Source: an optimization exercise on an open RTL-to-GDS flow (aim: small area). Production flows keep margins and buffers that such runs may drop.
Where RTL was checked, it was by simulation tests only, not by an equivalence proof against the original.
Not every run is shown, and edits may drop behaviour that the tests do not exercise.
For run 6, only the layout was checked, not whether the RTL still works.
Power is estimated from default activity; no workload was simulated. No driver is modelled on the clock port, so clocking that relies on it looks cheaper here than on a real chip.

run_1/met3.png
(1 px per um)
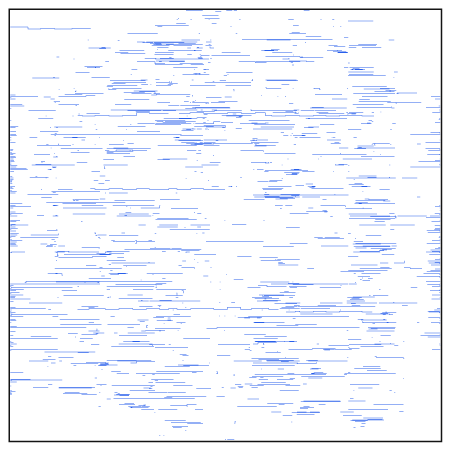
run_1/drive_strength.png
(2 px per um)
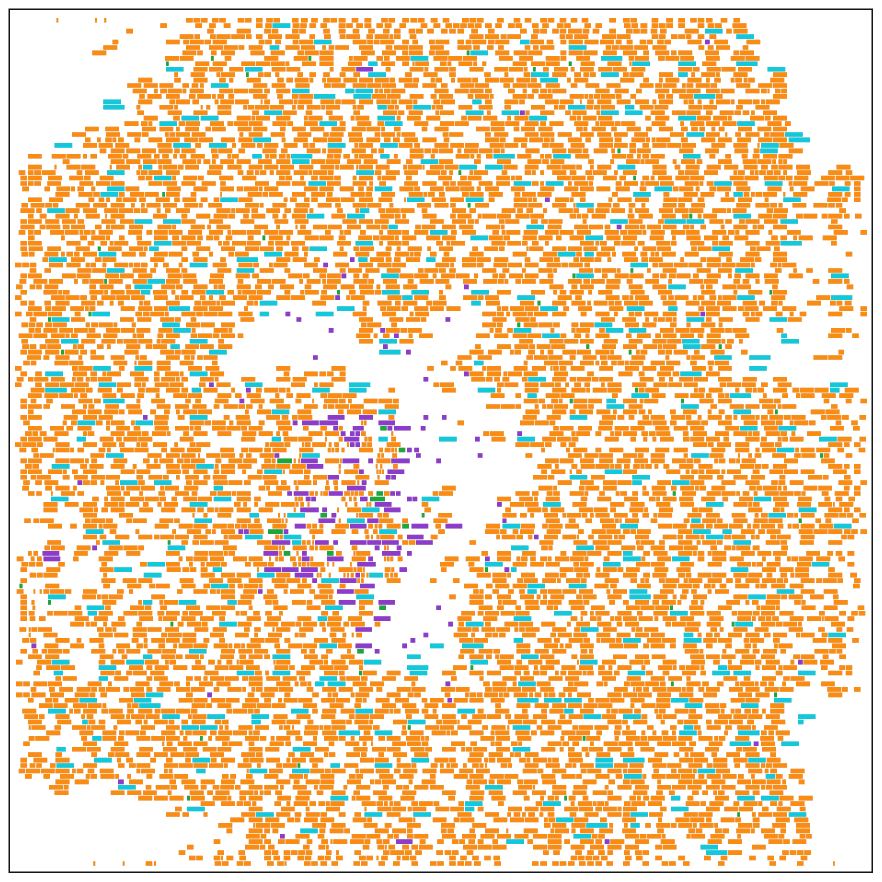
run_1/final_congestion.png
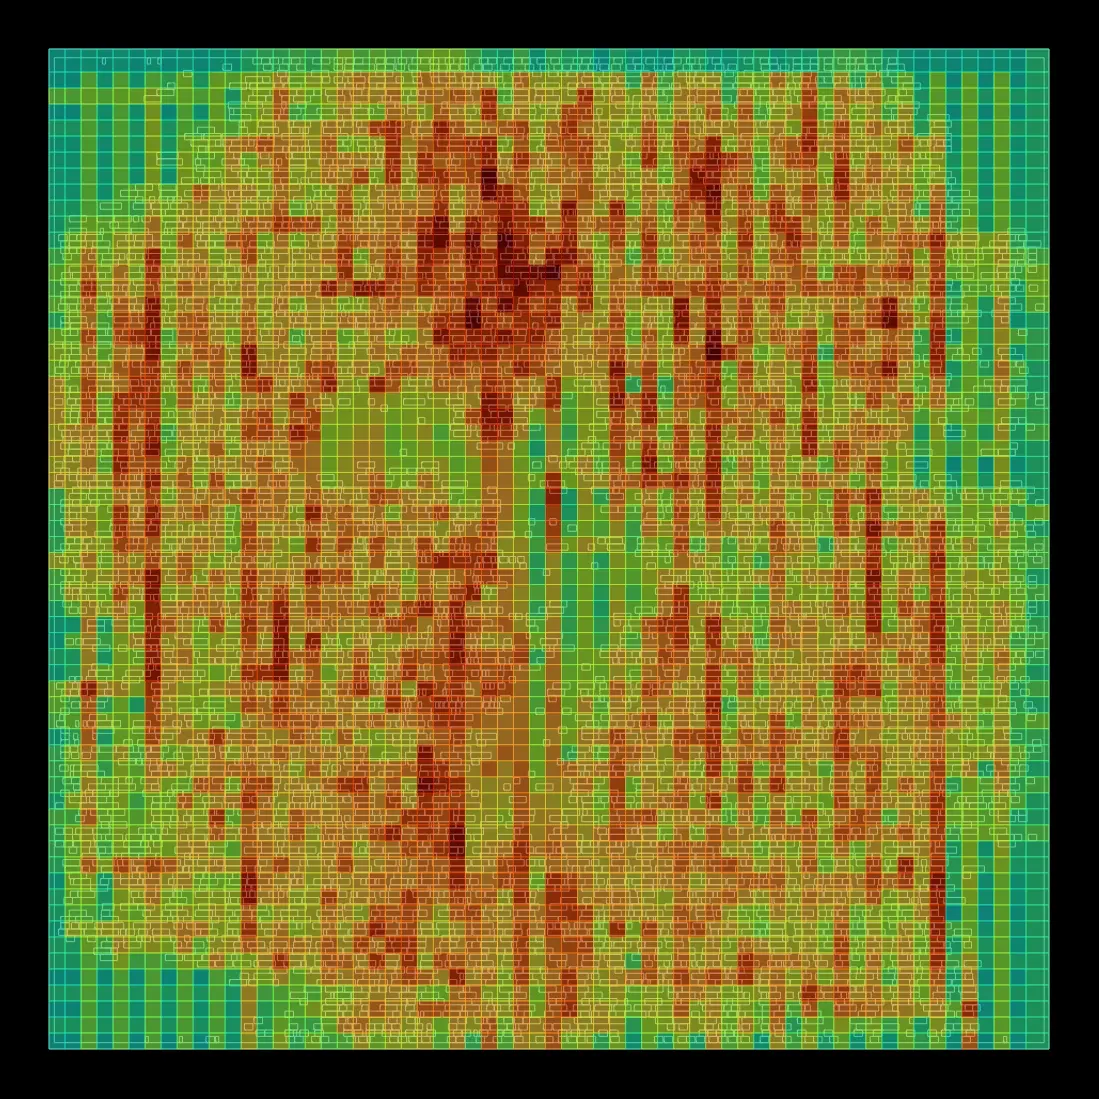
<file path="design.v">
module cardinal_router (cwsi, cwri, cwdi, ccwsi, ccwri, ccwdi, pesi, peri, pedi,
               cwso, cwro, cwdo, ccwso, ccwro, ccwdo, peso, pero, pedo,
               polarity, clk, reset);
    input cwsi, cwro, ccwsi, ccwro, pesi, pero, clk, reset, polarity;
    input [60:0] cwdi, ccwdi;        
    input [63:0] pedi;
    output cwri, cwso, ccwri, ccwso, peri, peso;
    output [60:0] cwdo, ccwdo;       
    output [63:0] pedo;
    reg [60:0] cwi_e, cwi_w, ccwi_e, ccwi_w;    
    reg [62:0] pei_e, pei_w;                    
    reg cwi_fe, cwi_fw, ccwi_fe, ccwi_fw, pei_fe, pei_fw;
    reg [60:0] cwo_o, cwo_w, ccwo_o, ccwo_w;    
    reg [60:0] peo_o, peo_w;                    
    reg cwo_fo, cwo_fw, ccwo_fo, ccwo_fw, peo_fo, peo_fw;
    reg cwo_g, ccwo_g, peo_g;
    wire cwo_ri  = ~cwo_fw;
    wire ccwo_ri = ~ccwo_fw;
    wire peo_ri  = ~peo_fw;
    wire cwi_so_cw   = cwi_fe & cwo_ri & cwi_e[48];
    wire cwi_so_pe   = cwi_fe & peo_ri & ~cwi_e[48];
    wire ccwi_so_ccw = ccwi_fe & ccwo_ri & ccwi_e[48];
    wire ccwi_so_pe  = ccwi_fe & peo_ri & ~ccwi_e[48];
    wire pei_so_cw   = pei_fe & cwo_ri & ~pei_e[62];
    wire pei_so_ccw  = pei_fe & ccwo_ri & pei_e[62];
    wire cwo_g1 = cwi_so_cw & ~(pei_so_cw & cwo_g);
    wire cwo_g2 = pei_so_cw & ~(cwi_so_cw & ~cwo_g);
    wire cwo_si = cwi_so_cw | pei_so_cw;
    wire ccwo_g1 = ccwi_so_ccw & ~(pei_so_ccw & ccwo_g);
    wire ccwo_g2 = pei_so_ccw & ~(ccwi_so_ccw & ~ccwo_g);
    wire ccwo_si = ccwi_so_ccw | pei_so_ccw;
    wire peo_g1 = cwi_so_pe & ~(ccwi_so_pe & peo_g);
    wire peo_g2 = ccwi_so_pe & ~(cwi_so_pe & ~peo_g);
    wire peo_si = cwi_so_pe | ccwi_so_pe;
    assign cwri  = ~cwi_fw;
    assign ccwri = ~ccwi_fw;
    assign peri  = ~pei_fw;
    assign cwso  = cwo_fo & cwro;
    assign ccwso = ccwo_fo & ccwro;
    assign peso  = peo_fo & pero;
    wire pe_take = pesi & (pedi[63] ^ polarity);
    wire [60:0] cwo_l1  = {cwi_e[60:55], 1'b0, cwi_e[54:49], cwi_e[47:0]};
    wire [60:0] cwo_l2  = {pei_e[61:56], pei_e[55:49], pei_e[47:0]};
    wire [60:0] ccwo_l1 = {ccwi_e[60:55], 1'b0, ccwi_e[54:49], ccwi_e[47:0]};
    wire [60:0] ccwo_l2 = cwo_l2;
    wire [60:0] peo_l1  = {1'b0, cwi_e[60:55], cwi_e[54:49], cwi_e[47:0]};
    wire [60:0] peo_l2  = {1'b1, ccwi_e[60:55], ccwi_e[54:49], ccwi_e[47:0]};
    reg cwi_fwn, ccwi_fwn, pei_fwn;
    function [60:0] sel3;
        input s1; input [60:0] a;
        input s2; input [60:0] b;
        input s3; input [60:0] c;
        sel3 = ({61{s1}} & a) | ({61{s2}} & b) | ({61{s3}} & c);
    endfunction
    always @(posedge clk) begin
        cwi_e  <= ({61{cwi_fw}} & cwi_w) | ({61{cwi_fwn}} & cwdi);
        cwi_w  <= cwi_e;
        ccwi_e <= ({61{ccwi_fw}} & ccwi_w) | ({61{ccwi_fwn}} & ccwdi);
        ccwi_w <= ccwi_e;
        pei_e  <= ({63{pei_fw}} & pei_w) | ({63{pei_fwn}} & pedi[62:0]);
        pei_w  <= pei_e;
        cwo_o  <= sel3(cwo_g1, cwo_l1, cwo_g2, cwo_l2, cwo_fw, cwo_w);
        cwo_w  <= cwo_o;
        ccwo_o <= sel3(ccwo_g1, ccwo_l1, ccwo_g2, ccwo_l2, ccwo_fw, ccwo_w);
        ccwo_w <= ccwo_o;
        peo_o  <= sel3(peo_g1, peo_l1, peo_g2, peo_l2, peo_fw, peo_w);
        peo_w  <= peo_o;
    end
    wire cwi_fw_nx  = cwi_fe & ~(cwo_g1 | peo_g1);
    wire ccwi_fw_nx = ccwi_fe & ~(ccwo_g1 | peo_g2);
    wire pei_fw_nx  = pei_fe & ~(cwo_g2 | ccwo_g2);
    wire cwo_fw_nx  = cwo_fo & ~cwro;
    wire ccwo_fw_nx = ccwo_fo & ~ccwro;
    wire peo_fw_nx  = peo_fo & ~pero;
    always @(posedge clk) begin
        if (reset) begin
            cwi_fwn <= 1; ccwi_fwn <= 1; pei_fwn <= 1;
        end else begin
            cwi_fwn <= ~cwi_fw_nx;
            ccwi_fwn <= ~ccwi_fw_nx;
            pei_fwn <= ~pei_fw_nx;
        end
    end
    always @(posedge clk) begin
        if (reset) begin
            cwi_fe <= 0; cwi_fw <= 0;
            ccwi_fe <= 0; ccwi_fw <= 0;
            pei_fe <= 0; pei_fw <= 0;
            cwo_fo <= 0; cwo_fw <= 0;
            ccwo_fo <= 0; ccwo_fw <= 0;
            peo_fo <= 0; peo_fw <= 0;
            cwo_g <= 0; ccwo_g <= 0; peo_g <= 0;
        end else begin
            cwi_fe  <= cwi_fw | cwsi;
            cwi_fw  <= cwi_fw_nx;
            ccwi_fe <= ccwi_fw | ccwsi;
            ccwi_fw <= ccwi_fw_nx;
            pei_fe  <= pei_fw | pe_take;
            pei_fw  <= pei_fw_nx;
            cwo_fo  <= cwo_fw | cwo_si;
            cwo_fw  <= cwo_fw_nx;
            ccwo_fo <= ccwo_fw | ccwo_si;
            ccwo_fw <= ccwo_fw_nx;
            peo_fo  <= peo_fw | peo_si;
            peo_fw  <= peo_fw_nx;
            cwo_g  <= cwo_g  ^ (cwi_so_cw & pei_so_cw);
            ccwo_g <= ccwo_g ^ (ccwi_so_ccw & pei_so_ccw);
            peo_g  <= peo_g  ^ (cwi_so_pe & ccwi_so_pe);
        end
    end
    assign pedo = {~polarity, peo_o[60:54], 2'b00, peo_o[53:0]};
    assign cwdo  = cwo_o;
    assign ccwdo = ccwo_o;
endmodule
module cardinal_ring (node0_pesi, node0_peri, node0_pedi, node0_peso, node0_pero, node0_pedo, node0_polarity,
                  node1_pesi, node1_peri, node1_pedi, node1_peso, node1_pero, node1_pedo, node1_polarity,
                  node2_pesi, node2_peri, node2_pedi, node2_peso, node2_pero, node2_pedo, node2_polarity,
                  node3_pesi, node3_peri, node3_pedi, node3_peso, node3_pero, node3_pedo, node3_polarity,
                  clk, reset);
    input clk, reset;
    input node0_pesi, node0_pero;
    input [63:0] node0_pedi;
    output node0_peri, node0_peso, node0_polarity;
    output [63:0] node0_pedo;
    input node1_pesi, node1_pero;
    input [63:0] node1_pedi;
    output node1_peri, node1_peso, node1_polarity;
    output [63:0] node1_pedo;
    input node2_pesi, node2_pero;
    input [63:0] node2_pedi;
    output node2_peri, node2_peso, node2_polarity;
    output [63:0] node2_pedo;
    input node3_pesi, node3_pero;
    input [63:0] node3_pedi;
    output node3_peri, node3_peso, node3_polarity;
    output [63:0] node3_pedo;
    reg polarity;
    always @(posedge clk) begin
        if (reset) polarity <= 0;
        else polarity <= ~polarity;
    end
    assign node0_polarity = polarity;
    assign node1_polarity = polarity;
    assign node2_polarity = polarity;
    assign node3_polarity = polarity;
    wire cwso_0, cwso_1, cwso_2, cwso_3;
    wire ccwso_0, ccwso_1, ccwso_2, ccwso_3;
    wire cwri_0, cwri_1, cwri_2, cwri_3;
    wire ccwri_0, ccwri_1, ccwri_2, ccwri_3;
    wire [60:0] cwdo_0, cwdo_1, cwdo_2, cwdo_3;
    wire [60:0] ccwdo_0, ccwdo_1, ccwdo_2, ccwdo_3;
    cardinal_router router_0 (cwso_3, cwri_0, cwdo_3, ccwso_1, ccwri_0, ccwdo_1, node0_pesi, node0_peri, node0_pedi,
                          cwso_0, cwri_1, cwdo_0, ccwso_0, ccwri_3, ccwdo_0, node0_peso, node0_pero, node0_pedo,
                          polarity, clk, reset);
    cardinal_router router_1 (cwso_0, cwri_1, cwdo_0, ccwso_2, ccwri_1, ccwdo_2, node1_pesi, node1_peri, node1_pedi,
                          cwso_1, cwri_2, cwdo_1, ccwso_1, ccwri_0, ccwdo_1, node1_peso, node1_pero, node1_pedo,
                          polarity, clk, reset);
    cardinal_router router_2 (cwso_1, cwri_2, cwdo_1, ccwso_3, ccwri_2, ccwdo_3, node2_pesi, node2_peri, node2_pedi,
                          cwso_2, cwri_3, cwdo_2, ccwso_2, ccwri_1, ccwdo_2, node2_peso, node2_pero, node2_pedo,
                          polarity, clk, reset);
    cardinal_router router_3 (cwso_2, cwri_3, cwdo_2, ccwso_0, ccwri_3, ccwdo_0, node3_pesi, node3_peri, node3_pedi,
                          cwso_3, cwri_0, cwdo_3, ccwso_3, ccwri_2, ccwdo_3, node3_peso, node3_pero, node3_pedo,
                          polarity, clk, reset);
endmodule
</file>
<file path="run.sh">
#!/bin/bash
# synth_recipe.tcl (not shown) runs the flow's synth.tcl, then flattens the netlist and writes it again
# the make line also repeats each setting of config.mk as NAME=value (left out here)
make -C /OpenROAD-flow-scripts/flow DESIGN_CONFIG=/design/flow/config.mk WORK_HOME=/design/flow/orfs CLKGATE_MAP_FILE= SYNTH_SCRIPT=/design/flow/synth_recipe.tcl finish
</file>
<file path="config.mk">
export PLATFORM = sky130hd
export DESIGN_NAME = cardinal_ring
export DESIGN_NICKNAME = cardinal_ring
export VERILOG_FILES = /design/flow/design.v
export SDC_FILE = /design/flow/constraint.sdc
export NUM_CORES = 4
export LEC_CHECK = 0
export CAP_MARGIN = 20
export CORE_MARGIN = 2
export CORE_UTILIZATION = 45
export PLACE_DENSITY = 0.6
export SLEW_MARGIN = 20
</file>
<file path="constraint.sdc">
create_clock -name core_clock -period 5.0 [get_ports {clk}]
set_input_delay 1.0000 -clock core_clock [delete_from_list [all_inputs] [get_ports {clk}]]
set_output_delay 1.0000 -clock core_clock [all_outputs]
set_load 0.01 [all_outputs]
</file>
==> results.sh, run 1 <==
export IMPL_synth_top_flop_cell="dfxtp_1"
export IMPL_die_area_um2=185600
export IMPL_status="timing/DRC/antenna clean"
export IMPL_holdWs_ns=0.3139
export IMPL_synth_top_family_by_area="compound AO/OA/AOI/OAI gates"
export IMPL_finalSetupViolations=0
export IMPL_hold_buffers=0
export IMPL_avgSynthCellArea_um2=14.06
export IMPL_p_int_uw=39300
export IMPL_yosys_area_share_simple=0.06519
export IMPL_irDropWorstVdd_uv=253.9
export IMPL_grt_overflow=0
export IMPL_min_period_over_period=0.6656
export IMPL_synth_fa_ha_area_frac=0
export IMPL_slowest_stage="dfxtp_1"
export IMPL_dr_pass1_iters=6
export IMPL_cp_max_fo=10
export IMPL_drc=0
export IMPL_cts_resized_gates=0
export IMPL_maxSlewHeadroom=0.1670
export IMPL_synth_seq_cells=3009
export IMPL_cts_tree="done"
export IMPL_leakage_uw=0.03988
export IMPL_min_path_type="flop to flop"
export IMPL_io_pins=534
export IMPL_core_area_um2=180900
export IMPL_synthArstFlopShare=0
export IMPL_drtAntennaViolNets=0
export IMPL_synth_xor_area_frac=0.0004274
export IMPL_dp_hpwl_mm=161.2
export IMPL_worstPathCellList="inv_1 > clkdlybuf4s50_1"
export IMPL_p_seq_frac=0.512
export IMPL_tns_ns=0
export IMPL_synth_cell_types=35
export IMPL_final_nets=6598
export IMPL_yosysWarnings=2
export IMPL_fillers=14690
export IMPL_area_delta_synth_final_pct=21.20
export IMPL_grt_antenna_before_repair=24
export IMPL_synth_compound_area_frac=0.1740
export IMPL_endpoint_kind="output pin"
export IMPL_finalMaxSlewViolations=0
export IMPL_drt_initial_drc_count=4664
export IMPL_pre_cts_ws_ns=1.852
export IMPL_vias_per_cell=5.706
export IMPL_critPathRequiredTime_ns=4.00
export IMPL_switching_power_uw=10370
export IMPL_grt_pass1_wl_mm=384.9
export IMPL_grt_setup_unrepaired="no"
export IMPL_synthMuxAreaShare=0
export IMPL_top_power_group="registers"
export IMPL_power_share_clock=0.467
export IMPL_start_util=0.4530
export IMPL_powerComb_uw=1020
## Picture notes: met3.png
The layer carries 18,200 um of wire. The wires run mostly horizontal. 679 nets have wire on it. The longest straight run is 146 um.
DRT Wirelength: 274.5 mm
global routing met3 resource utilization: 0.04582
DR vias: 50,990

## Picture notes: drive_strength.png
drive 6 and up: in cyan, cells 414, share 6.3%. drive 3 to 4: in purple, cells 148, share 2.3%. drive 1 or less: in orange, cells 5,925, share 90%. drive 2: in green, cells 66, share 1.0%.

## Picture notes: final_congestion.png
global route hottest layer: met2
met1 GRT Util: 0.3855
gr usage total: 0.2890
Final Core Density: 0.5491
met2 Usage GRT: 0.4695

-- run 1: area by class of cell --
cell class              count  area [um2]  area share
diodes                     13       32.53   0.0003274
clock buffers             429        8889     0.08947
clock inverters           101        1329     0.01337
inverters                  13       48.80   0.0004912
multi-input cells        2397       19840      0.1997
flip-flops and latches   3009       60370      0.6076
well taps                2370        2965     0.02985
repair buffers            604        5878     0.05917
-- run 1: stage by stage --
step,std cells,power (uW),instance area [um2],util
floorplan,5837,26170,82000,-
global placement,8392,26930,89080,0.4923
detailed placement,8393,26950,89100,0.4924
CTS,8923,49910,99320,0.5489
global route,8926,51040,99330,0.5489
finish,8936,49680,99350,0.5491
-- run 1: metal layers --
metal	vias to the layer above	routed length (um)	GRT usage
li1	22330	-	-
met1	25900	118100	0.3855
met2	2204	126900	0.4695
met3	550	18180	0.04582
met4	4	11300	0.1161
met5	-	29	0
-- run 1: Yosys cell counts (8+ instances only) --
master    count  area (um2)
dfxtp_1    3009       60240
a22o_1      744        6516
and2_1      724        4529
a221o_1     720        7207
clkbuf_1    263       987.2
buf_2        85       425.4
buf_6        42       473.0
a21oi_1      36       180.2
nor2_1       36       135.1
buf_1        14       52.55
buf_4        14       105.1
inv_1        13       48.80
nand2_1      13       48.80
nand2b_1     12       75.07
nor3b_1      12       90.09
nor4b_1      12       105.1
or4b_2        8       80.08
-- run 1: cells in the final DEF (no fill, tap or decap), types with 33 or more instances in the layout --
master,n
a21oi_1,36
a221o_1,720
a22o_1,744
and2_1,724
buf_4,79
clkbuf_1,54
clkbuf_16,313
clkbuf_8,62
clkdlybuf4s50_1,520
clkinv_2,53
dfxtp_1,2973
dfxtp_4,33
nor2_1,33
-- run 1: worst paths after layout --
path | slack (ns) | start | cells after the start | endpoint
setup reg to reg | 1.96 | router_1.ccwi_fe$_SDFF_PP0_ | 4 | router_1.ccwo_o[4]$_DFF_P_
setup / recovery | 1.67 | polarity$_SDFF_PP0_ | 2 | node2_pedo[63]
hold reg to reg | 0.31 | router_0.cwo_o[49]$_DFF_P_ | 0 | router_0.cwo_w[49]$_DFF_P_
hold / removal | 0.31 | router_0.cwo_o[49]$_DFF_P_ | 0 | router_0.cwo_w[49]$_DFF_P_
-- run 1: critical path: cells and delay by family, from the launching register on --
family,cells,cell delay (ns)
buffers and inverters,2,0.70
flip-flops,1,0.72
run_1/density.png
The die is cut into 22 by 22 equal tiles; black is low, pale yellow is high, 0 to 100% covered.
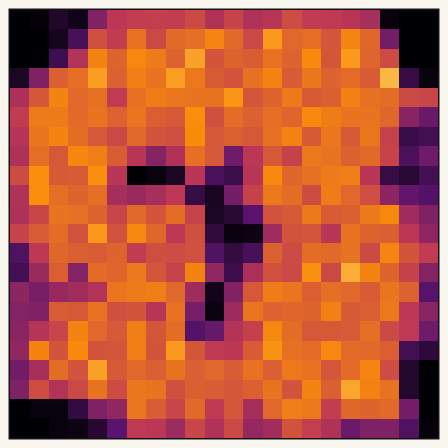

==> run 2: changes to the inputs <==
--- a/design.v
+++ b/design.v
@@ -1,3 +1,9 @@
+module buffer_right (s1, a, s2, b, s3, c, y);
+    input s1, s2, s3;
+    input [60:0] a, b, c;
+    output [60:0] y;
+    assign y = ({61{s1}} & a) | ({61{s2}} & b) | ({61{s3}} & c);
+endmodule
 module cardinal_router (cwsi, cwri, cwdi, ccwsi, ccwri, ccwdi, pesi, peri, pedi,
                cwso, cwro, cwdo, ccwso, ccwro, ccwdo, peso, pero, pedo,
                polarity, clk, reset);
@@ -46,12 +52,10 @@
     wire [60:0] peo_l1  = {1'b0, cwi_e[60:55], cwi_e[54:49], cwi_e[47:0]};
     wire [60:0] peo_l2  = {1'b1, ccwi_e[60:55], ccwi_e[54:49], ccwi_e[47:0]};
     reg cwi_fwn, ccwi_fwn, pei_fwn;
-    function [60:0] sel3;
-        input s1; input [60:0] a;
-        input s2; input [60:0] b;
-        input s3; input [60:0] c;
-        sel3 = ({61{s1}} & a) | ({61{s2}} & b) | ({61{s3}} & c);
-    endfunction
+    wire [60:0] cwo_d, ccwo_d, peo_d;
+    buffer_right cwo_sel (cwo_g1, cwo_l1, cwo_g2, cwo_l2, cwo_fw, cwo_w, cwo_d);
+    buffer_right ccwo_sel (ccwo_g1, ccwo_l1, ccwo_g2, ccwo_l2, ccwo_fw, ccwo_w, ccwo_d);
+    buffer_right peo_sel (peo_g1, peo_l1, peo_g2, peo_l2, peo_fw, peo_w, peo_d);
     always @(posedge clk) begin
         cwi_e  <= ({61{cwi_fw}} & cwi_w) | ({61{cwi_fwn}} & cwdi);
         cwi_w  <= cwi_e;
@@ -59,11 +63,11 @@
         ccwi_w <= ccwi_e;
         pei_e  <= ({63{pei_fw}} & pei_w) | ({63{pei_fwn}} & pedi[62:0]);
         pei_w  <= pei_e;
-        cwo_o  <= sel3(cwo_g1, cwo_l1, cwo_g2, cwo_l2, cwo_fw, cwo_w);
+        cwo_o  <= cwo_d;
         cwo_w  <= cwo_o;
-        ccwo_o <= sel3(ccwo_g1, ccwo_l1, ccwo_g2, ccwo_l2, ccwo_fw, ccwo_w);
+        ccwo_o <= ccwo_d;
         ccwo_w <= ccwo_o;
-        peo_o  <= sel3(peo_g1, peo_l1, peo_g2, peo_l2, peo_fw, peo_w);
+        peo_o  <= peo_d;
         peo_w  <= peo_o;
     end
     wire cwi_fw_nx  = cwi_fe & ~(cwo_g1 | peo_g1);
--- a/config.mk
+++ b/config.mk
@@ -5,8 +5,10 @@
 export SDC_FILE = /design/flow/constraint.sdc
 export NUM_CORES = 4
 export LEC_CHECK = 0
-export CAP_MARGIN = 20
+export CAP_MARGIN = 0
 export CORE_MARGIN = 2
 export CORE_UTILIZATION = 45
+export CTS_BUF_LIST = sky130_fd_sc_hd__clkbuf_8
 export PLACE_DENSITY = 0.6
-export SLEW_MARGIN = 20
+export SLEW_MARGIN = 0
+export SYNTH_HIERARCHICAL = 1
run_2/density.png
The die is cut into 21 by 21 equal tiles; black is low, pale yellow is high, 0 to 100% covered.
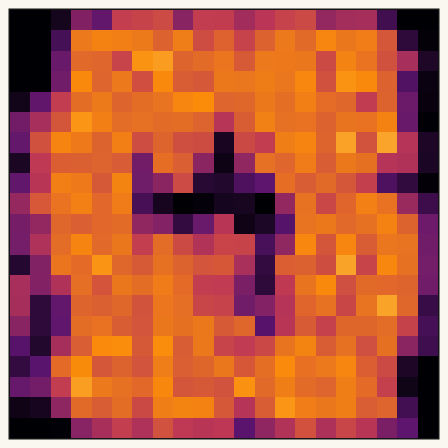
The fullest tile reaches 80%. 5.2% of the tiles are nearly empty. The mean over all tiles is 51%.

==> results.sh, run 2 <==
export IMPL_status="timing/DRC/antenna clean"
export IMPL_finalSetupViolations=0
export IMPL_area_delta_synth_final_pct=18.90
export IMPL_drc=0
export IMPL_p_seq_frac=0.547
export IMPL_tns_ns=0
export IMPL_ff2ff_path_depth=5
export IMPL_synthMuxAreaShare=0
export IMPL_endpoint_kind="output pin"
export IMPL_grt_pass1_wl_mm=380.5
export IMPL_dr_pass1_iters=13
export IMPL_critical_path_buf_inv_count=1
export IMPL_leakage_uw=0.04356
export IMPL_fin_area_um2=96560
export IMPL_cp_depth=1
export IMPL_cp_max_fo=13
export IMPL_synth_fa_ha_area_frac=0
export IMPL_layout_commonest_cell="dfxtp_1"
export IMPL_synth_top_family_by_area="compound AO/OA/AOI/OAI gates"
export IMPL_critPathRequiredTime_ns=4.00
export IMPL_synth_seq_cells=3009
export IMPL_yosysMostFrequentCell="dfxtp_1"
export IMPL_placed_cell_area_um2=87350
export IMPL_yosys_area_top_type="dfxtp_1"
export IMPL_vias=52150
export IMPL_slowest_stage="dfxtp_1"
export IMPL_hold_buffers=0
export IMPL_fillers=15050
export IMPL_synth_cell_types=34
export IMPL_grt_setup_unrepaired="no"
export IMPL_drt_initial_drc_count=8657
run_2/met3.png
(1 px per um)
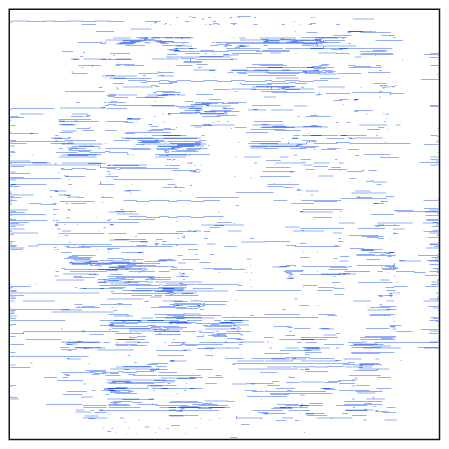
The wires run mostly horizontal. 790 nets have wire on it.

==> run 2: changes by cell type in the layout (fill, tap and decap cells not counted), sizes merged, moves of 8 or more <==
cell,previous run,this run
a221o,720,0
nor2,36,25
a22o,744,736
and2,724,12
a21oi,36,28
clkinv,54,62
inv,18,911
bufinv,31,8
clkbuf,429,581
a222oi,0,732
conb,8,24
==> run 2: path summary, 6_finish.rpt <==
path,startpoint,end,slack (ns)
setup / recovery,polarity$_SDFF_PP0_,node1_polarity,1.39
hold / removal,router_2.cwo_o[32]$_DFF_P_,router_2.cwo_w[32]$_DFF_P_,0.32
setup reg to reg,router_0.ccwo_fw$_SDFF_PP0_,router_0.ccwo_o[45]$_DFF_P_,2.12
hold reg to reg,router_2.cwo_o[32]$_DFF_P_,router_2.cwo_w[32]$_DFF_P_,0.32
==> run 2: per-module statistics from Yosys, one instance, submodules excluded <==
module / flip-flops and latches / cells / cell area, um2
buffer_right: 0 / 143 / 1031
cardinal_router: 752 / 1037 / 17200
cardinal_ring: 1 / 5 / 46.29
==> run 2: final cells by class <==
| class | instances | share of cell area |
|---|---|---|
| Timing Repair Buffer | 598 | 0.06007 |
| Multi-Input combinational cell | 1681 | 0.1594 |
| Antenna cell | 9 | 0.0002332 |
| Clock inverter | 230 | 0.01239 |
| Clock buffer | 581 | 0.08281 |
| Tap cell | 2355 | 0.03052 |
| Inverter | 756 | 0.02939 |
| Sequential cell | 3009 | 0.6252 |
==> run 2: power groups by stage <==
| stage | sequential, uW | combinational, uW | clock, uW |
|---|---|---|---|
| 2_1_floorplan | 25600 | 611 | 0 |
| 3_3_place_gp | 25900 | 1020 | 0 |
| 3_5_place_dp | 25900 | 1040 | 0 |
| 6_report | 25500 | 1050 | 20100 |
| 4_1_cts | 25400 | 1050 | 20300 |
| 5_1_grt | 25500 | 1110 | 21400 |
==> run 2: routing by layer <==
metal | GRT usage | part of all wire | up-vias
li1 | - | - | 22790
met3 | 0.06057 | 0.090 | 561
met5 | 0 | 0 | -
met1 | 0.3820 | 0.42 | 25780
met4 | 0.1518 | 0.051 | 0
met2 | 0.4334 | 0.44 | 3022
==> run 2: stage by stage <==
step                cells  utilization
floorplan            5885            -
global placement     8399       0.4885
detailed placement   8399       0.4885
CTS                  9210       0.5399
global route         9217       0.5400
finish               9219       0.5400
run_2/port_nets.png
(1 px per um)
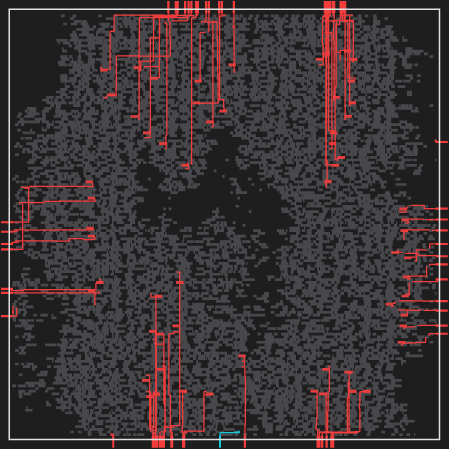

==> run 3: changes to the inputs <==
--- a/config.mk
+++ b/config.mk
@@ -7,8 +7,8 @@
 export LEC_CHECK = 0
 export CAP_MARGIN = 0
 export CORE_MARGIN = 2
-export CORE_UTILIZATION = 45
-export CTS_BUF_LIST = sky130_fd_sc_hd__clkbuf_8
-export PLACE_DENSITY = 0.6
+export CORE_UTILIZATION = 60
+export CTS_BUF_LIST = sky130_fd_sc_hd__clkbuf_4
+export PLACE_DENSITY = 0.7
 export SLEW_MARGIN = 0
 export SYNTH_HIERARCHICAL = 1
run_3/port_nets.png
(1 px per um)
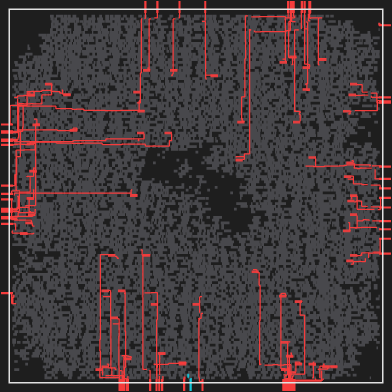
`node0_peri`: in cyan, direction output, end cells 1, buffers 1, wire 6.10 um. `node3_pedo`: in red, direction output, end cells 64, buffers 62, wire 4,880 um.

run_3/final_congestion.png
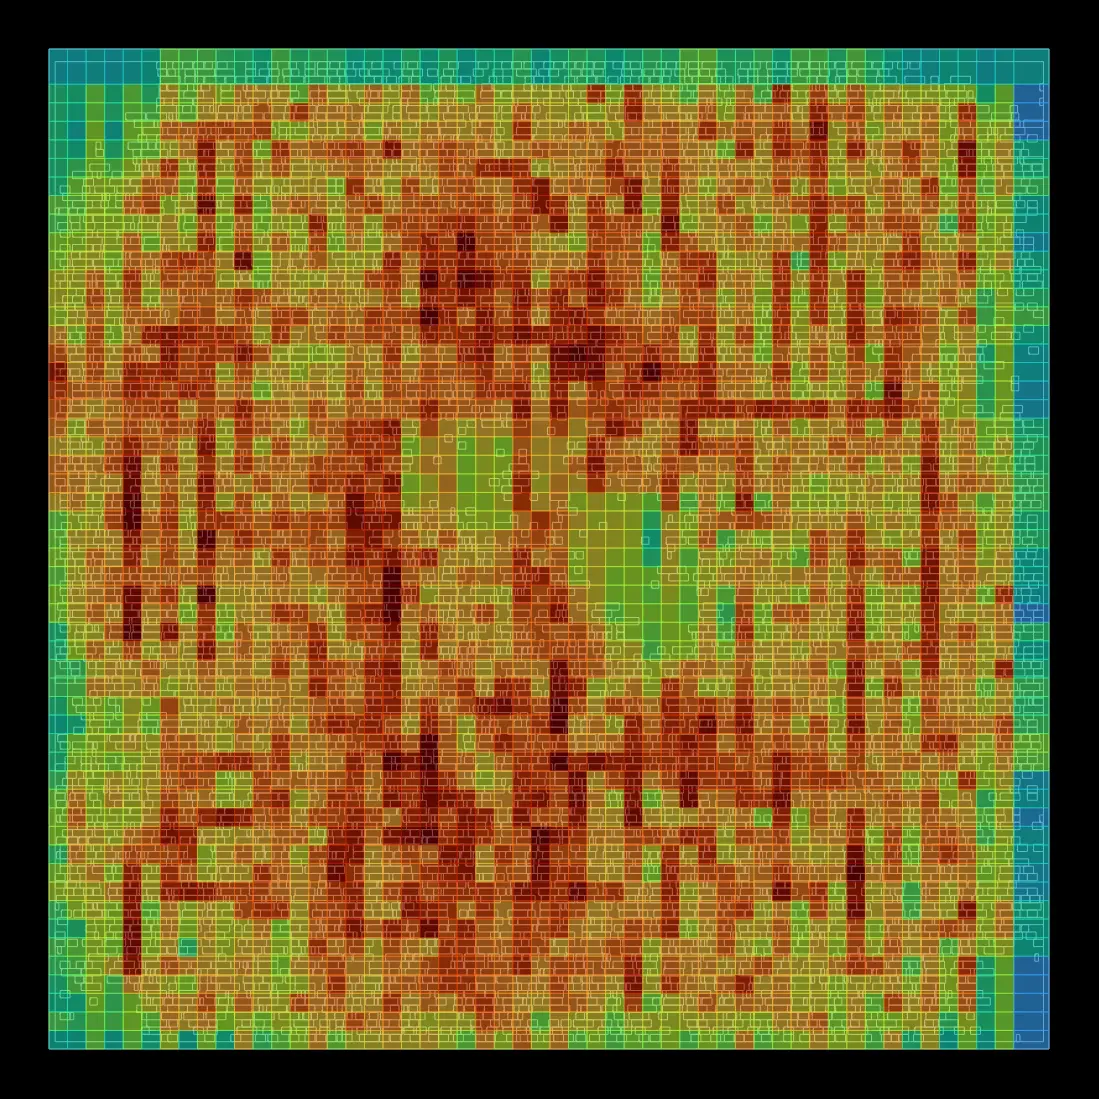
met2 Usage GRT: 0.5596
global routing met3 resource utilization: 0.1026
met1 GRT Util: 0.4977

==> results.sh, run 3 <==
export IMPL_synthTopCellsByCount="3,009 x dfxtp_1, 752 x inv_1, 736 x a22o_1"
export IMPL_cp_top_family="flip-flops"
export IMPL_grt_antenna_before_repair=10
export IMPL_yosys_top_cells_area="dfxtp_1 74%, a222oi_1 9.0%, a22o_1 7.9%"
export IMPL_status="timing/DRC/antenna clean"
export IMPL_slowest_stage="dfxtp_4"
export IMPL_synth_cell_types=34
export IMPL_synth_top_area_frac=0.7418
export IMPL_drtAntennaViolNets=0
export IMPL_drt_wl_total_mm=264.6
export IMPL_grt_overflow=0
export IMPL_hold_end="router_3.peo_fw$_SDFF_PP0_"
export IMPL_reg2reg_setup_slack_ns=2.04
export IMPL_r2r_end="router_2.ccwo_o[46]$_DFF_P_"
export IMPL_avgSynthCellArea_um2=13.84
export IMPL_yosys_area_share_simple=0.01009
export IMPL_grt_setup_unrepaired="no"
export IMPL_vias=55330
export IMPL_dp_hpwl_mm=147.6
export IMPL_hold_path_depth=2
export IMPL_endpoint_kind="output pin"
export IMPL_irDropWorstVdd_uv=214.8
export IMPL_synth_seq_cells=3009
export IMPL_cp_max_fo=34
export IMPL_grt_pass1_wl_mm=371.3
export IMPL_io_pins=534
export IMPL_cts_resized_gates=0
export IMPL_r2r_start="router_2.ccwi_fe$_SDFF_PP0_"
export IMPL_drc=0
export IMPL_yosysWarnings=8
export IMPL_critical_path_buf_inv_count=2
export IMPL_synthMuxAreaShare=0
export IMPL_min_path_type="primary input to flop"
export IMPL_yosysMostFrequentCell="dfxtp_1"
export IMPL_critPathRequiredTime_ns=4.00
export IMPL_yosys_area_top_type="dfxtp_1"
export IMPL_maxSlewHeadroom=0.08423
export IMPL_area_delta_synth_final_pct=17.31
export IMPL_start_util=0.6062
export IMPL_dr_pass1_iters=13
export IMPL_grt_usage=0.3722
export IMPL_hold_path_startpoint="node3_pero"
export IMPL_synth_compound_area_frac=0.1750
export IMPL_pre_cts_ws_ns=1.852
export IMPL_synthArstFlopShare=0
export IMPL_die_area_um2=138300
export IMPL_fin_area_um2=95270
export IMPL_ff2ff_path_depth=5
==> run 3: layout make-up <==
| cell class | instances | area (um2) | area share |
|---|---|---|---|
| sequential | 3009 | 60370 | 0.6337 |
| multi-input combinational | 1681 | 15390 | 0.1615 |
| clock buffer | 1025 | 7695 | 0.08077 |
| timing repair buffer | 598 | 5801 | 0.06089 |
| inverter | 756 | 2838 | 0.02979 |
| tap | 1768 | 2212 | 0.02322 |
| clock inverter | 161 | 953.4 | 0.01001 |
| antenna | 4 | 10.01 | 0.0001051 |
==> run 3: logic make-up after synthesis <==
group	count (synthesis)
other	8
buffers and inverters	1195
AND/OR/NAND/NOR	121
AO/OA/AOI/OAI	1532
XOR/XNOR	4
flip-flops	3009
==> run 3: layer usage <==
layer / global-route usage / vias up / wire length (um)
li1: - / 23550 / -
met1: 0.4977 / 27070 / 103800
met2: 0.5596 / 4038 / 116200
met3: 0.1026 / 673 / 33060
met4: 0.1811 / 6 / 11610
met5: 0 / - / 34
==> run 3: report_power, final <==
group | total (uW) | switching (uW) | internal (uW) | leakage (uW)
combinational | 1070 | 545 | 523 | 0.0137
sequential | 25400 | 634 | 24800 | 0.0245
clock | 19200 | 9230 | 9930 | 0.00517
==> run 3: worst max-delay path by stage <==
stage / startpoint / to / slack, ns / cells after the start
4_1_cts: polarity$_SDFF_PP0_ / node0_polarity / 1.08 / 1
5_1_grt: polarity$_SDFF_PP0_ / node0_polarity / 1.07 / 1
3_3_place_gp: node0_pero / node0_peso / 1.87 / 3
6_report: router_1.pei_fw$_SDFF_PP0_ / node1_peri / 1.20 / 2
3_5_place_dp: node2_pero / node2_peso / 1.85 / 3
2_1_floorplan: node0_pero / node0_peso / 2.85 / 1
==> run 3: per-stage QoR <==
step	util	hold slack, ns
global placement	0.6465	0.3346
detailed placement	0.6465	0.3356
CTS	0.7111	0.1365
finish	0.7112	0.2425
floorplan	-	0.3317
global route	0.7112	0.1863
==> run 3: modules after synthesis, one instance, submodules excluded <==
| module | flip-flops and latches | copies in the design |
|---|---|---|
| cardinal_ring | 1 | 1 |
| buffer_right | 0 | 12 |
| cardinal_router | 752 | 4 |
run_3/met3.png
(1 px per um)
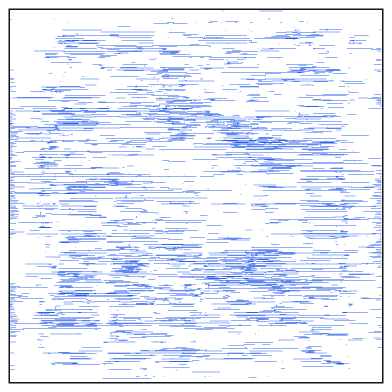

==> run 4: changes to the inputs <==
==> flow/run.sh (new file) <==
#!/bin/bash
# Layout flow: the standard flow (standard.sh) with three changes:
#  - port buffers use the smallest buffer (sky130_fd_sc_hd__buf_1),
#  - clock tree synthesis inserts no dummy loads and uses the buffers and
#    cluster sizes set in opts.sh,
#  - any further ORFS variables set in opts.sh.
# The standard synthesis runs unchanged. Each tool's full output is in
# the ORFS logs under orfs/logs; make's own output goes to flow.log here.
set -euo pipefail
HERE="$(cd "$(dirname "${BASH_SOURCE[0]}")" && pwd)"
WORK="$(pwd)"
export BUFFER_PORTS_ARGS="-buffer_cell sky130_fd_sc_hd__buf_1"
CTS_BUFS="sky130_fd_sc_hd__clkbuf_8"
CTS_EXTRA=""
if [[ -f "$HERE/opts.sh" ]]; then source "$HERE/opts.sh"; fi
export CTS_ARGS="-sink_clustering_enable -repair_clock_nets -dont_use_dummy_load -buf_list {$CTS_BUFS} $CTS_EXTRA"
bash "$WORK/standard.sh" > "$WORK/flow.log" 2>&1 || { tail -50 "$WORK/flow.log"; exit 1; }
tail -5 "$WORK/flow.log"
==> flow/opts.sh (new file) <==
CTS_BUFS="sky130_fd_sc_hd__clkbuf_8"
==> standard.sh (new file) <==
#!/bin/bash
# synth_recipe.tcl (not shown) runs the flow's synth.tcl, then flattens the netlist and writes it again
# the make line also repeats each setting of config.mk as NAME=value (left out here)
make -C /OpenROAD-flow-scripts/flow DESIGN_CONFIG=/design/flow/config.mk WORK_HOME=/design/flow/orfs CLKGATE_MAP_FILE= SYNTH_SCRIPT=/design/flow/synth_recipe.tcl "${@:-finish}"
--- a/config.mk
+++ b/config.mk
@@ -8,7 +8,6 @@
 export CAP_MARGIN = 0
 export CORE_MARGIN = 2
 export CORE_UTILIZATION = 60
-export CTS_BUF_LIST = sky130_fd_sc_hd__clkbuf_4
 export PLACE_DENSITY = 0.7
 export SLEW_MARGIN = 0
 export SYNTH_HIERARCHICAL = 1
removed: run.sh
run_4/met3.png
(1 px per um)
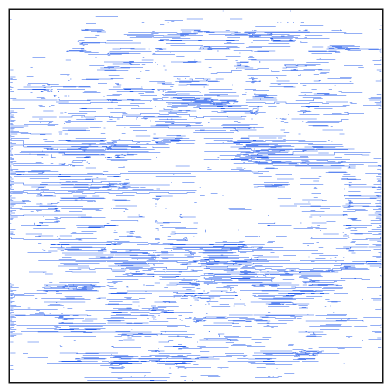
The wires run mostly horizontal. The longest straight run is 173 um.

==> results.sh, run 4 <==
export IMPL_synthTopCellsByCount="3,009 x dfxtp_1, 752 x inv_1, 736 x a22o_1"
export IMPL_drt_initial_drc_count=9762
export IMPL_most_common_layout_cells="2,973 x dfxtp_1, 752 x inv_1, 736 x a22o_1"
export IMPL_grt_setup_unrepaired="no"
export IMPL_dr_pass1_iters=11
export IMPL_yosysMostFrequentCell="dfxtp_1"
export IMPL_yosysWarnings=8
export IMPL_synthArstFlopShare=0
export IMPL_synth_cell_types=34
export IMPL_grt_overflow=0
export IMPL_pre_cts_ws_ns=2.247
export IMPL_avgSynthCellArea_um2=13.84
export IMPL_tns_ns=0
export IMPL_fin_total_pwr_uw=42170
export IMPL_drc=0
export IMPL_maxSlewHeadroom=0.2057
export IMPL_worstPathCellList="inv_1 > buf_1"
export IMPL_die_area_um2=138300
export IMPL_fillers=9804
export IMPL_cts_resized_gates=0
export IMPL_fin_area_um2=89420
export IMPL_dp_hpwl_mm=147.0
export IMPL_cp_top_family="flip-flops"
export IMPL_vias=53000
export IMPL_leakage_uw=0.04007
export IMPL_slowest_stage="dfxtp_1"
export IMPL_drt_wl_total_mm=260.3
export IMPL_cap_violations=0
export IMPL_min_path_type="primary input to flop"
export IMPL_drtAntennaViolNets=0
export IMPL_min_period_over_period=0.6483
export IMPL_cp_max_fo=13
export IMPL_irDropWorstVdd_uv=297.1
export IMPL_grt_antenna_before_repair=12
export IMPL_critical_path_buf_inv_count=2
export IMPL_grt_pass1_wl_mm=363.3
export IMPL_stdcell_count=8261
export IMPL_finalSetupViolations=0
export IMPL_layout_commonest_cell="dfxtp_1"
export IMPL_vias_per_cell=6.416
export IMPL_critPathRequiredTime_ns=4.00
export IMPL_grt_usage=0.3659
export IMPL_io_pins=534
export IMPL_cts_tree="done"
export IMPL_post_place_cells=7813
export IMPL_holdWs_ns=0.1103
export IMPL_synth_seq_cells=3009
export IMPL_area_delta_synth_final_pct=10.11
export IMPL_endpoint_kind="output pin"
export IMPL_yosys_top_cells_area="dfxtp_1 74%, a222oi_1 9.0%, a22o_1 7.9%"
export IMPL_status="timing/DRC/antenna clean"
export IMPL_synth_top_area_frac=0.7418
export IMPL_finalMaxSlewViolations=0
export IMPL_final_nets=6752
run_4/density.png
(1 px per um) The die is cut into 37 by 37 equal tiles; black is low, pale yellow is high, 0 to 100% covered.
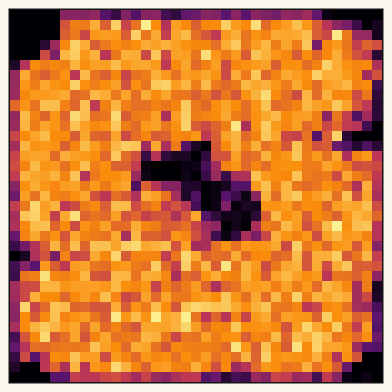
The mean over all tiles is 63%. The fullest tile reaches 97%. The emptiest ninth of the die: center.
Core Area: 134,000 um2
starting density of the core: 0.6062
Final Core Density: 0.6675

run 4: Yosys stat by module (local to each module, per instance):
module / cell area (um2) / cells
cardinal_ring: 46.29 / 5
buffer_right: 1031 / 143
cardinal_router: 17200 / 1037
run 4: worst reg2reg max path, delay by kind of cell, from the launching register on:
family / cells / cell delay [ns]
buffers and inverters: 2 / 0.94
AO/OA/AOI/OAI: 2 / 1.04
flip-flops: 1 / 0.58
AND/OR/NAND/NOR: 1 / 0.33
run 4: kinds of logic after synthesis:
logic type	Yosys count	share of synthesized area
flip-flops	3009	0.7418
AO/OA/AOI/OAI	1532	0.1750
buffers and inverters	1195	0.07238
AND/OR/NAND/NOR	121	0.01009
other	8	0.0003698
XOR/XNOR	4	0.0004314
run 4: worst paths after layout:
check / start / end / slack, ns / depth (start not counted)
setup / recovery: polarity$_SDFF_PP0_ / node3_pedo[63] / 1.76 / 2
hold / removal: node2_pedi[36] / router_2.pei_e[36]$_DFF_P_ / 0.11 / 2
setup reg to reg: router_3.cwo_fw$_SDFF_PP0_ / router_3.cwo_o[7]$_DFF_P_ / 2.06 / 5
hold reg to reg: router_1.cwo_o[33]$_DFF_P_ / router_1.cwo_w[33]$_DFF_P_ / 0.25 / 0
run 4: cell type report:
cell class | instances | area (um2) | share of cell area
Sequential cell | 3009 | 60370 | 0.6752
Timing Repair Buffer | 599 | 2542 | 0.02843
Inverter | 756 | 2838 | 0.03174
Clock buffer | 439 | 6042 | 0.06757
Multi-Input combinational cell | 1681 | 15390 | 0.1721
Antenna cell | 9 | 22.52 | 0.0002519
Tap cell | 1768 | 2212 | 0.02474
run 4: routing by layer:
layer / wire length [um] / share of wire / global-route usage
met1: 104000 / 0.40 / 0.4933
met5: 76 / 0.00029 / 0
met4: 11040 / 0.042 / 0.1690
met2: 115000 / 0.44 / 0.5548
met3: 30200 / 0.12 / 0.09392
run 4: where the power goes:
part	total, uW	switching, uW	internal [uW]
clock	15800	8060	7720
sequential	25500	638	24800
combinational	916	543	373
total	42200	9240	32900
run_4/port_nets.png
(1 px per um)
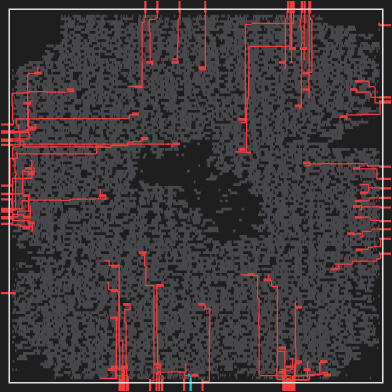

==> run 5: changes to the inputs <==
==> flow/opts.sh (replaced) <==
CTS_BUFS="sky130_fd_sc_hd__clkbuf_16"; CTS_EXTRA="-sink_clustering_size 30 -sink_clustering_max_diameter 80"
run_5/port_nets.png
(1 px per um)
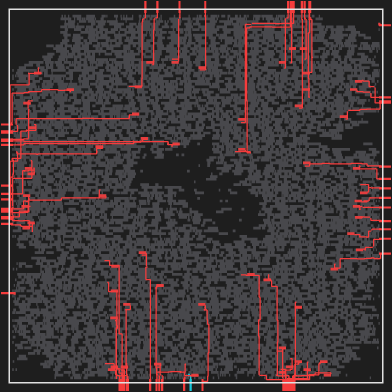
I/O Buffers: 521
I/O pin count: 534

==> results.sh, run 5 <==
export IMPL_status="timing/DRC/antenna clean"
export IMPL_grt_overflow=0
export IMPL_cp_top_family="compound AO/OA/AOI/OAI gates"
export IMPL_most_common_layout_cells="2,973 x dfxtp_1, 752 x inv_1, 736 x a22o_1"
export IMPL_yosysMostFrequentCell="dfxtp_1"
export IMPL_critPathRequiredTime_ns=5.68
export IMPL_drt_wl_total_mm=254.6
export IMPL_min_path_type="flop to flop"
export IMPL_tns_ns=0
export IMPL_yosysWarnings=8
export IMPL_drtAntennaViolNets=0
export IMPL_final_nets=6426
export IMPL_cap_violations=0
export IMPL_core_area_um2=134000
export IMPL_die_area_um2=138300
export IMPL_synthTopCellsByCount="3,009 x dfxtp_1, 752 x inv_1, 736 x a22o_1"
export IMPL_vias=51130
export IMPL_endpoint_kind="flop"
export IMPL_grt_antenna_before_repair=10
export IMPL_synth_cell_types=34
export IMPL_grt_pass1_wl_mm=353.3
export IMPL_critical_path_buf_inv_count=2
export IMPL_worstPathCellList="nand3b_1 > o21ba_4 > buf_4 > a222oi_1 > inv_1"
export IMPL_fillers=10150
export IMPL_yosys_top_cells_area="dfxtp_1 74%, a222oi_1 9.0%, a22o_1 7.9%"
export IMPL_irDropWorstVdd_uv=336.1
export IMPL_min_period_over_period=0.5970
export IMPL_layout_commonest_cell="dfxtp_1"
export IMPL_hold_buffers=0
run_5/final_congestion.png
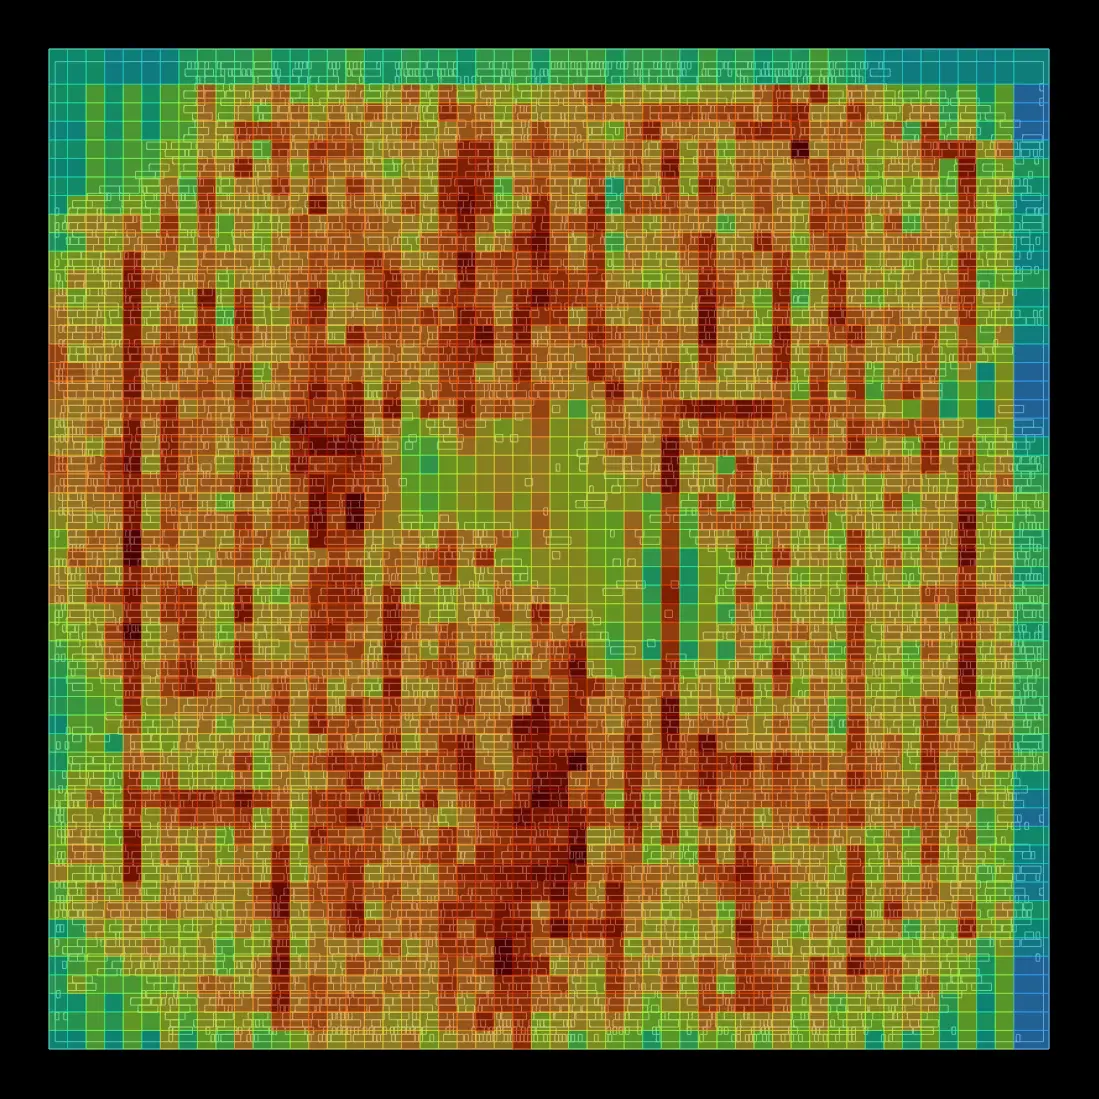
gr usage total: 0.3565
Final Core Density: 0.6434
global routing met3 resource utilization: 0.07589

[run 5: changes by cell type in the layout (fill, tap and decap cells not counted), sizes merged]
cell,delta
diode,-4
clkbuf,-326
[run 5: worst paths after layout]
kind                              startpoint                          to  depth (start not counted)
setup / recovery  router_3.cwo_fw$_SDFF_PP0_  router_3.cwo_o[12]$_DFF_P_                          5
hold / removal    router_3.pei_e[35]$_DFF_P_  router_3.pei_w[35]$_DFF_P_                          0
setup reg to reg  router_3.cwo_fw$_SDFF_PP0_  router_3.cwo_o[12]$_DFF_P_                          5
hold reg to reg   router_3.pei_e[35]$_DFF_P_  router_3.pei_w[35]$_DFF_P_                          0
[run 5: per-stage QoR]
step	instance area, um2	total power [uW]	util	hold WS, ns	std cells
6_report	86190	37250	0.6434	0.3152	7931
3_3_place_gp	83350	26780	0.6222	0.3335	7813
4_1_cts	86180	37230	0.6433	0.3140	7926
5_1_grt	86180	38220	0.6434	0.3165	7927
3_5_place_dp	83350	26810	0.6222	0.3347	7813
2_1_floorplan	81270	26240	-	0.3317	5885
[run 5: Yosys stat by module (local to each module, per instance)]
module / cells inside / copies in the design / area [um2] / flip-flops and latches
cardinal_router: 1037 / 4 / 17200 / 752
cardinal_ring: 5 / 1 / 46.29 / 1
buffer_right: 143 / 12 / 1031 / 0
[run 5: where the power goes]
part	total, uW	switching (uW)	internal (uW)
clock	10900	6840	4060
sequential	25400	636	24800
combinational	914	541	373
[run 5: cells by family (layout without fill, tap and decap cells)]
family	count (synthesis)	count (layout)	share of synthesized area
flops	3009	3009	0.7418
buf+inv	1195	1468	0.07238
simple gates	121	121	0.01009
compound gates	1532	1532	0.1750
other cells	8	29	0.0003698
xor+xnor	4	4	0.0004314
[run 5: area by class of cell]
| type | instances | area (um2) | share of cell area |
|---|---|---|---|
| clock buffers | 113 | 2828 | 0.03281 |
| inverters | 756 | 2838 | 0.03292 |
| well taps | 1768 | 2212 | 0.02566 |
| multi-input cells | 1681 | 15390 | 0.1785 |
| diodes | 5 | 12.51 | 0.0001452 |
| flip-flops and latches | 3009 | 60370 | 0.7004 |
| repair buffers | 599 | 2542 | 0.02950 |
[run 5: metal layers]
layer	global-route usage	share of wire	up-vias
li1	-	-	21750
met1	0.4905	0.40	25350
met5	0	0.00027	-
met3	0.07589	0.12	544
met2	0.5525	0.44	3476
met4	0.1396	0.042	10
run_5/drive_strength.png
(2 px per um)
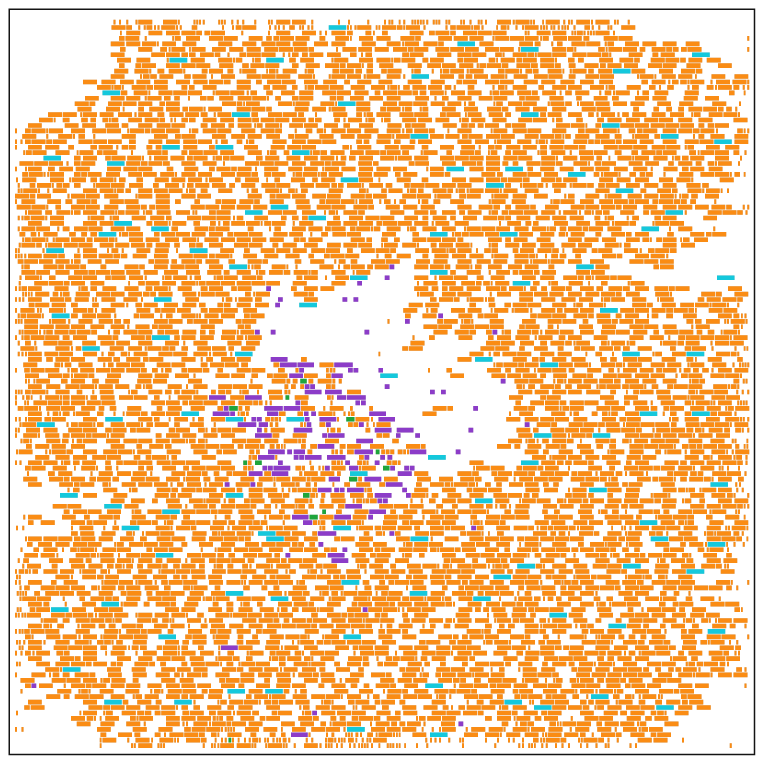

==> run 6: changes to the inputs <==
--- a/design.v
+++ b/design.v
@@ -1,8 +1,8 @@
-module buffer_right (s1, a, s2, b, s3, c, y);
+module buffer_right #(parameter W = 61) (s1, a, s2, b, s3, c, y);
     input s1, s2, s3;
-    input [60:0] a, b, c;
-    output [60:0] y;
-    assign y = ({61{s1}} & a) | ({61{s2}} & b) | ({61{s3}} & c);
+    input [W-1:0] a, b, c;
+    output [W-1:0] y;
+    assign y = ({W{s1}} & a) | ({W{s2}} & b) | ({W{s3}} & c);
 endmodule
 module cardinal_router (cwsi, cwri, cwdi, ccwsi, ccwri, ccwdi, pesi, peri, pedi,
                cwso, cwro, cwdo, ccwso, ccwro, ccwdo, peso, pero, pedo,
@@ -53,9 +53,17 @@
     wire [60:0] peo_l2  = {1'b1, ccwi_e[60:55], ccwi_e[54:49], ccwi_e[47:0]};
     reg cwi_fwn, ccwi_fwn, pei_fwn;
     wire [60:0] cwo_d, ccwo_d, peo_d;
-    buffer_right cwo_sel (cwo_g1, cwo_l1, cwo_g2, cwo_l2, cwo_fw, cwo_w, cwo_d);
-    buffer_right ccwo_sel (ccwo_g1, ccwo_l1, ccwo_g2, ccwo_l2, ccwo_fw, ccwo_w, ccwo_d);
-    buffer_right peo_sel (peo_g1, peo_l1, peo_g2, peo_l2, peo_fw, peo_w, peo_d);
+    buffer_right #(60) cwo_sel (cwo_g1, {cwo_l1[60:55], cwo_l1[53:0]},
+        cwo_g2, {cwo_l2[60:55], cwo_l2[53:0]},
+        cwo_fw, {cwo_w[60:55], cwo_w[53:0]}, {cwo_d[60:55], cwo_d[53:0]});
+    assign cwo_d[54] = (cwo_g2 & cwo_l2[54]) | (cwo_fw & cwo_w[54]);
+    buffer_right #(60) ccwo_sel (ccwo_g1, {ccwo_l1[60:55], ccwo_l1[53:0]},
+        ccwo_g2, {ccwo_l2[60:55], ccwo_l2[53:0]},
+        ccwo_fw, {ccwo_w[60:55], ccwo_w[53:0]}, {ccwo_d[60:55], ccwo_d[53:0]});
+    assign ccwo_d[54] = (ccwo_g2 & ccwo_l2[54]) | (ccwo_fw & ccwo_w[54]);
+    buffer_right #(60) peo_sel (peo_g1, peo_l1[59:0], peo_g2, peo_l2[59:0],
+        peo_fw, peo_w[59:0], peo_d[59:0]);
+    assign peo_d[60] = peo_g2 | (peo_fw & peo_w[60]);
     always @(posedge clk) begin
         cwi_e  <= ({61{cwi_fw}} & cwi_w) | ({61{cwi_fwn}} & cwdi);
         cwi_w  <= cwi_e;
==> flow/opts.sh (replaced) <==
CTS_BUFS="sky130_fd_sc_hd__clkbuf_16"; CTS_EXTRA="-sink_clustering_size 36 -sink_clustering_max_diameter 60"
run_6/drive_strength.png
(2 px per um)
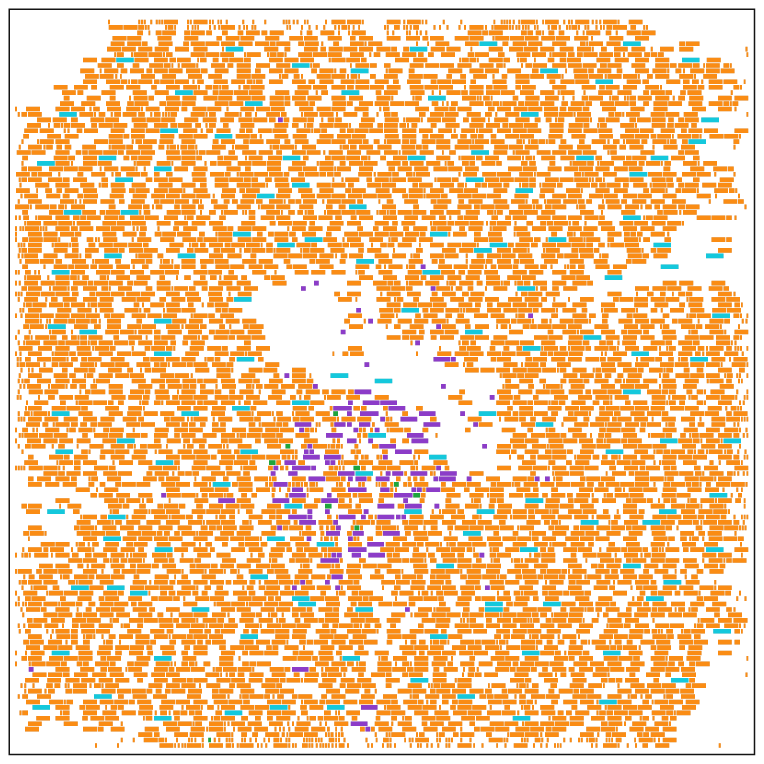
drive 2: in green, cells 9, share 0.15%. drive 1 or less: in orange, cells 5,870, share 95%. drive 3 to 4: in purple, cells 133, share 2.2%. drive 6 and up: in cyan, cells 139, share 2.3%.

==> results.sh, run 6 <==
export IMPL_grt_setup_unrepaired="no"
export IMPL_io_pins=534
export IMPL_final_nets=6419
export IMPL_yosys_top_cells_area="dfxtp_1 74%, a222oi_1 8.9%, a22o_1 8.0%"
export IMPL_drc=0
export IMPL_placed_cell_area_um2=83200
export IMPL_finalSetupViolations=0
export IMPL_maxSlewHeadroom=0.1375
export IMPL_endpoint_kind="flop"
export IMPL_grt_overflow=0
export IMPL_synth_top_area_frac=0.7421
export IMPL_layout_commonest_cell="dfxtp_1"
export IMPL_status="timing/DRC/antenna clean"
export IMPL_cp_max_fo=49
export IMPL_p_int_uw=30150
export IMPL_fin_total_pwr_uw=38280
export IMPL_min_period_over_period=0.6379
export IMPL_synthTopCellsByCount="3,009 x dfxtp_1, 744 x a22o_1, 740 x inv_1"
export IMPL_grt_antenna_before_repair=5
export IMPL_synth_cell_types=35
export IMPL_synth_seq_cells=3009
export IMPL_stdcell_count=7920
export IMPL_yosys_area_top_type="dfxtp_1"
export IMPL_p_sw_frac=0.2123
export IMPL_slowest_stage="a311oi_4"
export IMPL_vias_per_cell=6.388
export IMPL_critPathRequiredTime_ns=5.69
export IMPL_vias=50600
export IMPL_cts_tree="done"
export IMPL_dr_pass1_iters=12
export IMPL_fin_area_um2=86680
export IMPL_grt_usage=0.3442
export IMPL_grt_pass1_wl_mm=343.4
export IMPL_cts_resized_gates=0
export IMPL_drt_wl_total_mm=244.8
export IMPL_p_seq_frac=0.664
export IMPL_min_path_type="flop to flop"
export IMPL_tns_ns=0
export IMPL_drt_initial_drc_count=9100
export IMPL_dp_hpwl_mm=142.0
export IMPL_most_common_layout_cells="2,973 x dfxtp_1, 744 x a22o_1, 740 x inv_1"
export IMPL_synthArstFlopShare=0
export IMPL_cap_violations=0
export IMPL_worstPathCellList="nand2_1 > a311oi_4 > buf_4 > a222oi_1 > inv_1"
export IMPL_holdWs_ns=0.2936
export IMPL_yosysWarnings=8
export IMPL_pre_cts_ws_ns=2.009
export IMPL_leakage_uw=0.03849
export IMPL_die_area_um2=138300
export IMPL_io_buffers=521
export IMPL_synth_top_flop_cell="dfxtp_1"
export IMPL_drtAntennaViolNets=0
export IMPL_finalMaxSlewViolations=0
run_6/density.png
(1 px per um) The die is cut into 37 by 37 equal tiles; black is low, pale yellow is high, 0 to 100% covered.
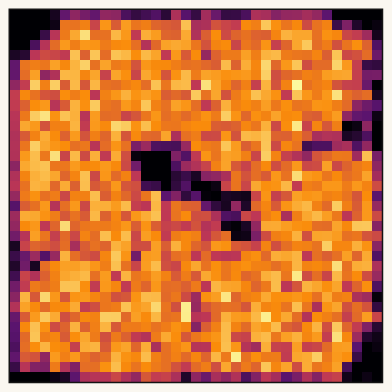
The emptiest ninth of the die: center. 3.8% of the tiles are nearly empty. The fullest tile reaches 99%. 30% of the tiles are over 75% full.
Final Core Density: 0.6479
starting density of the core: 0.6067
Core Area: 133,800 um2

==> run 6: area by class of cell <==
class / instances / area, um2
sequential: 3009 / 60370
fill: 10140 / 47110
multi-input combinational: 1669 / 15330
clock buffer: 139 / 3478
inverter: 740 / 2778
timing repair buffer: 594 / 2505
tap: 1768 / 2212
antenna: 1 / 2.502
==> run 6: cells by family (layout without fill, tap and decap cells) <==
logic type	count (synthesis)	count (layout)	share of synthesized area
DFF	3009	3009	0.7421
AOI/OAI and AO/OA	1536	1536	0.1747
buffers and inverters	1179	1473	0.07241
and+or+nand+nor	121	121	0.01016
other	4	9	0.0001849
xor gates and xnor gates	4	4	0.0004315
==> run 6: layer usage <==
layer,GRT usage,vias to the layer above,part of all wire
li1,-,21710,-
met1,0.4815,25100,0.41
met2,0.5196,3247,0.44
met3,0.07043,534,0.11
met4,0.1499,4,0.043
met5,0,-,0.00013
==> run 6: power groups by stage <==
stage	combinational [uW]	sequential (uW)	clock, uW
floorplan	610	25600	0
global placement	835	25900	0
detailed placement	858	25900	0
CTS	868	25400	12000
global route	931	25500	12900
finish	882	25400	12000
==> run 6: per-module statistics from Yosys (local to each module, per instance), excerpt <==
module	copies in the design	area (um2)
cardinal_ring	1	46.29
cardinal_router	4	17220
==> run 6: critical path: cells and delay by family (launching register included) <==
kind            cells  cell delay (ns)
buf+inv             2             1.14
compound gates      2             1.30
simple gates        1             0.19
flops               1             0.42
==> run 6: worst paths after layout <==
kind	startpoint	endpoint	slack [ns]	cells after the start
worst max-delay path	router_1.ccwi_fe$_SDFF_PP0_	router_1.ccwo_o[1]$_DFF_P_	1.81	5
worst min-delay path	router_2.cwo_o[41]$_DFF_P_	router_2.cwo_w[41]$_DFF_P_	0.29	0
worst min register to register	router_2.cwo_o[41]$_DFF_P_	router_2.cwo_w[41]$_DFF_P_	0.29	0
worst max register to register	router_1.ccwi_fe$_SDFF_PP0_	router_1.ccwo_o[1]$_DFF_P_	1.81	5
run_6/met3.png
(1 px per um)
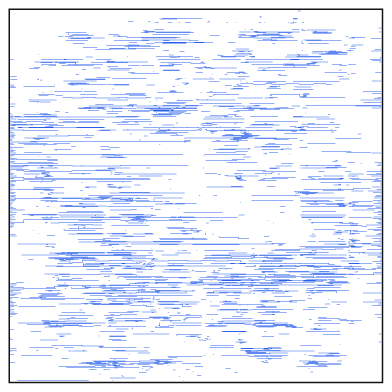

## Run 7: files that changed since run 6, shown whole
==> design.v <==
module left_sel #(parameter W = 61) (s, a, c, y);
    input s;
    input [W-1:0] a, c;
    output [W-1:0] y;
    assign y = ~(({W{s}} & a) | c);
endmodule
module hold_gate #(parameter W = 61) (a, kn, y);
    input [W-1:0] a;
    input kn;
    output [W-1:0] y;
    assign y = ~(a | {W{kn}});
endmodule
module sel_inv #(parameter W = 60) (s1, a, s2, b, c, y);
    input s1, s2;
    input [W-1:0] a, b, c;
    output [W-1:0] y;
    assign y = ~(({W{s1}} & a) | ({W{s2}} & b) | c);
endmodule
module cardinal_router (cwsi, cwri, cwdi, ccwsi, ccwri, ccwdi, pesi, peri, pedi,
               cwso, cwro, cwdo, ccwso, ccwro, ccwdo, peso, pero, pedo,
               polarity, clk, reset);
    input cwsi, cwro, ccwsi, ccwro, pesi, pero, clk, reset, polarity;
    input [60:0] cwdi, ccwdi;        
    input [63:0] pedi;
    output cwri, cwso, ccwri, ccwso, peri, peso;
    output [60:0] cwdo, ccwdo;       
    output [63:0] pedo;
    reg [60:0] cwi_e, cwi_w, ccwi_e, ccwi_w;    
    reg [62:0] pei_e, pei_w;                    
    reg cwi_fe, ccwi_fe, pei_fe;                
    reg cwi_en, ccwi_en, pei_en;                
    reg [60:0] cwo_o, cwo_w, ccwo_o, ccwo_w;    
    reg [60:0] peo_o, peo_w;                    
    reg cwo_fo, cwo_fw, ccwo_fo, ccwo_fw, peo_fo, peo_fw;
    reg cwo_g, ccwo_g, peo_g;
    wire cwo_ri  = ~cwo_fw;
    wire ccwo_ri = ~ccwo_fw;
    wire peo_ri  = ~peo_fw;
    wire cwi_fwd  = ~cwi_e[48];
    wire ccwi_fwd = ~ccwi_e[48];
    wire pei_ccw  = ~pei_e[62];
    wire cwi_so_cw   = cwi_fe & cwo_ri & cwi_fwd;
    wire cwi_so_pe   = cwi_fe & peo_ri & ~cwi_fwd;
    wire ccwi_so_ccw = ccwi_fe & ccwo_ri & ccwi_fwd;
    wire ccwi_so_pe  = ccwi_fe & peo_ri & ~ccwi_fwd;
    wire pei_so_cw   = pei_fe & cwo_ri & ~pei_ccw;
    wire pei_so_ccw  = pei_fe & ccwo_ri & pei_ccw;
    wire cwo_g1 = cwi_so_cw & ~(pei_so_cw & cwo_g);
    wire cwo_g2 = pei_so_cw & ~(cwi_so_cw & ~cwo_g);
    wire cwo_si = cwi_so_cw | pei_so_cw;
    wire ccwo_g1 = ccwi_so_ccw & ~(pei_so_ccw & ccwo_g);
    wire ccwo_g2 = pei_so_ccw & ~(ccwi_so_ccw & ~ccwo_g);
    wire ccwo_si = ccwi_so_ccw | pei_so_ccw;
    wire peo_g1 = cwi_so_pe & ~(ccwi_so_pe & peo_g);
    wire peo_g2 = ccwi_so_pe & ~(cwi_so_pe & ~peo_g);
    wire peo_si = cwi_so_pe | ccwi_so_pe;
    assign cwri  = cwi_en;
    assign ccwri = ccwi_en;
    assign peri  = pei_en;
    assign cwso  = cwo_fo & cwro;
    assign ccwso = ccwo_fo & ccwro;
    assign peso  = peo_fo & pero;
    wire pe_take = pesi & (pedi[63] ^ polarity);
    wire cwi_fw_nx  = cwi_fe & ~(cwo_g1 | peo_g1);
    wire ccwi_fw_nx = ccwi_fe & ~(ccwo_g1 | peo_g2);
    wire pei_fw_nx  = pei_fe & ~(cwo_g2 | ccwo_g2);
    wire cwo_fw_nx  = cwo_fo & ~cwro;
    wire ccwo_fw_nx = ccwo_fo & ~ccwro;
    wire peo_fw_nx  = peo_fo & ~pero;
    wire [60:0] cwi_d, ccwi_d, cwi_k, ccwi_k;
    wire [62:0] pei_d, pei_k;
    left_sel #(61) cwi_sel (cwi_en, cwdi, cwi_w, cwi_d);
    left_sel #(61) ccwi_sel (ccwi_en, ccwdi, ccwi_w, ccwi_d);
    left_sel #(63) pei_sel (pei_en, pedi[62:0], pei_w, pei_d);
    hold_gate #(61) cwi_hold (cwi_e, ~cwi_fw_nx | reset, cwi_k);
    hold_gate #(61) ccwi_hold (ccwi_e, ~ccwi_fw_nx | reset, ccwi_k);
    hold_gate #(63) pei_hold (pei_e, ~pei_fw_nx | reset, pei_k);
    wire [59:0] cwo_l1  = {cwi_e[60:55], cwi_e[54:49], cwi_e[47:0]};
    wire [59:0] cwo_l2  = {pei_e[61:56], pei_e[54:49], pei_e[47:0]};
    wire [59:0] ccwo_l1 = {ccwi_e[60:55], ccwi_e[54:49], ccwi_e[47:0]};
    wire [59:0] peo_l1  = {cwi_e[60:55], cwi_e[54:49], cwi_e[47:0]};
    wire [59:0] peo_l2  = {ccwi_e[60:55], ccwi_e[54:49], ccwi_e[47:0]};
    wire [60:0] cwo_d, ccwo_d, peo_d, cwo_k, ccwo_k, peo_k;
    sel_inv #(60) cwo_sel (cwo_g1, cwo_l1, cwo_g2, cwo_l2,
        {cwo_w[60:55], cwo_w[53:0]}, {cwo_d[60:55], cwo_d[53:0]});
    assign cwo_d[54] = ~(cwo_g1 | (cwo_g2 & pei_e[55]) | cwo_w[54]);
    sel_inv #(60) ccwo_sel (ccwo_g1, ccwo_l1, ccwo_g2, cwo_l2,
        {ccwo_w[60:55], ccwo_w[53:0]}, {ccwo_d[60:55], ccwo_d[53:0]});
    assign ccwo_d[54] = ~(ccwo_g1 | (ccwo_g2 & pei_e[55]) | ccwo_w[54]);
    sel_inv #(60) peo_sel (peo_g1, peo_l1, peo_g2, peo_l2,
        peo_w[59:0], peo_d[59:0]);
    assign peo_d[60] = ~(peo_g1 | peo_w[60]);
    hold_gate #(61) cwo_hold (cwo_o, ~cwo_fw_nx, cwo_k);
    hold_gate #(61) ccwo_hold (ccwo_o, ~ccwo_fw_nx, ccwo_k);
    hold_gate #(61) peo_hold (peo_o, ~peo_fw_nx, peo_k);
    always @(posedge clk) begin
        cwi_e  <= cwi_d;
        cwi_w  <= cwi_k;
        ccwi_e <= ccwi_d;
        ccwi_w <= ccwi_k;
        pei_e  <= pei_d;
        pei_w  <= pei_k;
        cwo_o  <= cwo_d;
        cwo_w  <= cwo_k;
        ccwo_o <= ccwo_d;
        ccwo_w <= ccwo_k;
        peo_o  <= peo_d;
        peo_w  <= peo_k;
    end
    always @(posedge clk) begin
        if (reset) begin
            cwi_fe <= 0; cwi_en <= 1;
            ccwi_fe <= 0; ccwi_en <= 1;
            pei_fe <= 0; pei_en <= 1;
            cwo_fo <= 0; cwo_fw <= 0;
            ccwo_fo <= 0; ccwo_fw <= 0;
            peo_fo <= 0; peo_fw <= 0;
            cwo_g <= 0; ccwo_g <= 0; peo_g <= 0;
        end else begin
            cwi_fe  <= ~cwi_en | cwsi;
            cwi_en  <= ~cwi_fw_nx;
            ccwi_fe <= ~ccwi_en | ccwsi;
            ccwi_en <= ~ccwi_fw_nx;
            pei_fe  <= ~pei_en | pe_take;
            pei_en  <= ~pei_fw_nx;
            cwo_fo  <= cwo_fw | cwo_si;
            cwo_fw  <= cwo_fw_nx;
            ccwo_fo <= ccwo_fw | ccwo_si;
            ccwo_fw <= ccwo_fw_nx;
            peo_fo  <= peo_fw | peo_si;
            peo_fw  <= peo_fw_nx;
            cwo_g  <= cwo_g  ^ (cwi_so_cw & pei_so_cw);
            ccwo_g <= ccwo_g ^ (ccwi_so_ccw & pei_so_ccw);
            peo_g  <= peo_g  ^ (cwi_so_pe & ccwi_so_pe);
        end
    end
    assign pedo = {~polarity, peo_o[60:54], 2'b00, peo_o[53:0]};
    assign cwdo  = cwo_o;
    assign ccwdo = ccwo_o;
endmodule
module cardinal_ring (node0_pesi, node0_peri, node0_pedi, node0_peso, node0_pero, node0_pedo, node0_polarity,
                  node1_pesi, node1_peri, node1_pedi, node1_peso, node1_pero, node1_pedo, node1_polarity,
                  node2_pesi, node2_peri, node2_pedi, node2_peso, node2_pero, node2_pedo, node2_polarity,
                  node3_pesi, node3_peri, node3_pedi, node3_peso, node3_pero, node3_pedo, node3_polarity,
                  clk, reset);
    input clk, reset;
    input node0_pesi, node0_pero;
    input [63:0] node0_pedi;
    output node0_peri, node0_peso, node0_polarity;
    output [63:0] node0_pedo;
    input node1_pesi, node1_pero;
    input [63:0] node1_pedi;
    output node1_peri, node1_peso, node1_polarity;
    output [63:0] node1_pedo;
    input node2_pesi, node2_pero;
    input [63:0] node2_pedi;
    output node2_peri, node2_peso, node2_polarity;
    output [63:0] node2_pedo;
    input node3_pesi, node3_pero;
    input [63:0] node3_pedi;
    output node3_peri, node3_peso, node3_polarity;
    output [63:0] node3_pedo;
    reg polarity;
    always @(posedge clk) begin
        if (reset) polarity <= 0;
        else polarity <= ~polarity;
    end
    assign node0_polarity = polarity;
    assign node1_polarity = polarity;
    assign node2_polarity = polarity;
    assign node3_polarity = polarity;
    wire cwso_0, cwso_1, cwso_2, cwso_3;
    wire ccwso_0, ccwso_1, ccwso_2, ccwso_3;
    wire cwri_0, cwri_1, cwri_2, cwri_3;
    wire ccwri_0, ccwri_1, ccwri_2, ccwri_3;
    wire [60:0] cwdo_0, cwdo_1, cwdo_2, cwdo_3;
    wire [60:0] ccwdo_0, ccwdo_1, ccwdo_2, ccwdo_3;
    cardinal_router router_0 (cwso_3, cwri_0, cwdo_3, ccwso_1, ccwri_0, ccwdo_1, node0_pesi, node0_peri, node0_pedi,
                          cwso_0, cwri_1, cwdo_0, ccwso_0, ccwri_3, ccwdo_0, node0_peso, node0_pero, node0_pedo,
                          polarity, clk, reset);
    cardinal_router router_1 (cwso_0, cwri_1, cwdo_0, ccwso_2, ccwri_1, ccwdo_2, node1_pesi, node1_peri, node1_pedi,
                          cwso_1, cwri_2, cwdo_1, ccwso_1, ccwri_0, ccwdo_1, node1_peso, node1_pero, node1_pedo,
                          polarity, clk, reset);
    cardinal_router router_2 (cwso_1, cwri_2, cwdo_1, ccwso_3, ccwri_2, ccwdo_3, node2_pesi, node2_peri, node2_pedi,
                          cwso_2, cwri_3, cwdo_2, ccwso_2, ccwri_1, ccwdo_2, node2_peso, node2_pero, node2_pedo,
                          polarity, clk, reset);
    cardinal_router router_3 (cwso_2, cwri_3, cwdo_2, ccwso_0, ccwri_3, ccwdo_0, node3_pesi, node3_peri, node3_pedi,
                          cwso_3, cwri_0, cwdo_3, ccwso_3, ccwri_2, ccwdo_3, node3_peso, node3_pero, node3_pedo,
                          polarity, clk, reset);
endmodule
==> flow/run.sh <==
#!/bin/bash
# Layout flow: the standard flow (standard.sh, standard synthesis
# unchanged) with these changes, set in opts.sh:
#  - port buffers use the smallest buffer (sky130_fd_sc_hd__buf_1),
#  - clock tree synthesis inserts no dummy loads and uses the buffers and
#    sink cluster sizes given in opts.sh,
#  - other ORFS variables exported by opts.sh: PRE_FLOORPLAN_TCL runs
#    downsize.tcl, which sets the synthesized data-path gates to their
#    smallest drive strength before floorplanning (later repair steps
#    upsize or buffer where needed), and RECOVER_POWER downsizes gates with
#    timing slack after global routing.
# Each tool's full output is in the ORFS logs under orfs/logs; make's own
# output goes to flow.log in the work folder.
set -euo pipefail
HERE="$(cd "$(dirname "${BASH_SOURCE[0]}")" && pwd)"
WORK="$(pwd)"
export BUFFER_PORTS_ARGS="-buffer_cell sky130_fd_sc_hd__buf_1"
CTS_BUFS="sky130_fd_sc_hd__clkbuf_16"
CTS_EXTRA=""
if [[ -f "$HERE/opts.sh" ]]; then source "$HERE/opts.sh"; fi
export CTS_ARGS="-sink_clustering_enable -repair_clock_nets -dont_use_dummy_load -buf_list {$CTS_BUFS} $CTS_EXTRA"
bash "$WORK/standard.sh" > "$WORK/flow.log" 2>&1 || { tail -50 "$WORK/flow.log"; exit 1; }
tail -5 "$WORK/flow.log"
==> flow/downsize.tcl <==
# Downsize the synthesized data-path gates to their smallest drive
# strength; later repair steps upsize or buffer where slew, capacitance or
# timing need it.
set ds_count 0
foreach inst [get_cells *] {
  set master [get_property $inst ref_name]
  if {[regexp {^(sky130_fd_sc_hd__(a221oi|a222oi|a21oi|a22o|a22oi|nor2|nand2|o21ai|inv))_([2-9]|1[0-9])$} $master -> base]} {
    if {[llength [get_lib_cells ${base}_1]] > 0} {
      replace_cell $inst ${base}_1
      incr ds_count
    }
  }
}
puts "downsize: replaced $ds_count instances"
==> flow/opts.sh <==
CTS_BUFS="sky130_fd_sc_hd__clkbuf_16"
CTS_EXTRA="-sink_clustering_size 30 -sink_clustering_max_diameter 80"
export RECOVER_POWER=100
export PRE_FLOORPLAN_TCL="$HERE/downsize.tcl"
run_7/met3.png
(1 px per um)
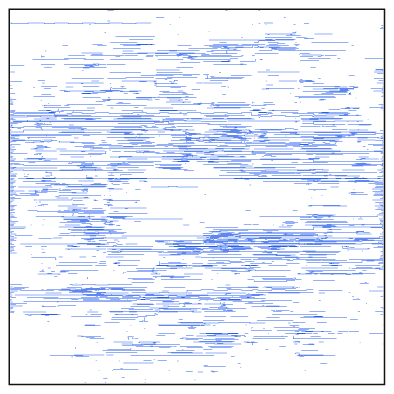
DR vias: 53,950
DRT Wirelength: 259.5 mm
global routing met3 resource utilization: 0.08950

==> results.sh, run 7 <==
export IMPL_status="finished with violations"
export IMPL_failed_checks="max-capacitance violations, max-slew violations"
export IMPL_die_area_um2=139800
export IMPL_grt_usage=0.3581
export IMPL_grt_antenna_before_repair=12
export IMPL_drt_initial_drc_count=7531
export IMPL_slowest_stage="nand2b_1"
export IMPL_grt_overflow=0
export IMPL_fin_area_um2=84730
export IMPL_min_path_type="flop to flop"
export IMPL_min_period_over_period=0.8370
export IMPL_endpoint_kind="flop"
export IMPL_cap_violations=40
export IMPL_worstPathCellList="nand2b_1 > clkbuf_1 > nor2_1"
export IMPL_drc=0
export IMPL_dp_hpwl_mm=151.9
export IMPL_io_pins=534
export IMPL_vias_per_cell=6.220
export IMPL_dr_pass1_iters=7
export IMPL_finalMaxSlewViolations=1496
export IMPL_avgSynthCellArea_um2=12.46
export IMPL_critPathRequiredTime_ns=5.63
export IMPL_maxSlewHeadroom=-1.691
export IMPL_layout_commonest_cell="dfxtp_1"
export IMPL_ff2ff_path_depth=3
export IMPL_multi_input_area_um2=17010
export IMPL_hold_buffers=0
export IMPL_irDropWorstVdd_uv=283.7
export IMPL_io_buffers=521
export IMPL_register_area_um2=60000
export IMPL_area_delta_synth_final_pct=3.230
export IMPL_yosysWarnings=8
export IMPL_cp_max_fo=45
export IMPL_cts_resized_gates=0
export IMPL_cp_top_family="simple AND/OR/NAND/NOR gates"
export IMPL_finalSetupViolations=0
export IMPL_drtAntennaViolNets=0
export IMPL_final_util=0.6247
export IMPL_holdWs_ns=0.3150
export IMPL_fillers=10880
export IMPL_hold_path_depth=1
export IMPL_leakage_uw=0.03110
export IMPL_critical_path_buf_inv_count=1
export IMPL_cts_tree="done"
run_7/density.png
(1 px per um) The die is cut into 37 by 37 equal tiles; black is low, pale yellow is high, 0 to 100% covered.
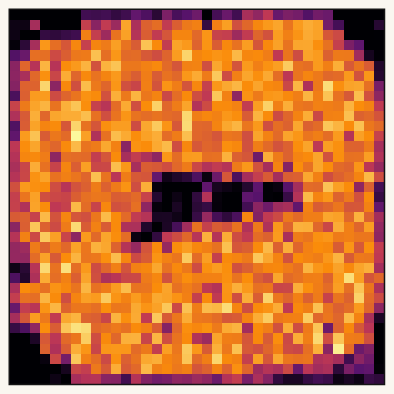
The emptiest ninth of the die: center. 5.6% of the tiles are nearly empty. The fullest tile reaches 99%. The mean over all tiles is 59%. 25% of the tiles are over 75% full.
starting density of the core: 0.6051
Core Area: 135,600 um2

[run 7: worst paths after layout]
check                                    from                           to  slack [ns]
hold / removal    router_3.ccwi_w[57]$_DFF_P_  router_3.ccwi_e[57]$_DFF_P_        0.31
hold reg to reg   router_3.ccwi_w[57]$_DFF_P_  router_3.ccwi_e[57]$_DFF_P_        0.31
setup reg to reg  router_2.ccwi_en$_SDFF_PP1_  router_3.ccwo_w[56]$_DFF_P_        0.81
setup / recovery  router_2.ccwi_en$_SDFF_PP1_  router_3.ccwo_w[56]$_DFF_P_        0.81
[run 7: per-stage QoR]
| step | instances | worst slack, ns | power, uW |
|---|---|---|---|
| after global routing | 8670 | 0.9230 | 38100 |
| after floorplan | 6589 | 2.854 | 26130 |
| after detailed placement | 8556 | 1.598 | 26710 |
| after CTS | 8669 | 1.893 | 37120 |
| final | 8673 | 0.8150 | 37160 |
| after global placement | 8556 | 1.659 | 26690 |
[run 7: final cells by class]
class,instances,area share
diodes,4,0.0001181
clock buffers,113,0.03337
inverters,24,0.001063
multi-input cells,3133,0.2008
flip-flops and latches,2997,0.7081
well taps,1781,0.02630
repair buffers,621,0.03020
[run 7: per-layer routing]
metal	vias up	wire length (um)	track usage
met5	-	50	0
met4	8	12020	0.1418
met3	582	31140	0.08950
met2	3462	111600	0.5337
met1	26690	104600	0.5016
li1	23210	-	-
[run 7: power by group]
group	total, uW	switching [uW]	internal [uW]
sequential	25200	650	24600
clock	10900	6860	4060
combinational	1030	680	348
total	37200	8190	29000
run_7/port_nets.png
(1 px per um)
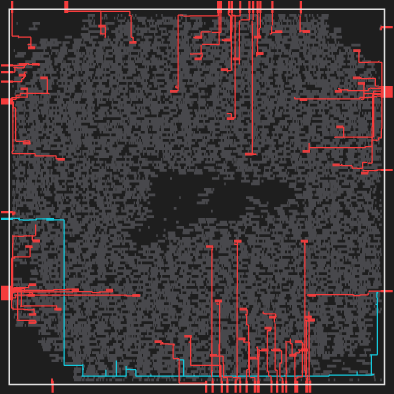

==> run 8: changes to the inputs <==
--- a/flow/run.sh
+++ b/flow/run.sh
@@ -7,8 +7,7 @@
 #  - other ORFS variables exported by opts.sh: PRE_FLOORPLAN_TCL runs
 #    downsize.tcl, which sets the synthesized data-path gates to their
 #    smallest drive strength before floorplanning (later repair steps
-#    upsize or buffer where needed), and RECOVER_POWER downsizes gates with
-#    timing slack after global routing.
+#    upsize or buffer where needed).
 # Each tool's full output is in the ORFS logs under orfs/logs; make's own
 # output goes to flow.log in the work folder.
 set -euo pipefail
==> flow/opts.sh (replaced) <==
CTS_BUFS="sky130_fd_sc_hd__clkbuf_16"
CTS_EXTRA="-sink_clustering_size 30 -sink_clustering_max_diameter 80"
export PRE_FLOORPLAN_TCL="$HERE/downsize.tcl"
run_8/port_nets.png
(1 px per um)
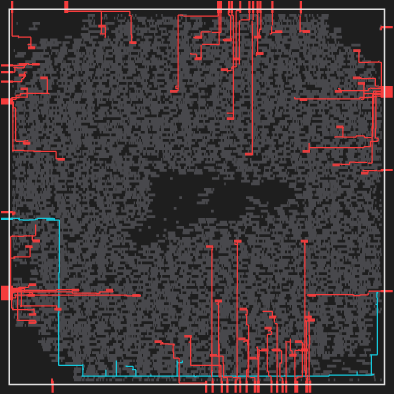

==> results.sh, run 8 <==
export IMPL_min_period_over_period=0.6650
export IMPL_start_util=0.6051
export IMPL_final_nets=7156
export IMPL_cp_max_fo=29
export IMPL_holdWs_ns=0.3156
export IMPL_grt_antenna_before_repair=12
export IMPL_grtUsageMet1=0.5016
export IMPL_grt_pass1_vias=51640
export IMPL_post_place_cells=8556
export IMPL_grt_usage=0.3581
export IMPL_finalMaxSlewViolations=0
export IMPL_worstSkewPairLatency_ns=0.77
export IMPL_tightest_slew_ns=1.244
export IMPL_drtAntennaViolNets=0
export IMPL_io_buffers=521
export IMPL_pre_cts_ws_ns=1.598
export IMPL_hold_buffers=0
export IMPL_layout_commonest_cell="dfxtp_1"
export IMPL_slowest_stage="a311oi_4"
export IMPL_most_common_layout_cells="2,985 x dfxtp_1, 1,485 x nor2_1, 776 x a21oi_1"
export IMPL_cap_violations=0
export IMPL_clkSlewWorstSetupHoldPaths_ns=0.10
export IMPL_vias_per_cell=6.240
export IMPL_drt_initial_drc_count=7522
export IMPL_core_area_um2=135600
export IMPL_place_congestion=0.8593
export IMPL_dp_hpwl_mm=151.9
export IMPL_finalWorstSetupSlack_ns=1.675
export IMPL_tns_ns=0
export IMPL_fmax_mhz=300.7
export IMPL_worstPathCellList="nand2_1 > a311oi_4 > buf_4 > buf_4 > a221oi_1"
export IMPL_yosysWarnings=8
export IMPL_gr_max_usage_layer="met2"
export IMPL_maxSlewHeadroom=0.1705
export IMPL_power_density_nw_per_um2=436.0
export IMPL_cts_resized_gates=0
export IMPL_area_delta_synth_final_pct=3.846
export IMPL_leakage_uw=0.03133
export IMPL_vias=54120
export IMPL_grt_use_met2=0.5337
export IMPL_status="timing/DRC/antenna clean"
export IMPL_drc=0
export IMPL_final_util=0.6284
export IMPL_grtUsageMet3=0.08950
export IMPL_io_pins=534
export IMPL_endpoint_kind="flop"
export IMPL_drt_wl_total_mm=259.9
export IMPL_grt_pass1_wl_mm=363.4
export IMPL_finalSetupViolations=0
export IMPL_grt_setup_unrepaired="no"
export IMPL_avgSynthCellArea_um2=12.46
export IMPL_die_area_um2=139800
export IMPL_stdcell_count=8673
export IMPL_critPathRequiredTime_ns=5.60
export IMPL_post_drt_wl_per_cell_um=29.96
export IMPL_cts_tree="done"
export IMPL_grt_overflow=0
export IMPL_min_path_type="flop to flop"
export IMPL_dr_pass1_iters=6
export IMPL_irDropWorstVdd_uv=282.9
run_8/drive_strength.png
(2 px per um)
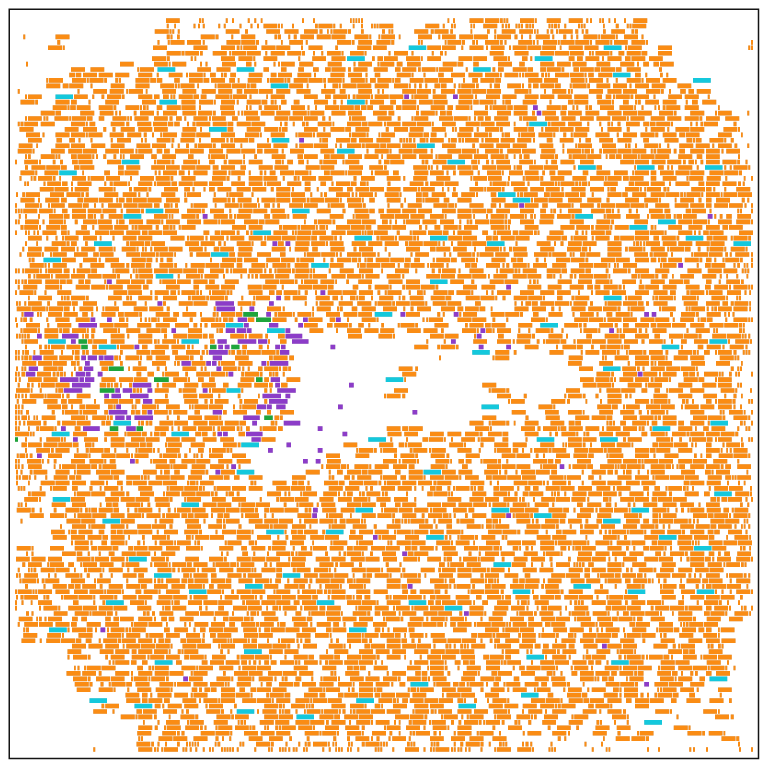
drive 3 to 4: in purple, cells 150, share 2.2%. drive 2: in green, cells 14, share 0.20%. drive 6 and up: in cyan, cells 114, share 1.7%. drive 1 or less: in orange, cells 6,610, share 96%.

-- run 8: worst paths after layout --
| path | cells after the start | from | slack, ns | to |
|---|---|---|---|---|
| worst max-delay path | 5 | router_0.ccwi_fe$_SDFF_PP0_ | 1.67 | router_0.peo_o[17]$_DFF_P_ |
| worst min-delay path | 1 | router_3.ccwi_w[57]$_DFF_P_ | 0.32 | router_3.ccwi_e[57]$_DFF_P_ |
| worst max register to register | 5 | router_0.ccwi_fe$_SDFF_PP0_ | 1.67 | router_0.peo_o[17]$_DFF_P_ |
| worst min register to register | 1 | router_3.ccwi_w[57]$_DFF_P_ | 0.32 | router_3.ccwi_e[57]$_DFF_P_ |
-- run 8: worst max-delay path: cells and delay by family (launching register included) --
| kind | cells | cell delay [ns] |
|---|---|---|
| buf+inv | 2 | 1.30 |
| simple gates | 1 | 0.20 |
| compound gates | 2 | 1.01 |
| flops | 1 | 0.59 |
-- run 8: per-stage QoR --
stage               cell area, um2  power [uW]
detailed placement           82390       26710
global route                 85220       38120
floorplan                    82090       26130
CTS                          85220       37120
global placement             82390       26690
finish                       85230       37160
-- run 8: final cells by class --
class | instances | area (um2)
Antenna cell | 4 | 10.01
Clock buffer | 113 | 2828
Fill cell | 10780 | 50400
Inverter | 24 | 90.09
Multi-Input combinational cell | 3133 | 17330
Sequential cell | 2997 | 60030
Tap cell | 1781 | 2228
Timing Repair Buffer | 621 | 2720
-- run 8: where the power goes --
group | internal [uW] | switching (uW) | leakage (uW)
sequential | 24600 | 657 | 0.0243
clock | 4060 | 6850 | 0.00139
combinational | 355 | 685 | 0.00560
total | 29000 | 8190 | 0.0313
-- run 8: layer usage --
layer | part of all wire | wire length (um)
met5 | 0.00032 | 83
met4 | 0.044 | 11480
met3 | 0.12 | 30810
met2 | 0.43 | 111900
met1 | 0.41 | 105600
run_8/density.png
(1 px per um) The die is cut into 37 by 37 equal tiles; black is low, pale yellow is high, 0 to 100% covered.
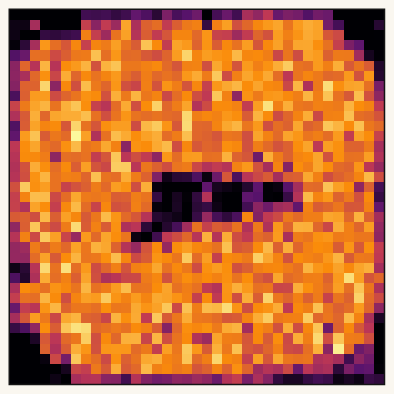

==> run 9: changes to the inputs <==
--- a/config.mk
+++ b/config.mk
@@ -7,7 +7,7 @@
 export LEC_CHECK = 0
 export CAP_MARGIN = 0
 export CORE_MARGIN = 2
-export CORE_UTILIZATION = 60
-export PLACE_DENSITY = 0.7
+export CORE_UTILIZATION = 72
+export PLACE_DENSITY = 0.82
 export SLEW_MARGIN = 0
 export SYNTH_HIERARCHICAL = 1
run_9/density.png
(1 px per um) The die is cut into 34 by 34 equal tiles; black is low, pale yellow is high, 0 to 100% covered.
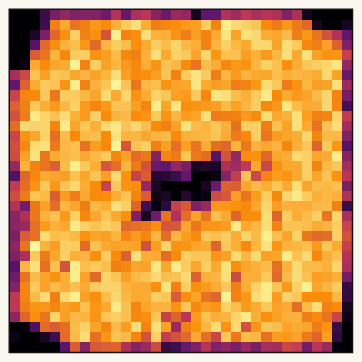
3.5% of the tiles are nearly empty. 62% of the tiles are over 75% full. The emptiest ninth of the die: center. The fullest tile reaches 99%. The mean over all tiles is 71%.
starting density of the core: 0.7276
Final Core Density: 0.7511
Core Area: 112,800 um2

==> results.sh, run 9 <==
export IMPL_r2r_end="router_1.ccwi_w[28]$_DFF_P_"
export IMPL_ff2ff_path_depth=5
export IMPL_fillers=7346
export IMPL_status="timing/DRC/antenna clean"
export IMPL_dr_pass1_iters=8
export IMPL_cp_startpoint="router_1.pei_e[62]$_DFF_P_"
export IMPL_cts_resized_gates=0
export IMPL_min_period_over_period=0.6576
export IMPL_maxSlewHeadroom=0.09651
export IMPL_p_seq_frac=0.683
export IMPL_layout_commonest_cell="dfxtp_1"
export IMPL_met1Wirelength_mm=93.35
export IMPL_final_nets=7140
export IMPL_grt_pass1_wl_mm=359.8
export IMPL_slowest_stage="or4b_4"
export IMPL_combPwrFrac=0.028
export IMPL_critical_path_buf_inv_count=2
export IMPL_register_area_um2=60030
export IMPL_r2r_start="router_1.pei_e[62]$_DFF_P_"
export IMPL_grt_antenna_before_repair=3
export IMPL_grt_pass1_vias=54050
export IMPL_io_buffers=521
export IMPL_fin_total_pwr_uw=36960
export IMPL_io_pins=534
export IMPL_place_congestion=0.8738
export IMPL_worstSkewPairLatency_ns=0.75
export IMPL_switching_power_uw=8086
export IMPL_drt_wl_total_mm=255.9
export IMPL_vias_per_cell=6.650
export IMPL_cp_top_family="simple AND/OR/NAND/NOR gates"
export IMPL_dr_wl_met2_mm=109.8
export IMPL_grt_overflow=0
export IMPL_grt_setup_unrepaired="no"
export IMPL_power_share_clock=0.289
export IMPL_hold_end="router_0.cwo_o[48]$_DFF_P_"
export IMPL_clkSlewWorstSetupHoldPaths_ns=0.11
export IMPL_dp_hpwl_mm=146.1
export IMPL_fmax_mhz=304.1
run_9/drive_strength.png
(2 px per um)
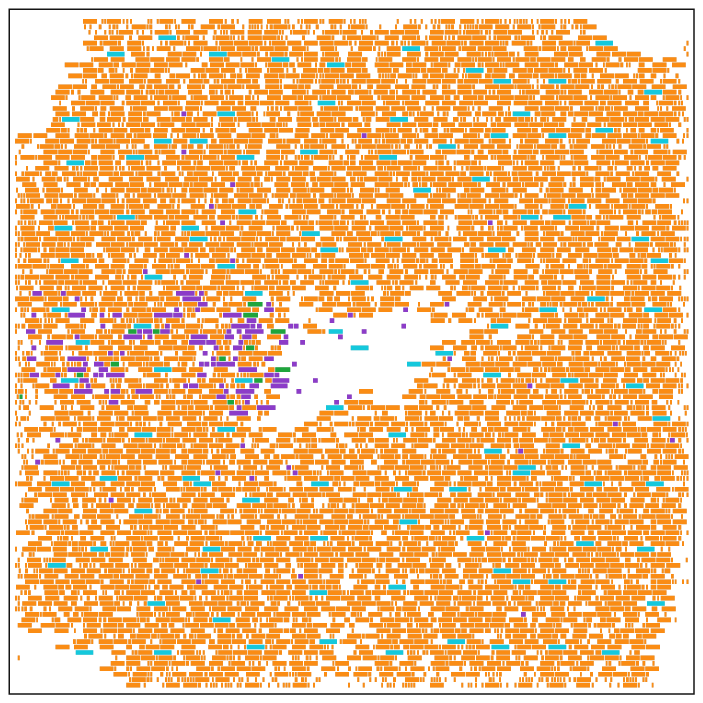
drive 3 to 4: in purple, cells 136, share 2.0%. drive 6 and up: in cyan, cells 113, share 1.6%. drive 2: in green, cells 13, share 0.19%. drive 1 or less: in orange, cells 6,610, share 96%.
Buffers excl. clock: 608
Layout area overhead: 3.238%
Final Cell Area: 84,730 um2
Setup WS post-layout: 1.712 ns

run 9: cell types whose count changed in the layout (fill, tap and decap cells not counted):
cell       before  now
clkbuf_16     113  110
dfxtp_4         7    8
buf_4          99   84
buf_12          1    3
dfxtp_2         5    4
diode_2         4    3
run 9: metrics by stage:
stage / cell area [um2] / utilization / instances / setup WS (ns)
after floorplan: 82090 / - / 6589 / 2.854
after global placement: 81970 / 0.7267 / 8262 / 1.720
after detailed placement: 81970 / 0.7267 / 8262 / 1.646
after CTS: 84730 / 0.7511 / 8372 / 1.892
after global routing: 84730 / 0.7511 / 8372 / 1.864
final: 84730 / 0.7511 / 8375 / 1.712
run 9: worst reg2reg max path: cells and delay by family, from the launching register on:
| kind | cells | cell delay [ns] |
|---|---|---|
| AND/OR/NAND/NOR | 2 | 1.08 |
| AO/OA/AOI/OAI | 1 | 0.93 |
| buffers and inverters | 2 | 0.58 |
| flip-flops | 1 | 0.57 |
run 9: per-layer routing:
layer / vias up / track usage
met3: 980 / 0.1111
met2: 4568 / 0.6294
met1: 26950 / 0.5606
li1: 23200 / -
met5: - / 0
met4: 2 / 0.2445
run 9: worst max path at each step:
stage                                        endpoint  slack (ns)  cells past startpoint
after floorplan                            node0_peso        2.85                      1
after global placement     router_0.pei_w[24]$_DFF_P_        1.72                      4
after detailed placement    router_0.pei_w[2]$_DFF_P_        1.65                      4
after CTS                 router_1.ccwi_w[28]$_DFF_P_        1.89                      5
after global routing      router_1.ccwi_w[28]$_DFF_P_        1.86                      5
final                     router_1.ccwi_w[28]$_DFF_P_        1.71                      5
run 9: final cells by class:
| type | instances | share of cell area |
|---|---|---|
| clock buffers | 110 | 0.03249 |
| inverters | 24 | 0.001063 |
| flip-flops and latches | 2997 | 0.7085 |
| well taps | 1500 | 0.02215 |
| diodes | 3 | 0.00008860 |
| multi-input cells | 3133 | 0.2045 |
| repair buffers | 608 | 0.03125 |
run 9: power groups by stage:
stage / Combinational (uW) / Clock (uW) / Sequential [uW]
finish: 1030 / 10700 / 25200
global route: 1060 / 11500 / 25300
CTS: 982 / 10600 / 25200
detailed placement: 970 / 0 / 25700
global placement: 928 / 0 / 25700
floorplan: 709 / 0 / 25400
run_9/met3.png
(1.5 px per um)
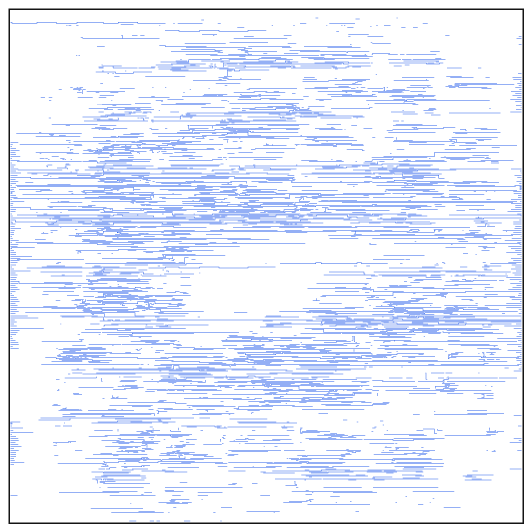

==> run 10: changes to the inputs <==
--- a/config.mk
+++ b/config.mk
@@ -7,7 +7,7 @@
 export LEC_CHECK = 0
 export CAP_MARGIN = 0
 export CORE_MARGIN = 2
-export CORE_UTILIZATION = 72
-export PLACE_DENSITY = 0.82
+export CORE_UTILIZATION = 80
+export PLACE_DENSITY = 0.88
 export SLEW_MARGIN = 0
 export SYNTH_HIERARCHICAL = 1
run_10/met3.png
(1.5 px per um)
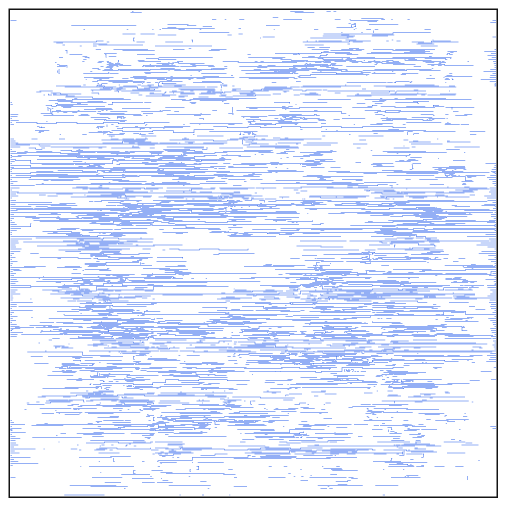
The wires run mostly horizontal. The layer carries 38.5 mm of wire. The layer holds 15% of the routed length.
DRT Wirelength: 258.9 mm
DR vias: 57,540
global routing met3 resource utilization: 0.1482

==> results.sh, run 10 <==
export IMPL_status="timing/DRC/antenna clean"
export IMPL_avgSynthCellArea_um2=12.46
export IMPL_switching_power_uw=8155
export IMPL_dp_hpwl_mm=146.1
export IMPL_final_nets=7139
export IMPL_maxSlewHeadroom=0.07666
export IMPL_cts_resized_gates=0
export IMPL_hold_buffers=0
export IMPL_top_layer="met5"
export IMPL_p_sw_frac=0.2204
export IMPL_drc=0
export IMPL_grt_overflow=0
export IMPL_clkSlewWorstSetupHoldPaths_ns=0.11
export IMPL_place_congestion=0.8943
export IMPL_most_common_layout_cells="2,985 x dfxtp_1, 1,485 x nor2_1, 776 x a21oi_1"
export IMPL_met1Wirelength_mm=88.97
export IMPL_worstSkewPairLatency_ns=0.76
export IMPL_power_density_nw_per_um2=437.7
export IMPL_cp_top_family="compound AO/OA/AOI/OAI gates"
export IMPL_combPwrFrac=0.029
export IMPL_fin_total_pwr_uw=37000
export IMPL_finalSetupViolations=0
export IMPL_cp_startpoint="router_0.pei_fe$_SDFF_PP0_"
export IMPL_worstSetupEndpoint="router_0.pei_w[61]$_DFF_P_"
export IMPL_grt_pass1_wl_mm=368.1
export IMPL_p_int_uw=28840
export IMPL_met3_length_mm=38.50
export IMPL_grt_antenna_before_repair=6
export IMPL_finalWorstSetupSlack_ns=1.748
export IMPL_dr_pass1_iters=10
export IMPL_grt_usage=0.4750
export IMPL_r2r_start="router_0.pei_fe$_SDFF_PP0_"
export IMPL_power_share_clock=0.289
export IMPL_min_period_over_period=0.6504
export IMPL_critical_path_buf_inv_count=0
export IMPL_cts_tree="done"
export IMPL_area_delta_synth_final_pct=2.985
export IMPL_start_util=0.8067
export IMPL_drtAntennaViolNets=0
export IMPL_vias_per_cell=6.979
export IMPL_critPathRequiredTime_ns=5.58
export IMPL_io_pins=534
export IMPL_grt_pass1_vias=56650
export IMPL_drt_initial_drc_count=9851
export IMPL_fmax_mhz=307.5
export IMPL_min_path_type="flop to flop"
export IMPL_endpoint_kind="flop"
export IMPL_slowest_stage="o2111a_2"
export IMPL_irDropWorstVdd_uv=347.3
export IMPL_tns_ns=0
export IMPL_grt_setup_unrepaired="no"
export IMPL_dr_wl_met2_mm=109.9
export IMPL_cp_depth=3
export IMPL_io_buffers=521
export IMPL_leakage_uw=0.03121
export IMPL_r2r_end="router_0.pei_w[61]$_DFF_P_"
export IMPL_ff2ff_path_depth=3
export IMPL_cp_max_fo=62
export IMPL_core_area_um2=101700
run_10/final_congestion.png
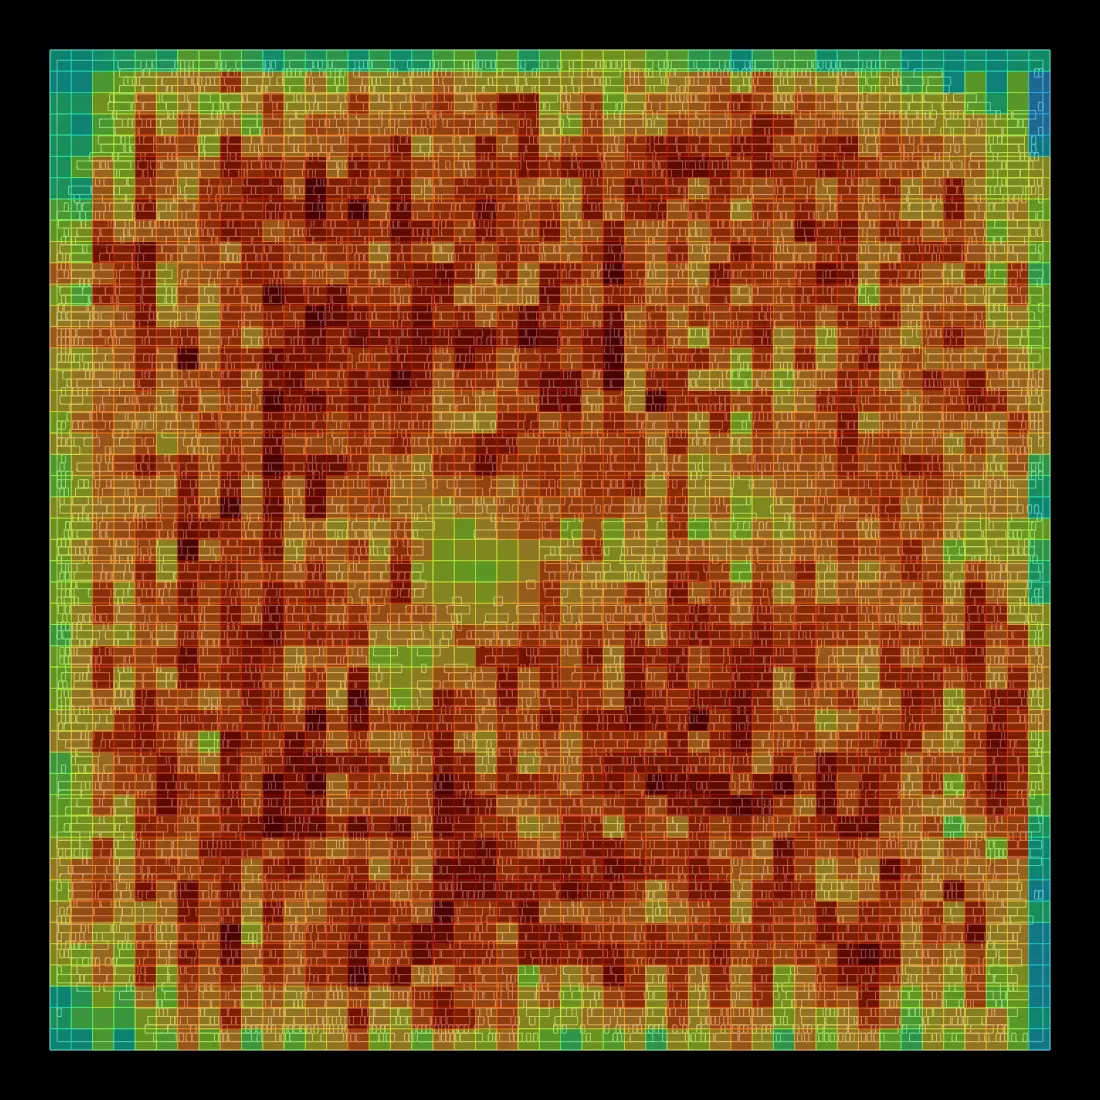
Wirelength per Cell: 31.40 um
met2 Usage GRT: 0.6976

-- run 10: through the flow --
step,hold WS [ns],area (um2),util,instances
6_report,0.3689,84520,0.8308,8245
5_1_grt,0.3713,84510,0.8306,8239
4_1_cts,0.3648,84510,0.8306,8239
3_5_place_dp,0.3679,81780,0.8038,8130
3_3_place_gp,0.3663,81780,0.8038,8130
2_1_floorplan,0.3650,82090,-,6589
-- run 10: cell type report --
class	count	area (um2)
flip-flops and latches	2997	60020
multi-input cells	3133	17310
fillers	5344	17220
clock buffers	109	2728
repair buffers	608	2648
well taps	1368	1712
inverters	24	90.09
diodes	6	15.01
-- run 10: worst min path at each step --
| stage | from | to | depth (start not counted) |
|---|---|---|---|
| global route | router_0.cwi_w[5]$_DFF_P_ | router_0.cwi_e[5]$_DFF_P_ | 1 |
| finish | router_0.pei_w[24]$_DFF_P_ | router_0.pei_e[24]$_DFF_P_ | 1 |
| floorplan | router_0.ccwi_w[0]$_DFF_P_ | router_0.ccwi_e[0]$_DFF_P_ | 1 |
| global placement | router_3.cwi_w[4]$_DFF_P_ | router_3.cwi_e[4]$_DFF_P_ | 1 |
| detailed placement | router_0.cwi_w[5]$_DFF_P_ | router_0.cwi_e[5]$_DFF_P_ | 1 |
| CTS | router_0.cwi_w[5]$_DFF_P_ | router_0.cwi_e[5]$_DFF_P_ | 1 |
-- run 10: worst reg2reg max path, stage by stage, from the launching register on --
cell	delay (ns)
dfxtp_1	0.64
o2111a_2	1.21
or4b_4	1.01
nor2_1	0.22
-- run 10: layer usage --
metal,vias up,GRT usage
met5,-,0
met4,4,0.3240
met3,1361,0.1482
met2,5431,0.6976
met1,27570,0.6054
li1,23180,-
-- run 10: power by group through the flow --
stage	registers [uW]	logic, uW	clock network (uW)
after floorplan	25400	709	0
after global placement	25700	934	0
after detailed placement	25700	978	0
after CTS	25200	996	10600
after global routing	25300	1080	11400
final	25200	1060	10700
==> run 11: changes to the inputs <==
==> flow/opts.sh (replaced) <==
CTS_BUFS="sky130_fd_sc_hd__clkbuf_16"
CTS_EXTRA="-sink_clustering_size 30 -sink_clustering_max_diameter 120"
export PRE_FLOORPLAN_TCL="$HERE/downsize.tcl"
run_11/port_nets.png
(1 px per um)
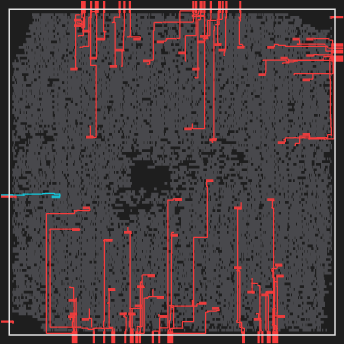

==> results.sh, run 11 <==
export IMPL_status="timing/DRC/antenna clean"
export IMPL_cts_tree="done"
export IMPL_finalSetupViolations=0
export IMPL_area_delta_synth_final_pct=2.985
export IMPL_drtAntennaViolNets=0
export IMPL_core_area_um2=101700
export IMPL_drc=0
export IMPL_finalMaxSlewViolations=0
export IMPL_grt_usage=0.4750
export IMPL_fin_total_pwr_uw=37000
export IMPL_grt_overflow=0
export IMPL_finalWorstSetupSlack_ns=1.748
export IMPL_vias=57540
export IMPL_power_density_nw_per_um2=437.7
export IMPL_avgSynthCellArea_um2=12.46
export IMPL_irDropWorstVdd_uv=347.3
export IMPL_cts_resized_gates=0
export IMPL_dr_pass1_iters=10
export IMPL_die_w_um=324.3
export IMPL_layout_commonest_cell="dfxtp_1"
export IMPL_start_util=0.8067
export IMPL_die_area_um2=105200
export IMPL_drt_wl_total_mm=258.9
export IMPL_die_h_um=324.3
export IMPL_yosysWarnings=8
export IMPL_most_common_layout_cells="2,985 x dfxtp_1, 1,485 x nor2_1, 776 x a21oi_1"
export IMPL_hold_buffers=0
export IMPL_drt_initial_drc_count=9851
export IMPL_min_period_over_period=0.6504
export IMPL_tightest_slew_ns=1.385
export IMPL_critPathRequiredTime_ns=5.58
export IMPL_cp_max_fo=62
export IMPL_dp_hpwl_mm=146.1
export IMPL_grt_max_degree=65
export IMPL_fmax_mhz=307.5
export IMPL_vias_per_cell=6.979
export IMPL_grt_setup_unrepaired="no"
export IMPL_post_drt_wl_per_cell_um=31.40
export IMPL_grt_pass1_wl_mm=368.1
export IMPL_cap_violations=0
export IMPL_pre_cts_ws_ns=1.747
export IMPL_endpoint_kind="flop"
export IMPL_io_buffers=521
export IMPL_maxSlewHeadroom=0.07666
export IMPL_min_path_type="flop to flop"
export IMPL_leakage_uw=0.03121
export IMPL_final_nets=7139
run_11/drive_strength.png
(2 px per um)
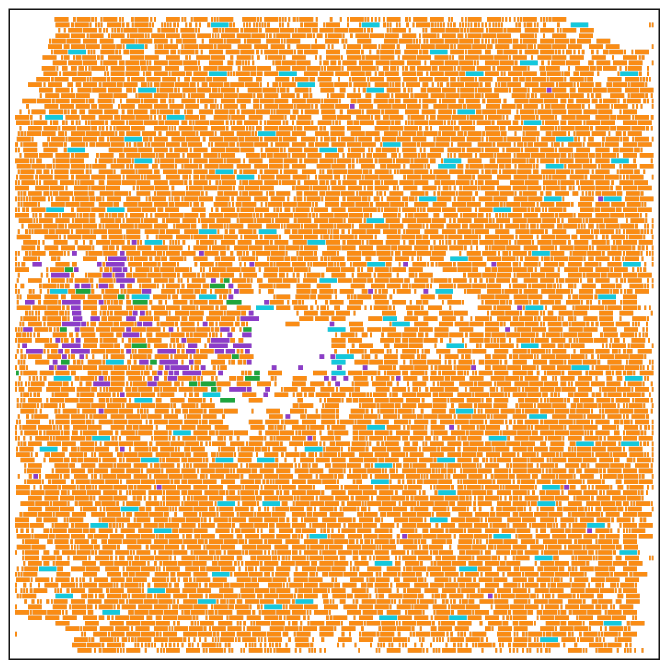
drive 3 to 4: in purple, cells 129, share 1.9%. drive 2: in green, cells 20, share 0.29%. drive 1 or less: in orange, cells 6,610, share 96%. drive 6 and up: in cyan, cells 112, share 1.6%.

==> run 11: cell counts in the layout (fill, tap and decap cells not counted) <==
No cell type changed its count.
==> run 11: stage by stage <==
stage | instance area, um2 | util | hold slack [ns] | cells
2_1_floorplan | 82090 | - | 0.3650 | 6589
3_3_place_gp | 81780 | 0.8038 | 0.3663 | 8130
3_5_place_dp | 81780 | 0.8038 | 0.3679 | 8130
4_1_cts | 84510 | 0.8306 | 0.3648 | 8239
5_1_grt | 84510 | 0.8306 | 0.3713 | 8239
6_report | 84520 | 0.8308 | 0.3689 | 8245
==> run 11: power by group <==
group / internal (uW) / switching, uW / total, uW
clock network: 3930 / 6770 / 10700
logic: 354 / 704 / 1060
registers: 24600 / 680 / 25200
total: 28800 / 8150 / 37000
==> run 11: layout make-up <==
cell class	instances	area, um2
clock buffers	109	2728
diodes	6	15.01
well taps	1368	1712
multi-input cells	3133	17310
fillers	5344	17220
flip-flops and latches	2997	60020
repair buffers	608	2648
inverters	24	90.09
==> run 11: worst max-delay path, cell delays in order (launching register included) <==
cell and delay, ns:
dfxtp_1 0.64, o2111a_2 1.21, or4b_4 1.00, nor2_1 0.14
==> run 11: worst paths after layout <==
kind,end,slack [ns],cells past startpoint,startpoint
worst max register to register,router_0.pei_w[61]$_DFF_P_,1.75,3,router_0.pei_fe$_SDFF_PP0_
worst min register to register,router_0.pei_e[24]$_DFF_P_,0.37,1,router_0.pei_w[24]$_DFF_P_
worst min-delay path,router_0.pei_e[24]$_DFF_P_,0.37,1,router_0.pei_w[24]$_DFF_P_
worst max-delay path,router_0.pei_w[61]$_DFF_P_,1.75,3,router_0.pei_fe$_SDFF_PP0_
==> run 11: routing by layer <==
metal / wire, um / vias to the layer above / GRT usage
li1: - / 23180 / -
met4: 21530 / 4 / 0.3240
met3: 38500 / 1361 / 0.1482
met1: 88970 / 27570 / 0.6054
met5: 27 / - / 0
met2: 109900 / 5431 / 0.6976
==> run 12: changes to the inputs <==
==> flow/opts.sh (replaced) <==
CTS_BUFS="sky130_fd_sc_hd__clkbuf_16 sky130_fd_sc_hd__clkbuf_8"
CTS_EXTRA="-sink_clustering_size 30 -sink_clustering_max_diameter 100"
export PRE_FLOORPLAN_TCL="$HERE/downsize.tcl"
run_12/density.png
(1 px per um) The die is cut into 32 by 32 equal tiles; black is low, pale yellow is high, 0 to 100% covered.
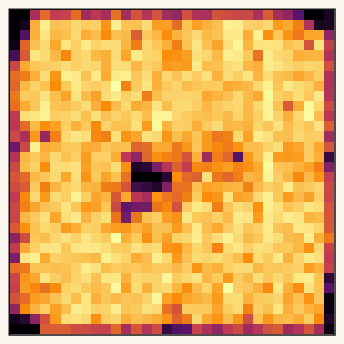
Core Area: 101,700 um2
starting density of the core: 0.8067
Final Core Density: 0.8308

==> results.sh, run 12 <==
export IMPL_worstSkewPairLatency_ns=0.76
export IMPL_grt_pass1_wl_mm=368.1
export IMPL_cts_resized_gates=0
export IMPL_grt_overflow=0
export IMPL_pre_cts_ws_ns=1.747
export IMPL_grt_antenna_before_repair=6
export IMPL_post_drt_wl_per_cell_um=31.40
export IMPL_endpoint_kind="flop"
export IMPL_drt_wl_total_mm=258.9
export IMPL_vias=57540
export IMPL_io_pins=534
export IMPL_min_period_over_period=0.6504
export IMPL_post_cts_buffers=0
export IMPL_dr_pass1_iters=10
export IMPL_min_path_type="flop to flop"
export IMPL_finalWorstSetupSlack_ns=1.748
export IMPL_die_h_um=324.3
export IMPL_drtAntennaViolNets=0
export IMPL_leakage_uw=0.03121
export IMPL_status="timing/DRC/antenna clean"
export IMPL_cap_violations=0
export IMPL_avgSynthCellArea_um2=12.46
export IMPL_netlist_area_um2=82070
export IMPL_area_delta_synth_final_pct=2.985
export IMPL_finalSetupViolations=0
export IMPL_die_area_um2=105200
export IMPL_grt_pass1_vias=56650
export IMPL_grt_usage=0.4750
export IMPL_cts_tree="done"
export IMPL_drt_initial_drc_count=9851
export IMPL_final_nets=7139
export IMPL_clkSlewWorstSetupHoldPaths_ns=0.11
export IMPL_hold_buffers=0
export IMPL_drc=0
export IMPL_fmax_mhz=307.5
export IMPL_die_w_um=324.3
export IMPL_irDropWorstVdd_uv=347.3
export IMPL_critical_path_arrival_ns=3.83
export IMPL_dp_hpwl_mm=146.1
export IMPL_grt_setup_unrepaired="no"
export IMPL_fillers=5344
export IMPL_grt_max_degree=65
export IMPL_io_buffers=521
export IMPL_critPathRequiredTime_ns=5.58
export IMPL_maxSlewHeadroom=0.07666
export IMPL_finalMaxSlewViolations=0
export IMPL_tightest_slew_ns=1.385
export IMPL_yosysWarnings=8
export IMPL_holdWs_ns=0.3689
export IMPL_place_congestion=0.8943
export IMPL_most_common_layout_cells="2,985 x dfxtp_1, 1,485 x nor2_1, 776 x a21oi_1"
run 12: stage by stage:
step | instance area, um2 | std cells
after global placement | 81780 | 8130
final | 84520 | 8245
after global routing | 84510 | 8239
after floorplan | 82090 | 6589
after detailed placement | 81780 | 8130
after CTS | 84510 | 8239
run 12: final cells by class:
cell class	instances	area [um2]	share of cell area
sequential	2997	60020	0.7101
multi-input combinational	3133	17310	0.2048
clock buffer	109	2728	0.03227
timing repair buffer	608	2648	0.03132
tap	1368	1712	0.02025
inverter	24	90.09	0.001066
antenna	6	15.01	0.0001776
run 12: worst paths after layout:
check	from	end	slack, ns	depth (start not counted)
setup / recovery	router_0.pei_fe$_SDFF_PP0_	router_0.pei_w[61]$_DFF_P_	1.75	3
setup reg to reg	router_0.pei_fe$_SDFF_PP0_	router_0.pei_w[61]$_DFF_P_	1.75	3
hold / removal	router_0.pei_w[24]$_DFF_P_	router_0.pei_e[24]$_DFF_P_	0.37	1
hold reg to reg	router_0.pei_w[24]$_DFF_P_	router_0.pei_e[24]$_DFF_P_	0.37	1
run 12: per-layer routing:
layer,vias up,part of all wire,GRT usage
li1,23180,-,-
met1,27570,0.34,0.6054
met2,5431,0.42,0.6976
met3,1361,0.15,0.1482
met4,4,0.083,0.3240
met5,-,0.00010,0
run 12: worst max-delay path, stage by stage (launching register included):
cell	delay, ns
dfxtp_1	0.64
o2111a_2	1.21
or4b_4	1.00
nor2_1	0.14
run 12: power breakdown:
group          internal (uW)  switching, uW  total [uW]
Sequential             24600            680       25200
Combinational            354            704        1060
Clock                   3930           6770       10700

==> static timing again, ports no longer ideal <==
No port has a modelled driver above. Below, the same layouts with a new extraction and two added sets of constraints. Step 1 assumes that a clkbuf_16 drives the clock port and a buf_2 every other input. Step 2 times the ports against the registers' clock, not the clock port: input delays grow and output delays shrink by t, the midpoint of the rising clock arrivals with the driver on. Slacks: ideal ports / drivers / drivers and shift; pairs: ideal ports / drivers.
| run | t, ns | setup slack, ns | clock arrival spread, ns | pins driven straight from the clock port |
|---|---|---|---|---|
| run 1 | 0.988 | 1.672 / 1.587 / 1.834 | 0.060 / 0.060 | 1 |
| run 2 | 1.168 | 1.387 / 1.300 / 1.846 | 0.068 / 0.068 | 1 |
| run 3 | 1.407 | 1.201 / 1.121 / 1.820 | 0.110 / 0.110 | 1 |
| run 4 | 1.124 | 1.758 / 1.676 / 2.055 | 0.127 / 0.126 | 1 |
| run 5 | 0.820 | 2.015 / 1.988 / 2.015 | 0.078 / 0.078 | 1 |
| run 6 | 0.859 | 1.811 / 1.811 / 1.811 | 0.079 / 0.079 | 1 |
| run 7 | 0.834 | 0.815 / 0.815 / 0.223 | 0.075 / 0.076 | 1 |
| run 8 | 0.834 | 1.675 / 1.675 / 1.498 | 0.075 / 0.075 | 1 |
| run 9 | 0.806 | 1.712 / 1.712 / 1.556 | 0.048 / 0.048 | 1 |
| run 10 | 0.823 | 1.748 / 1.748 / 1.629 | 0.036 / 0.035 | 1 |
| run 11 | 0.823 | 1.748 / 1.748 / 1.629 | 0.036 / 0.035 | 1 |
| run 12 | 0.823 | 1.748 / 1.748 / 1.629 | 0.036 / 0.035 | 1 |
For run 7, which loses most, drivers alone change the setup slack by 0.000 ns; drivers and shift together by -0.592 ns.
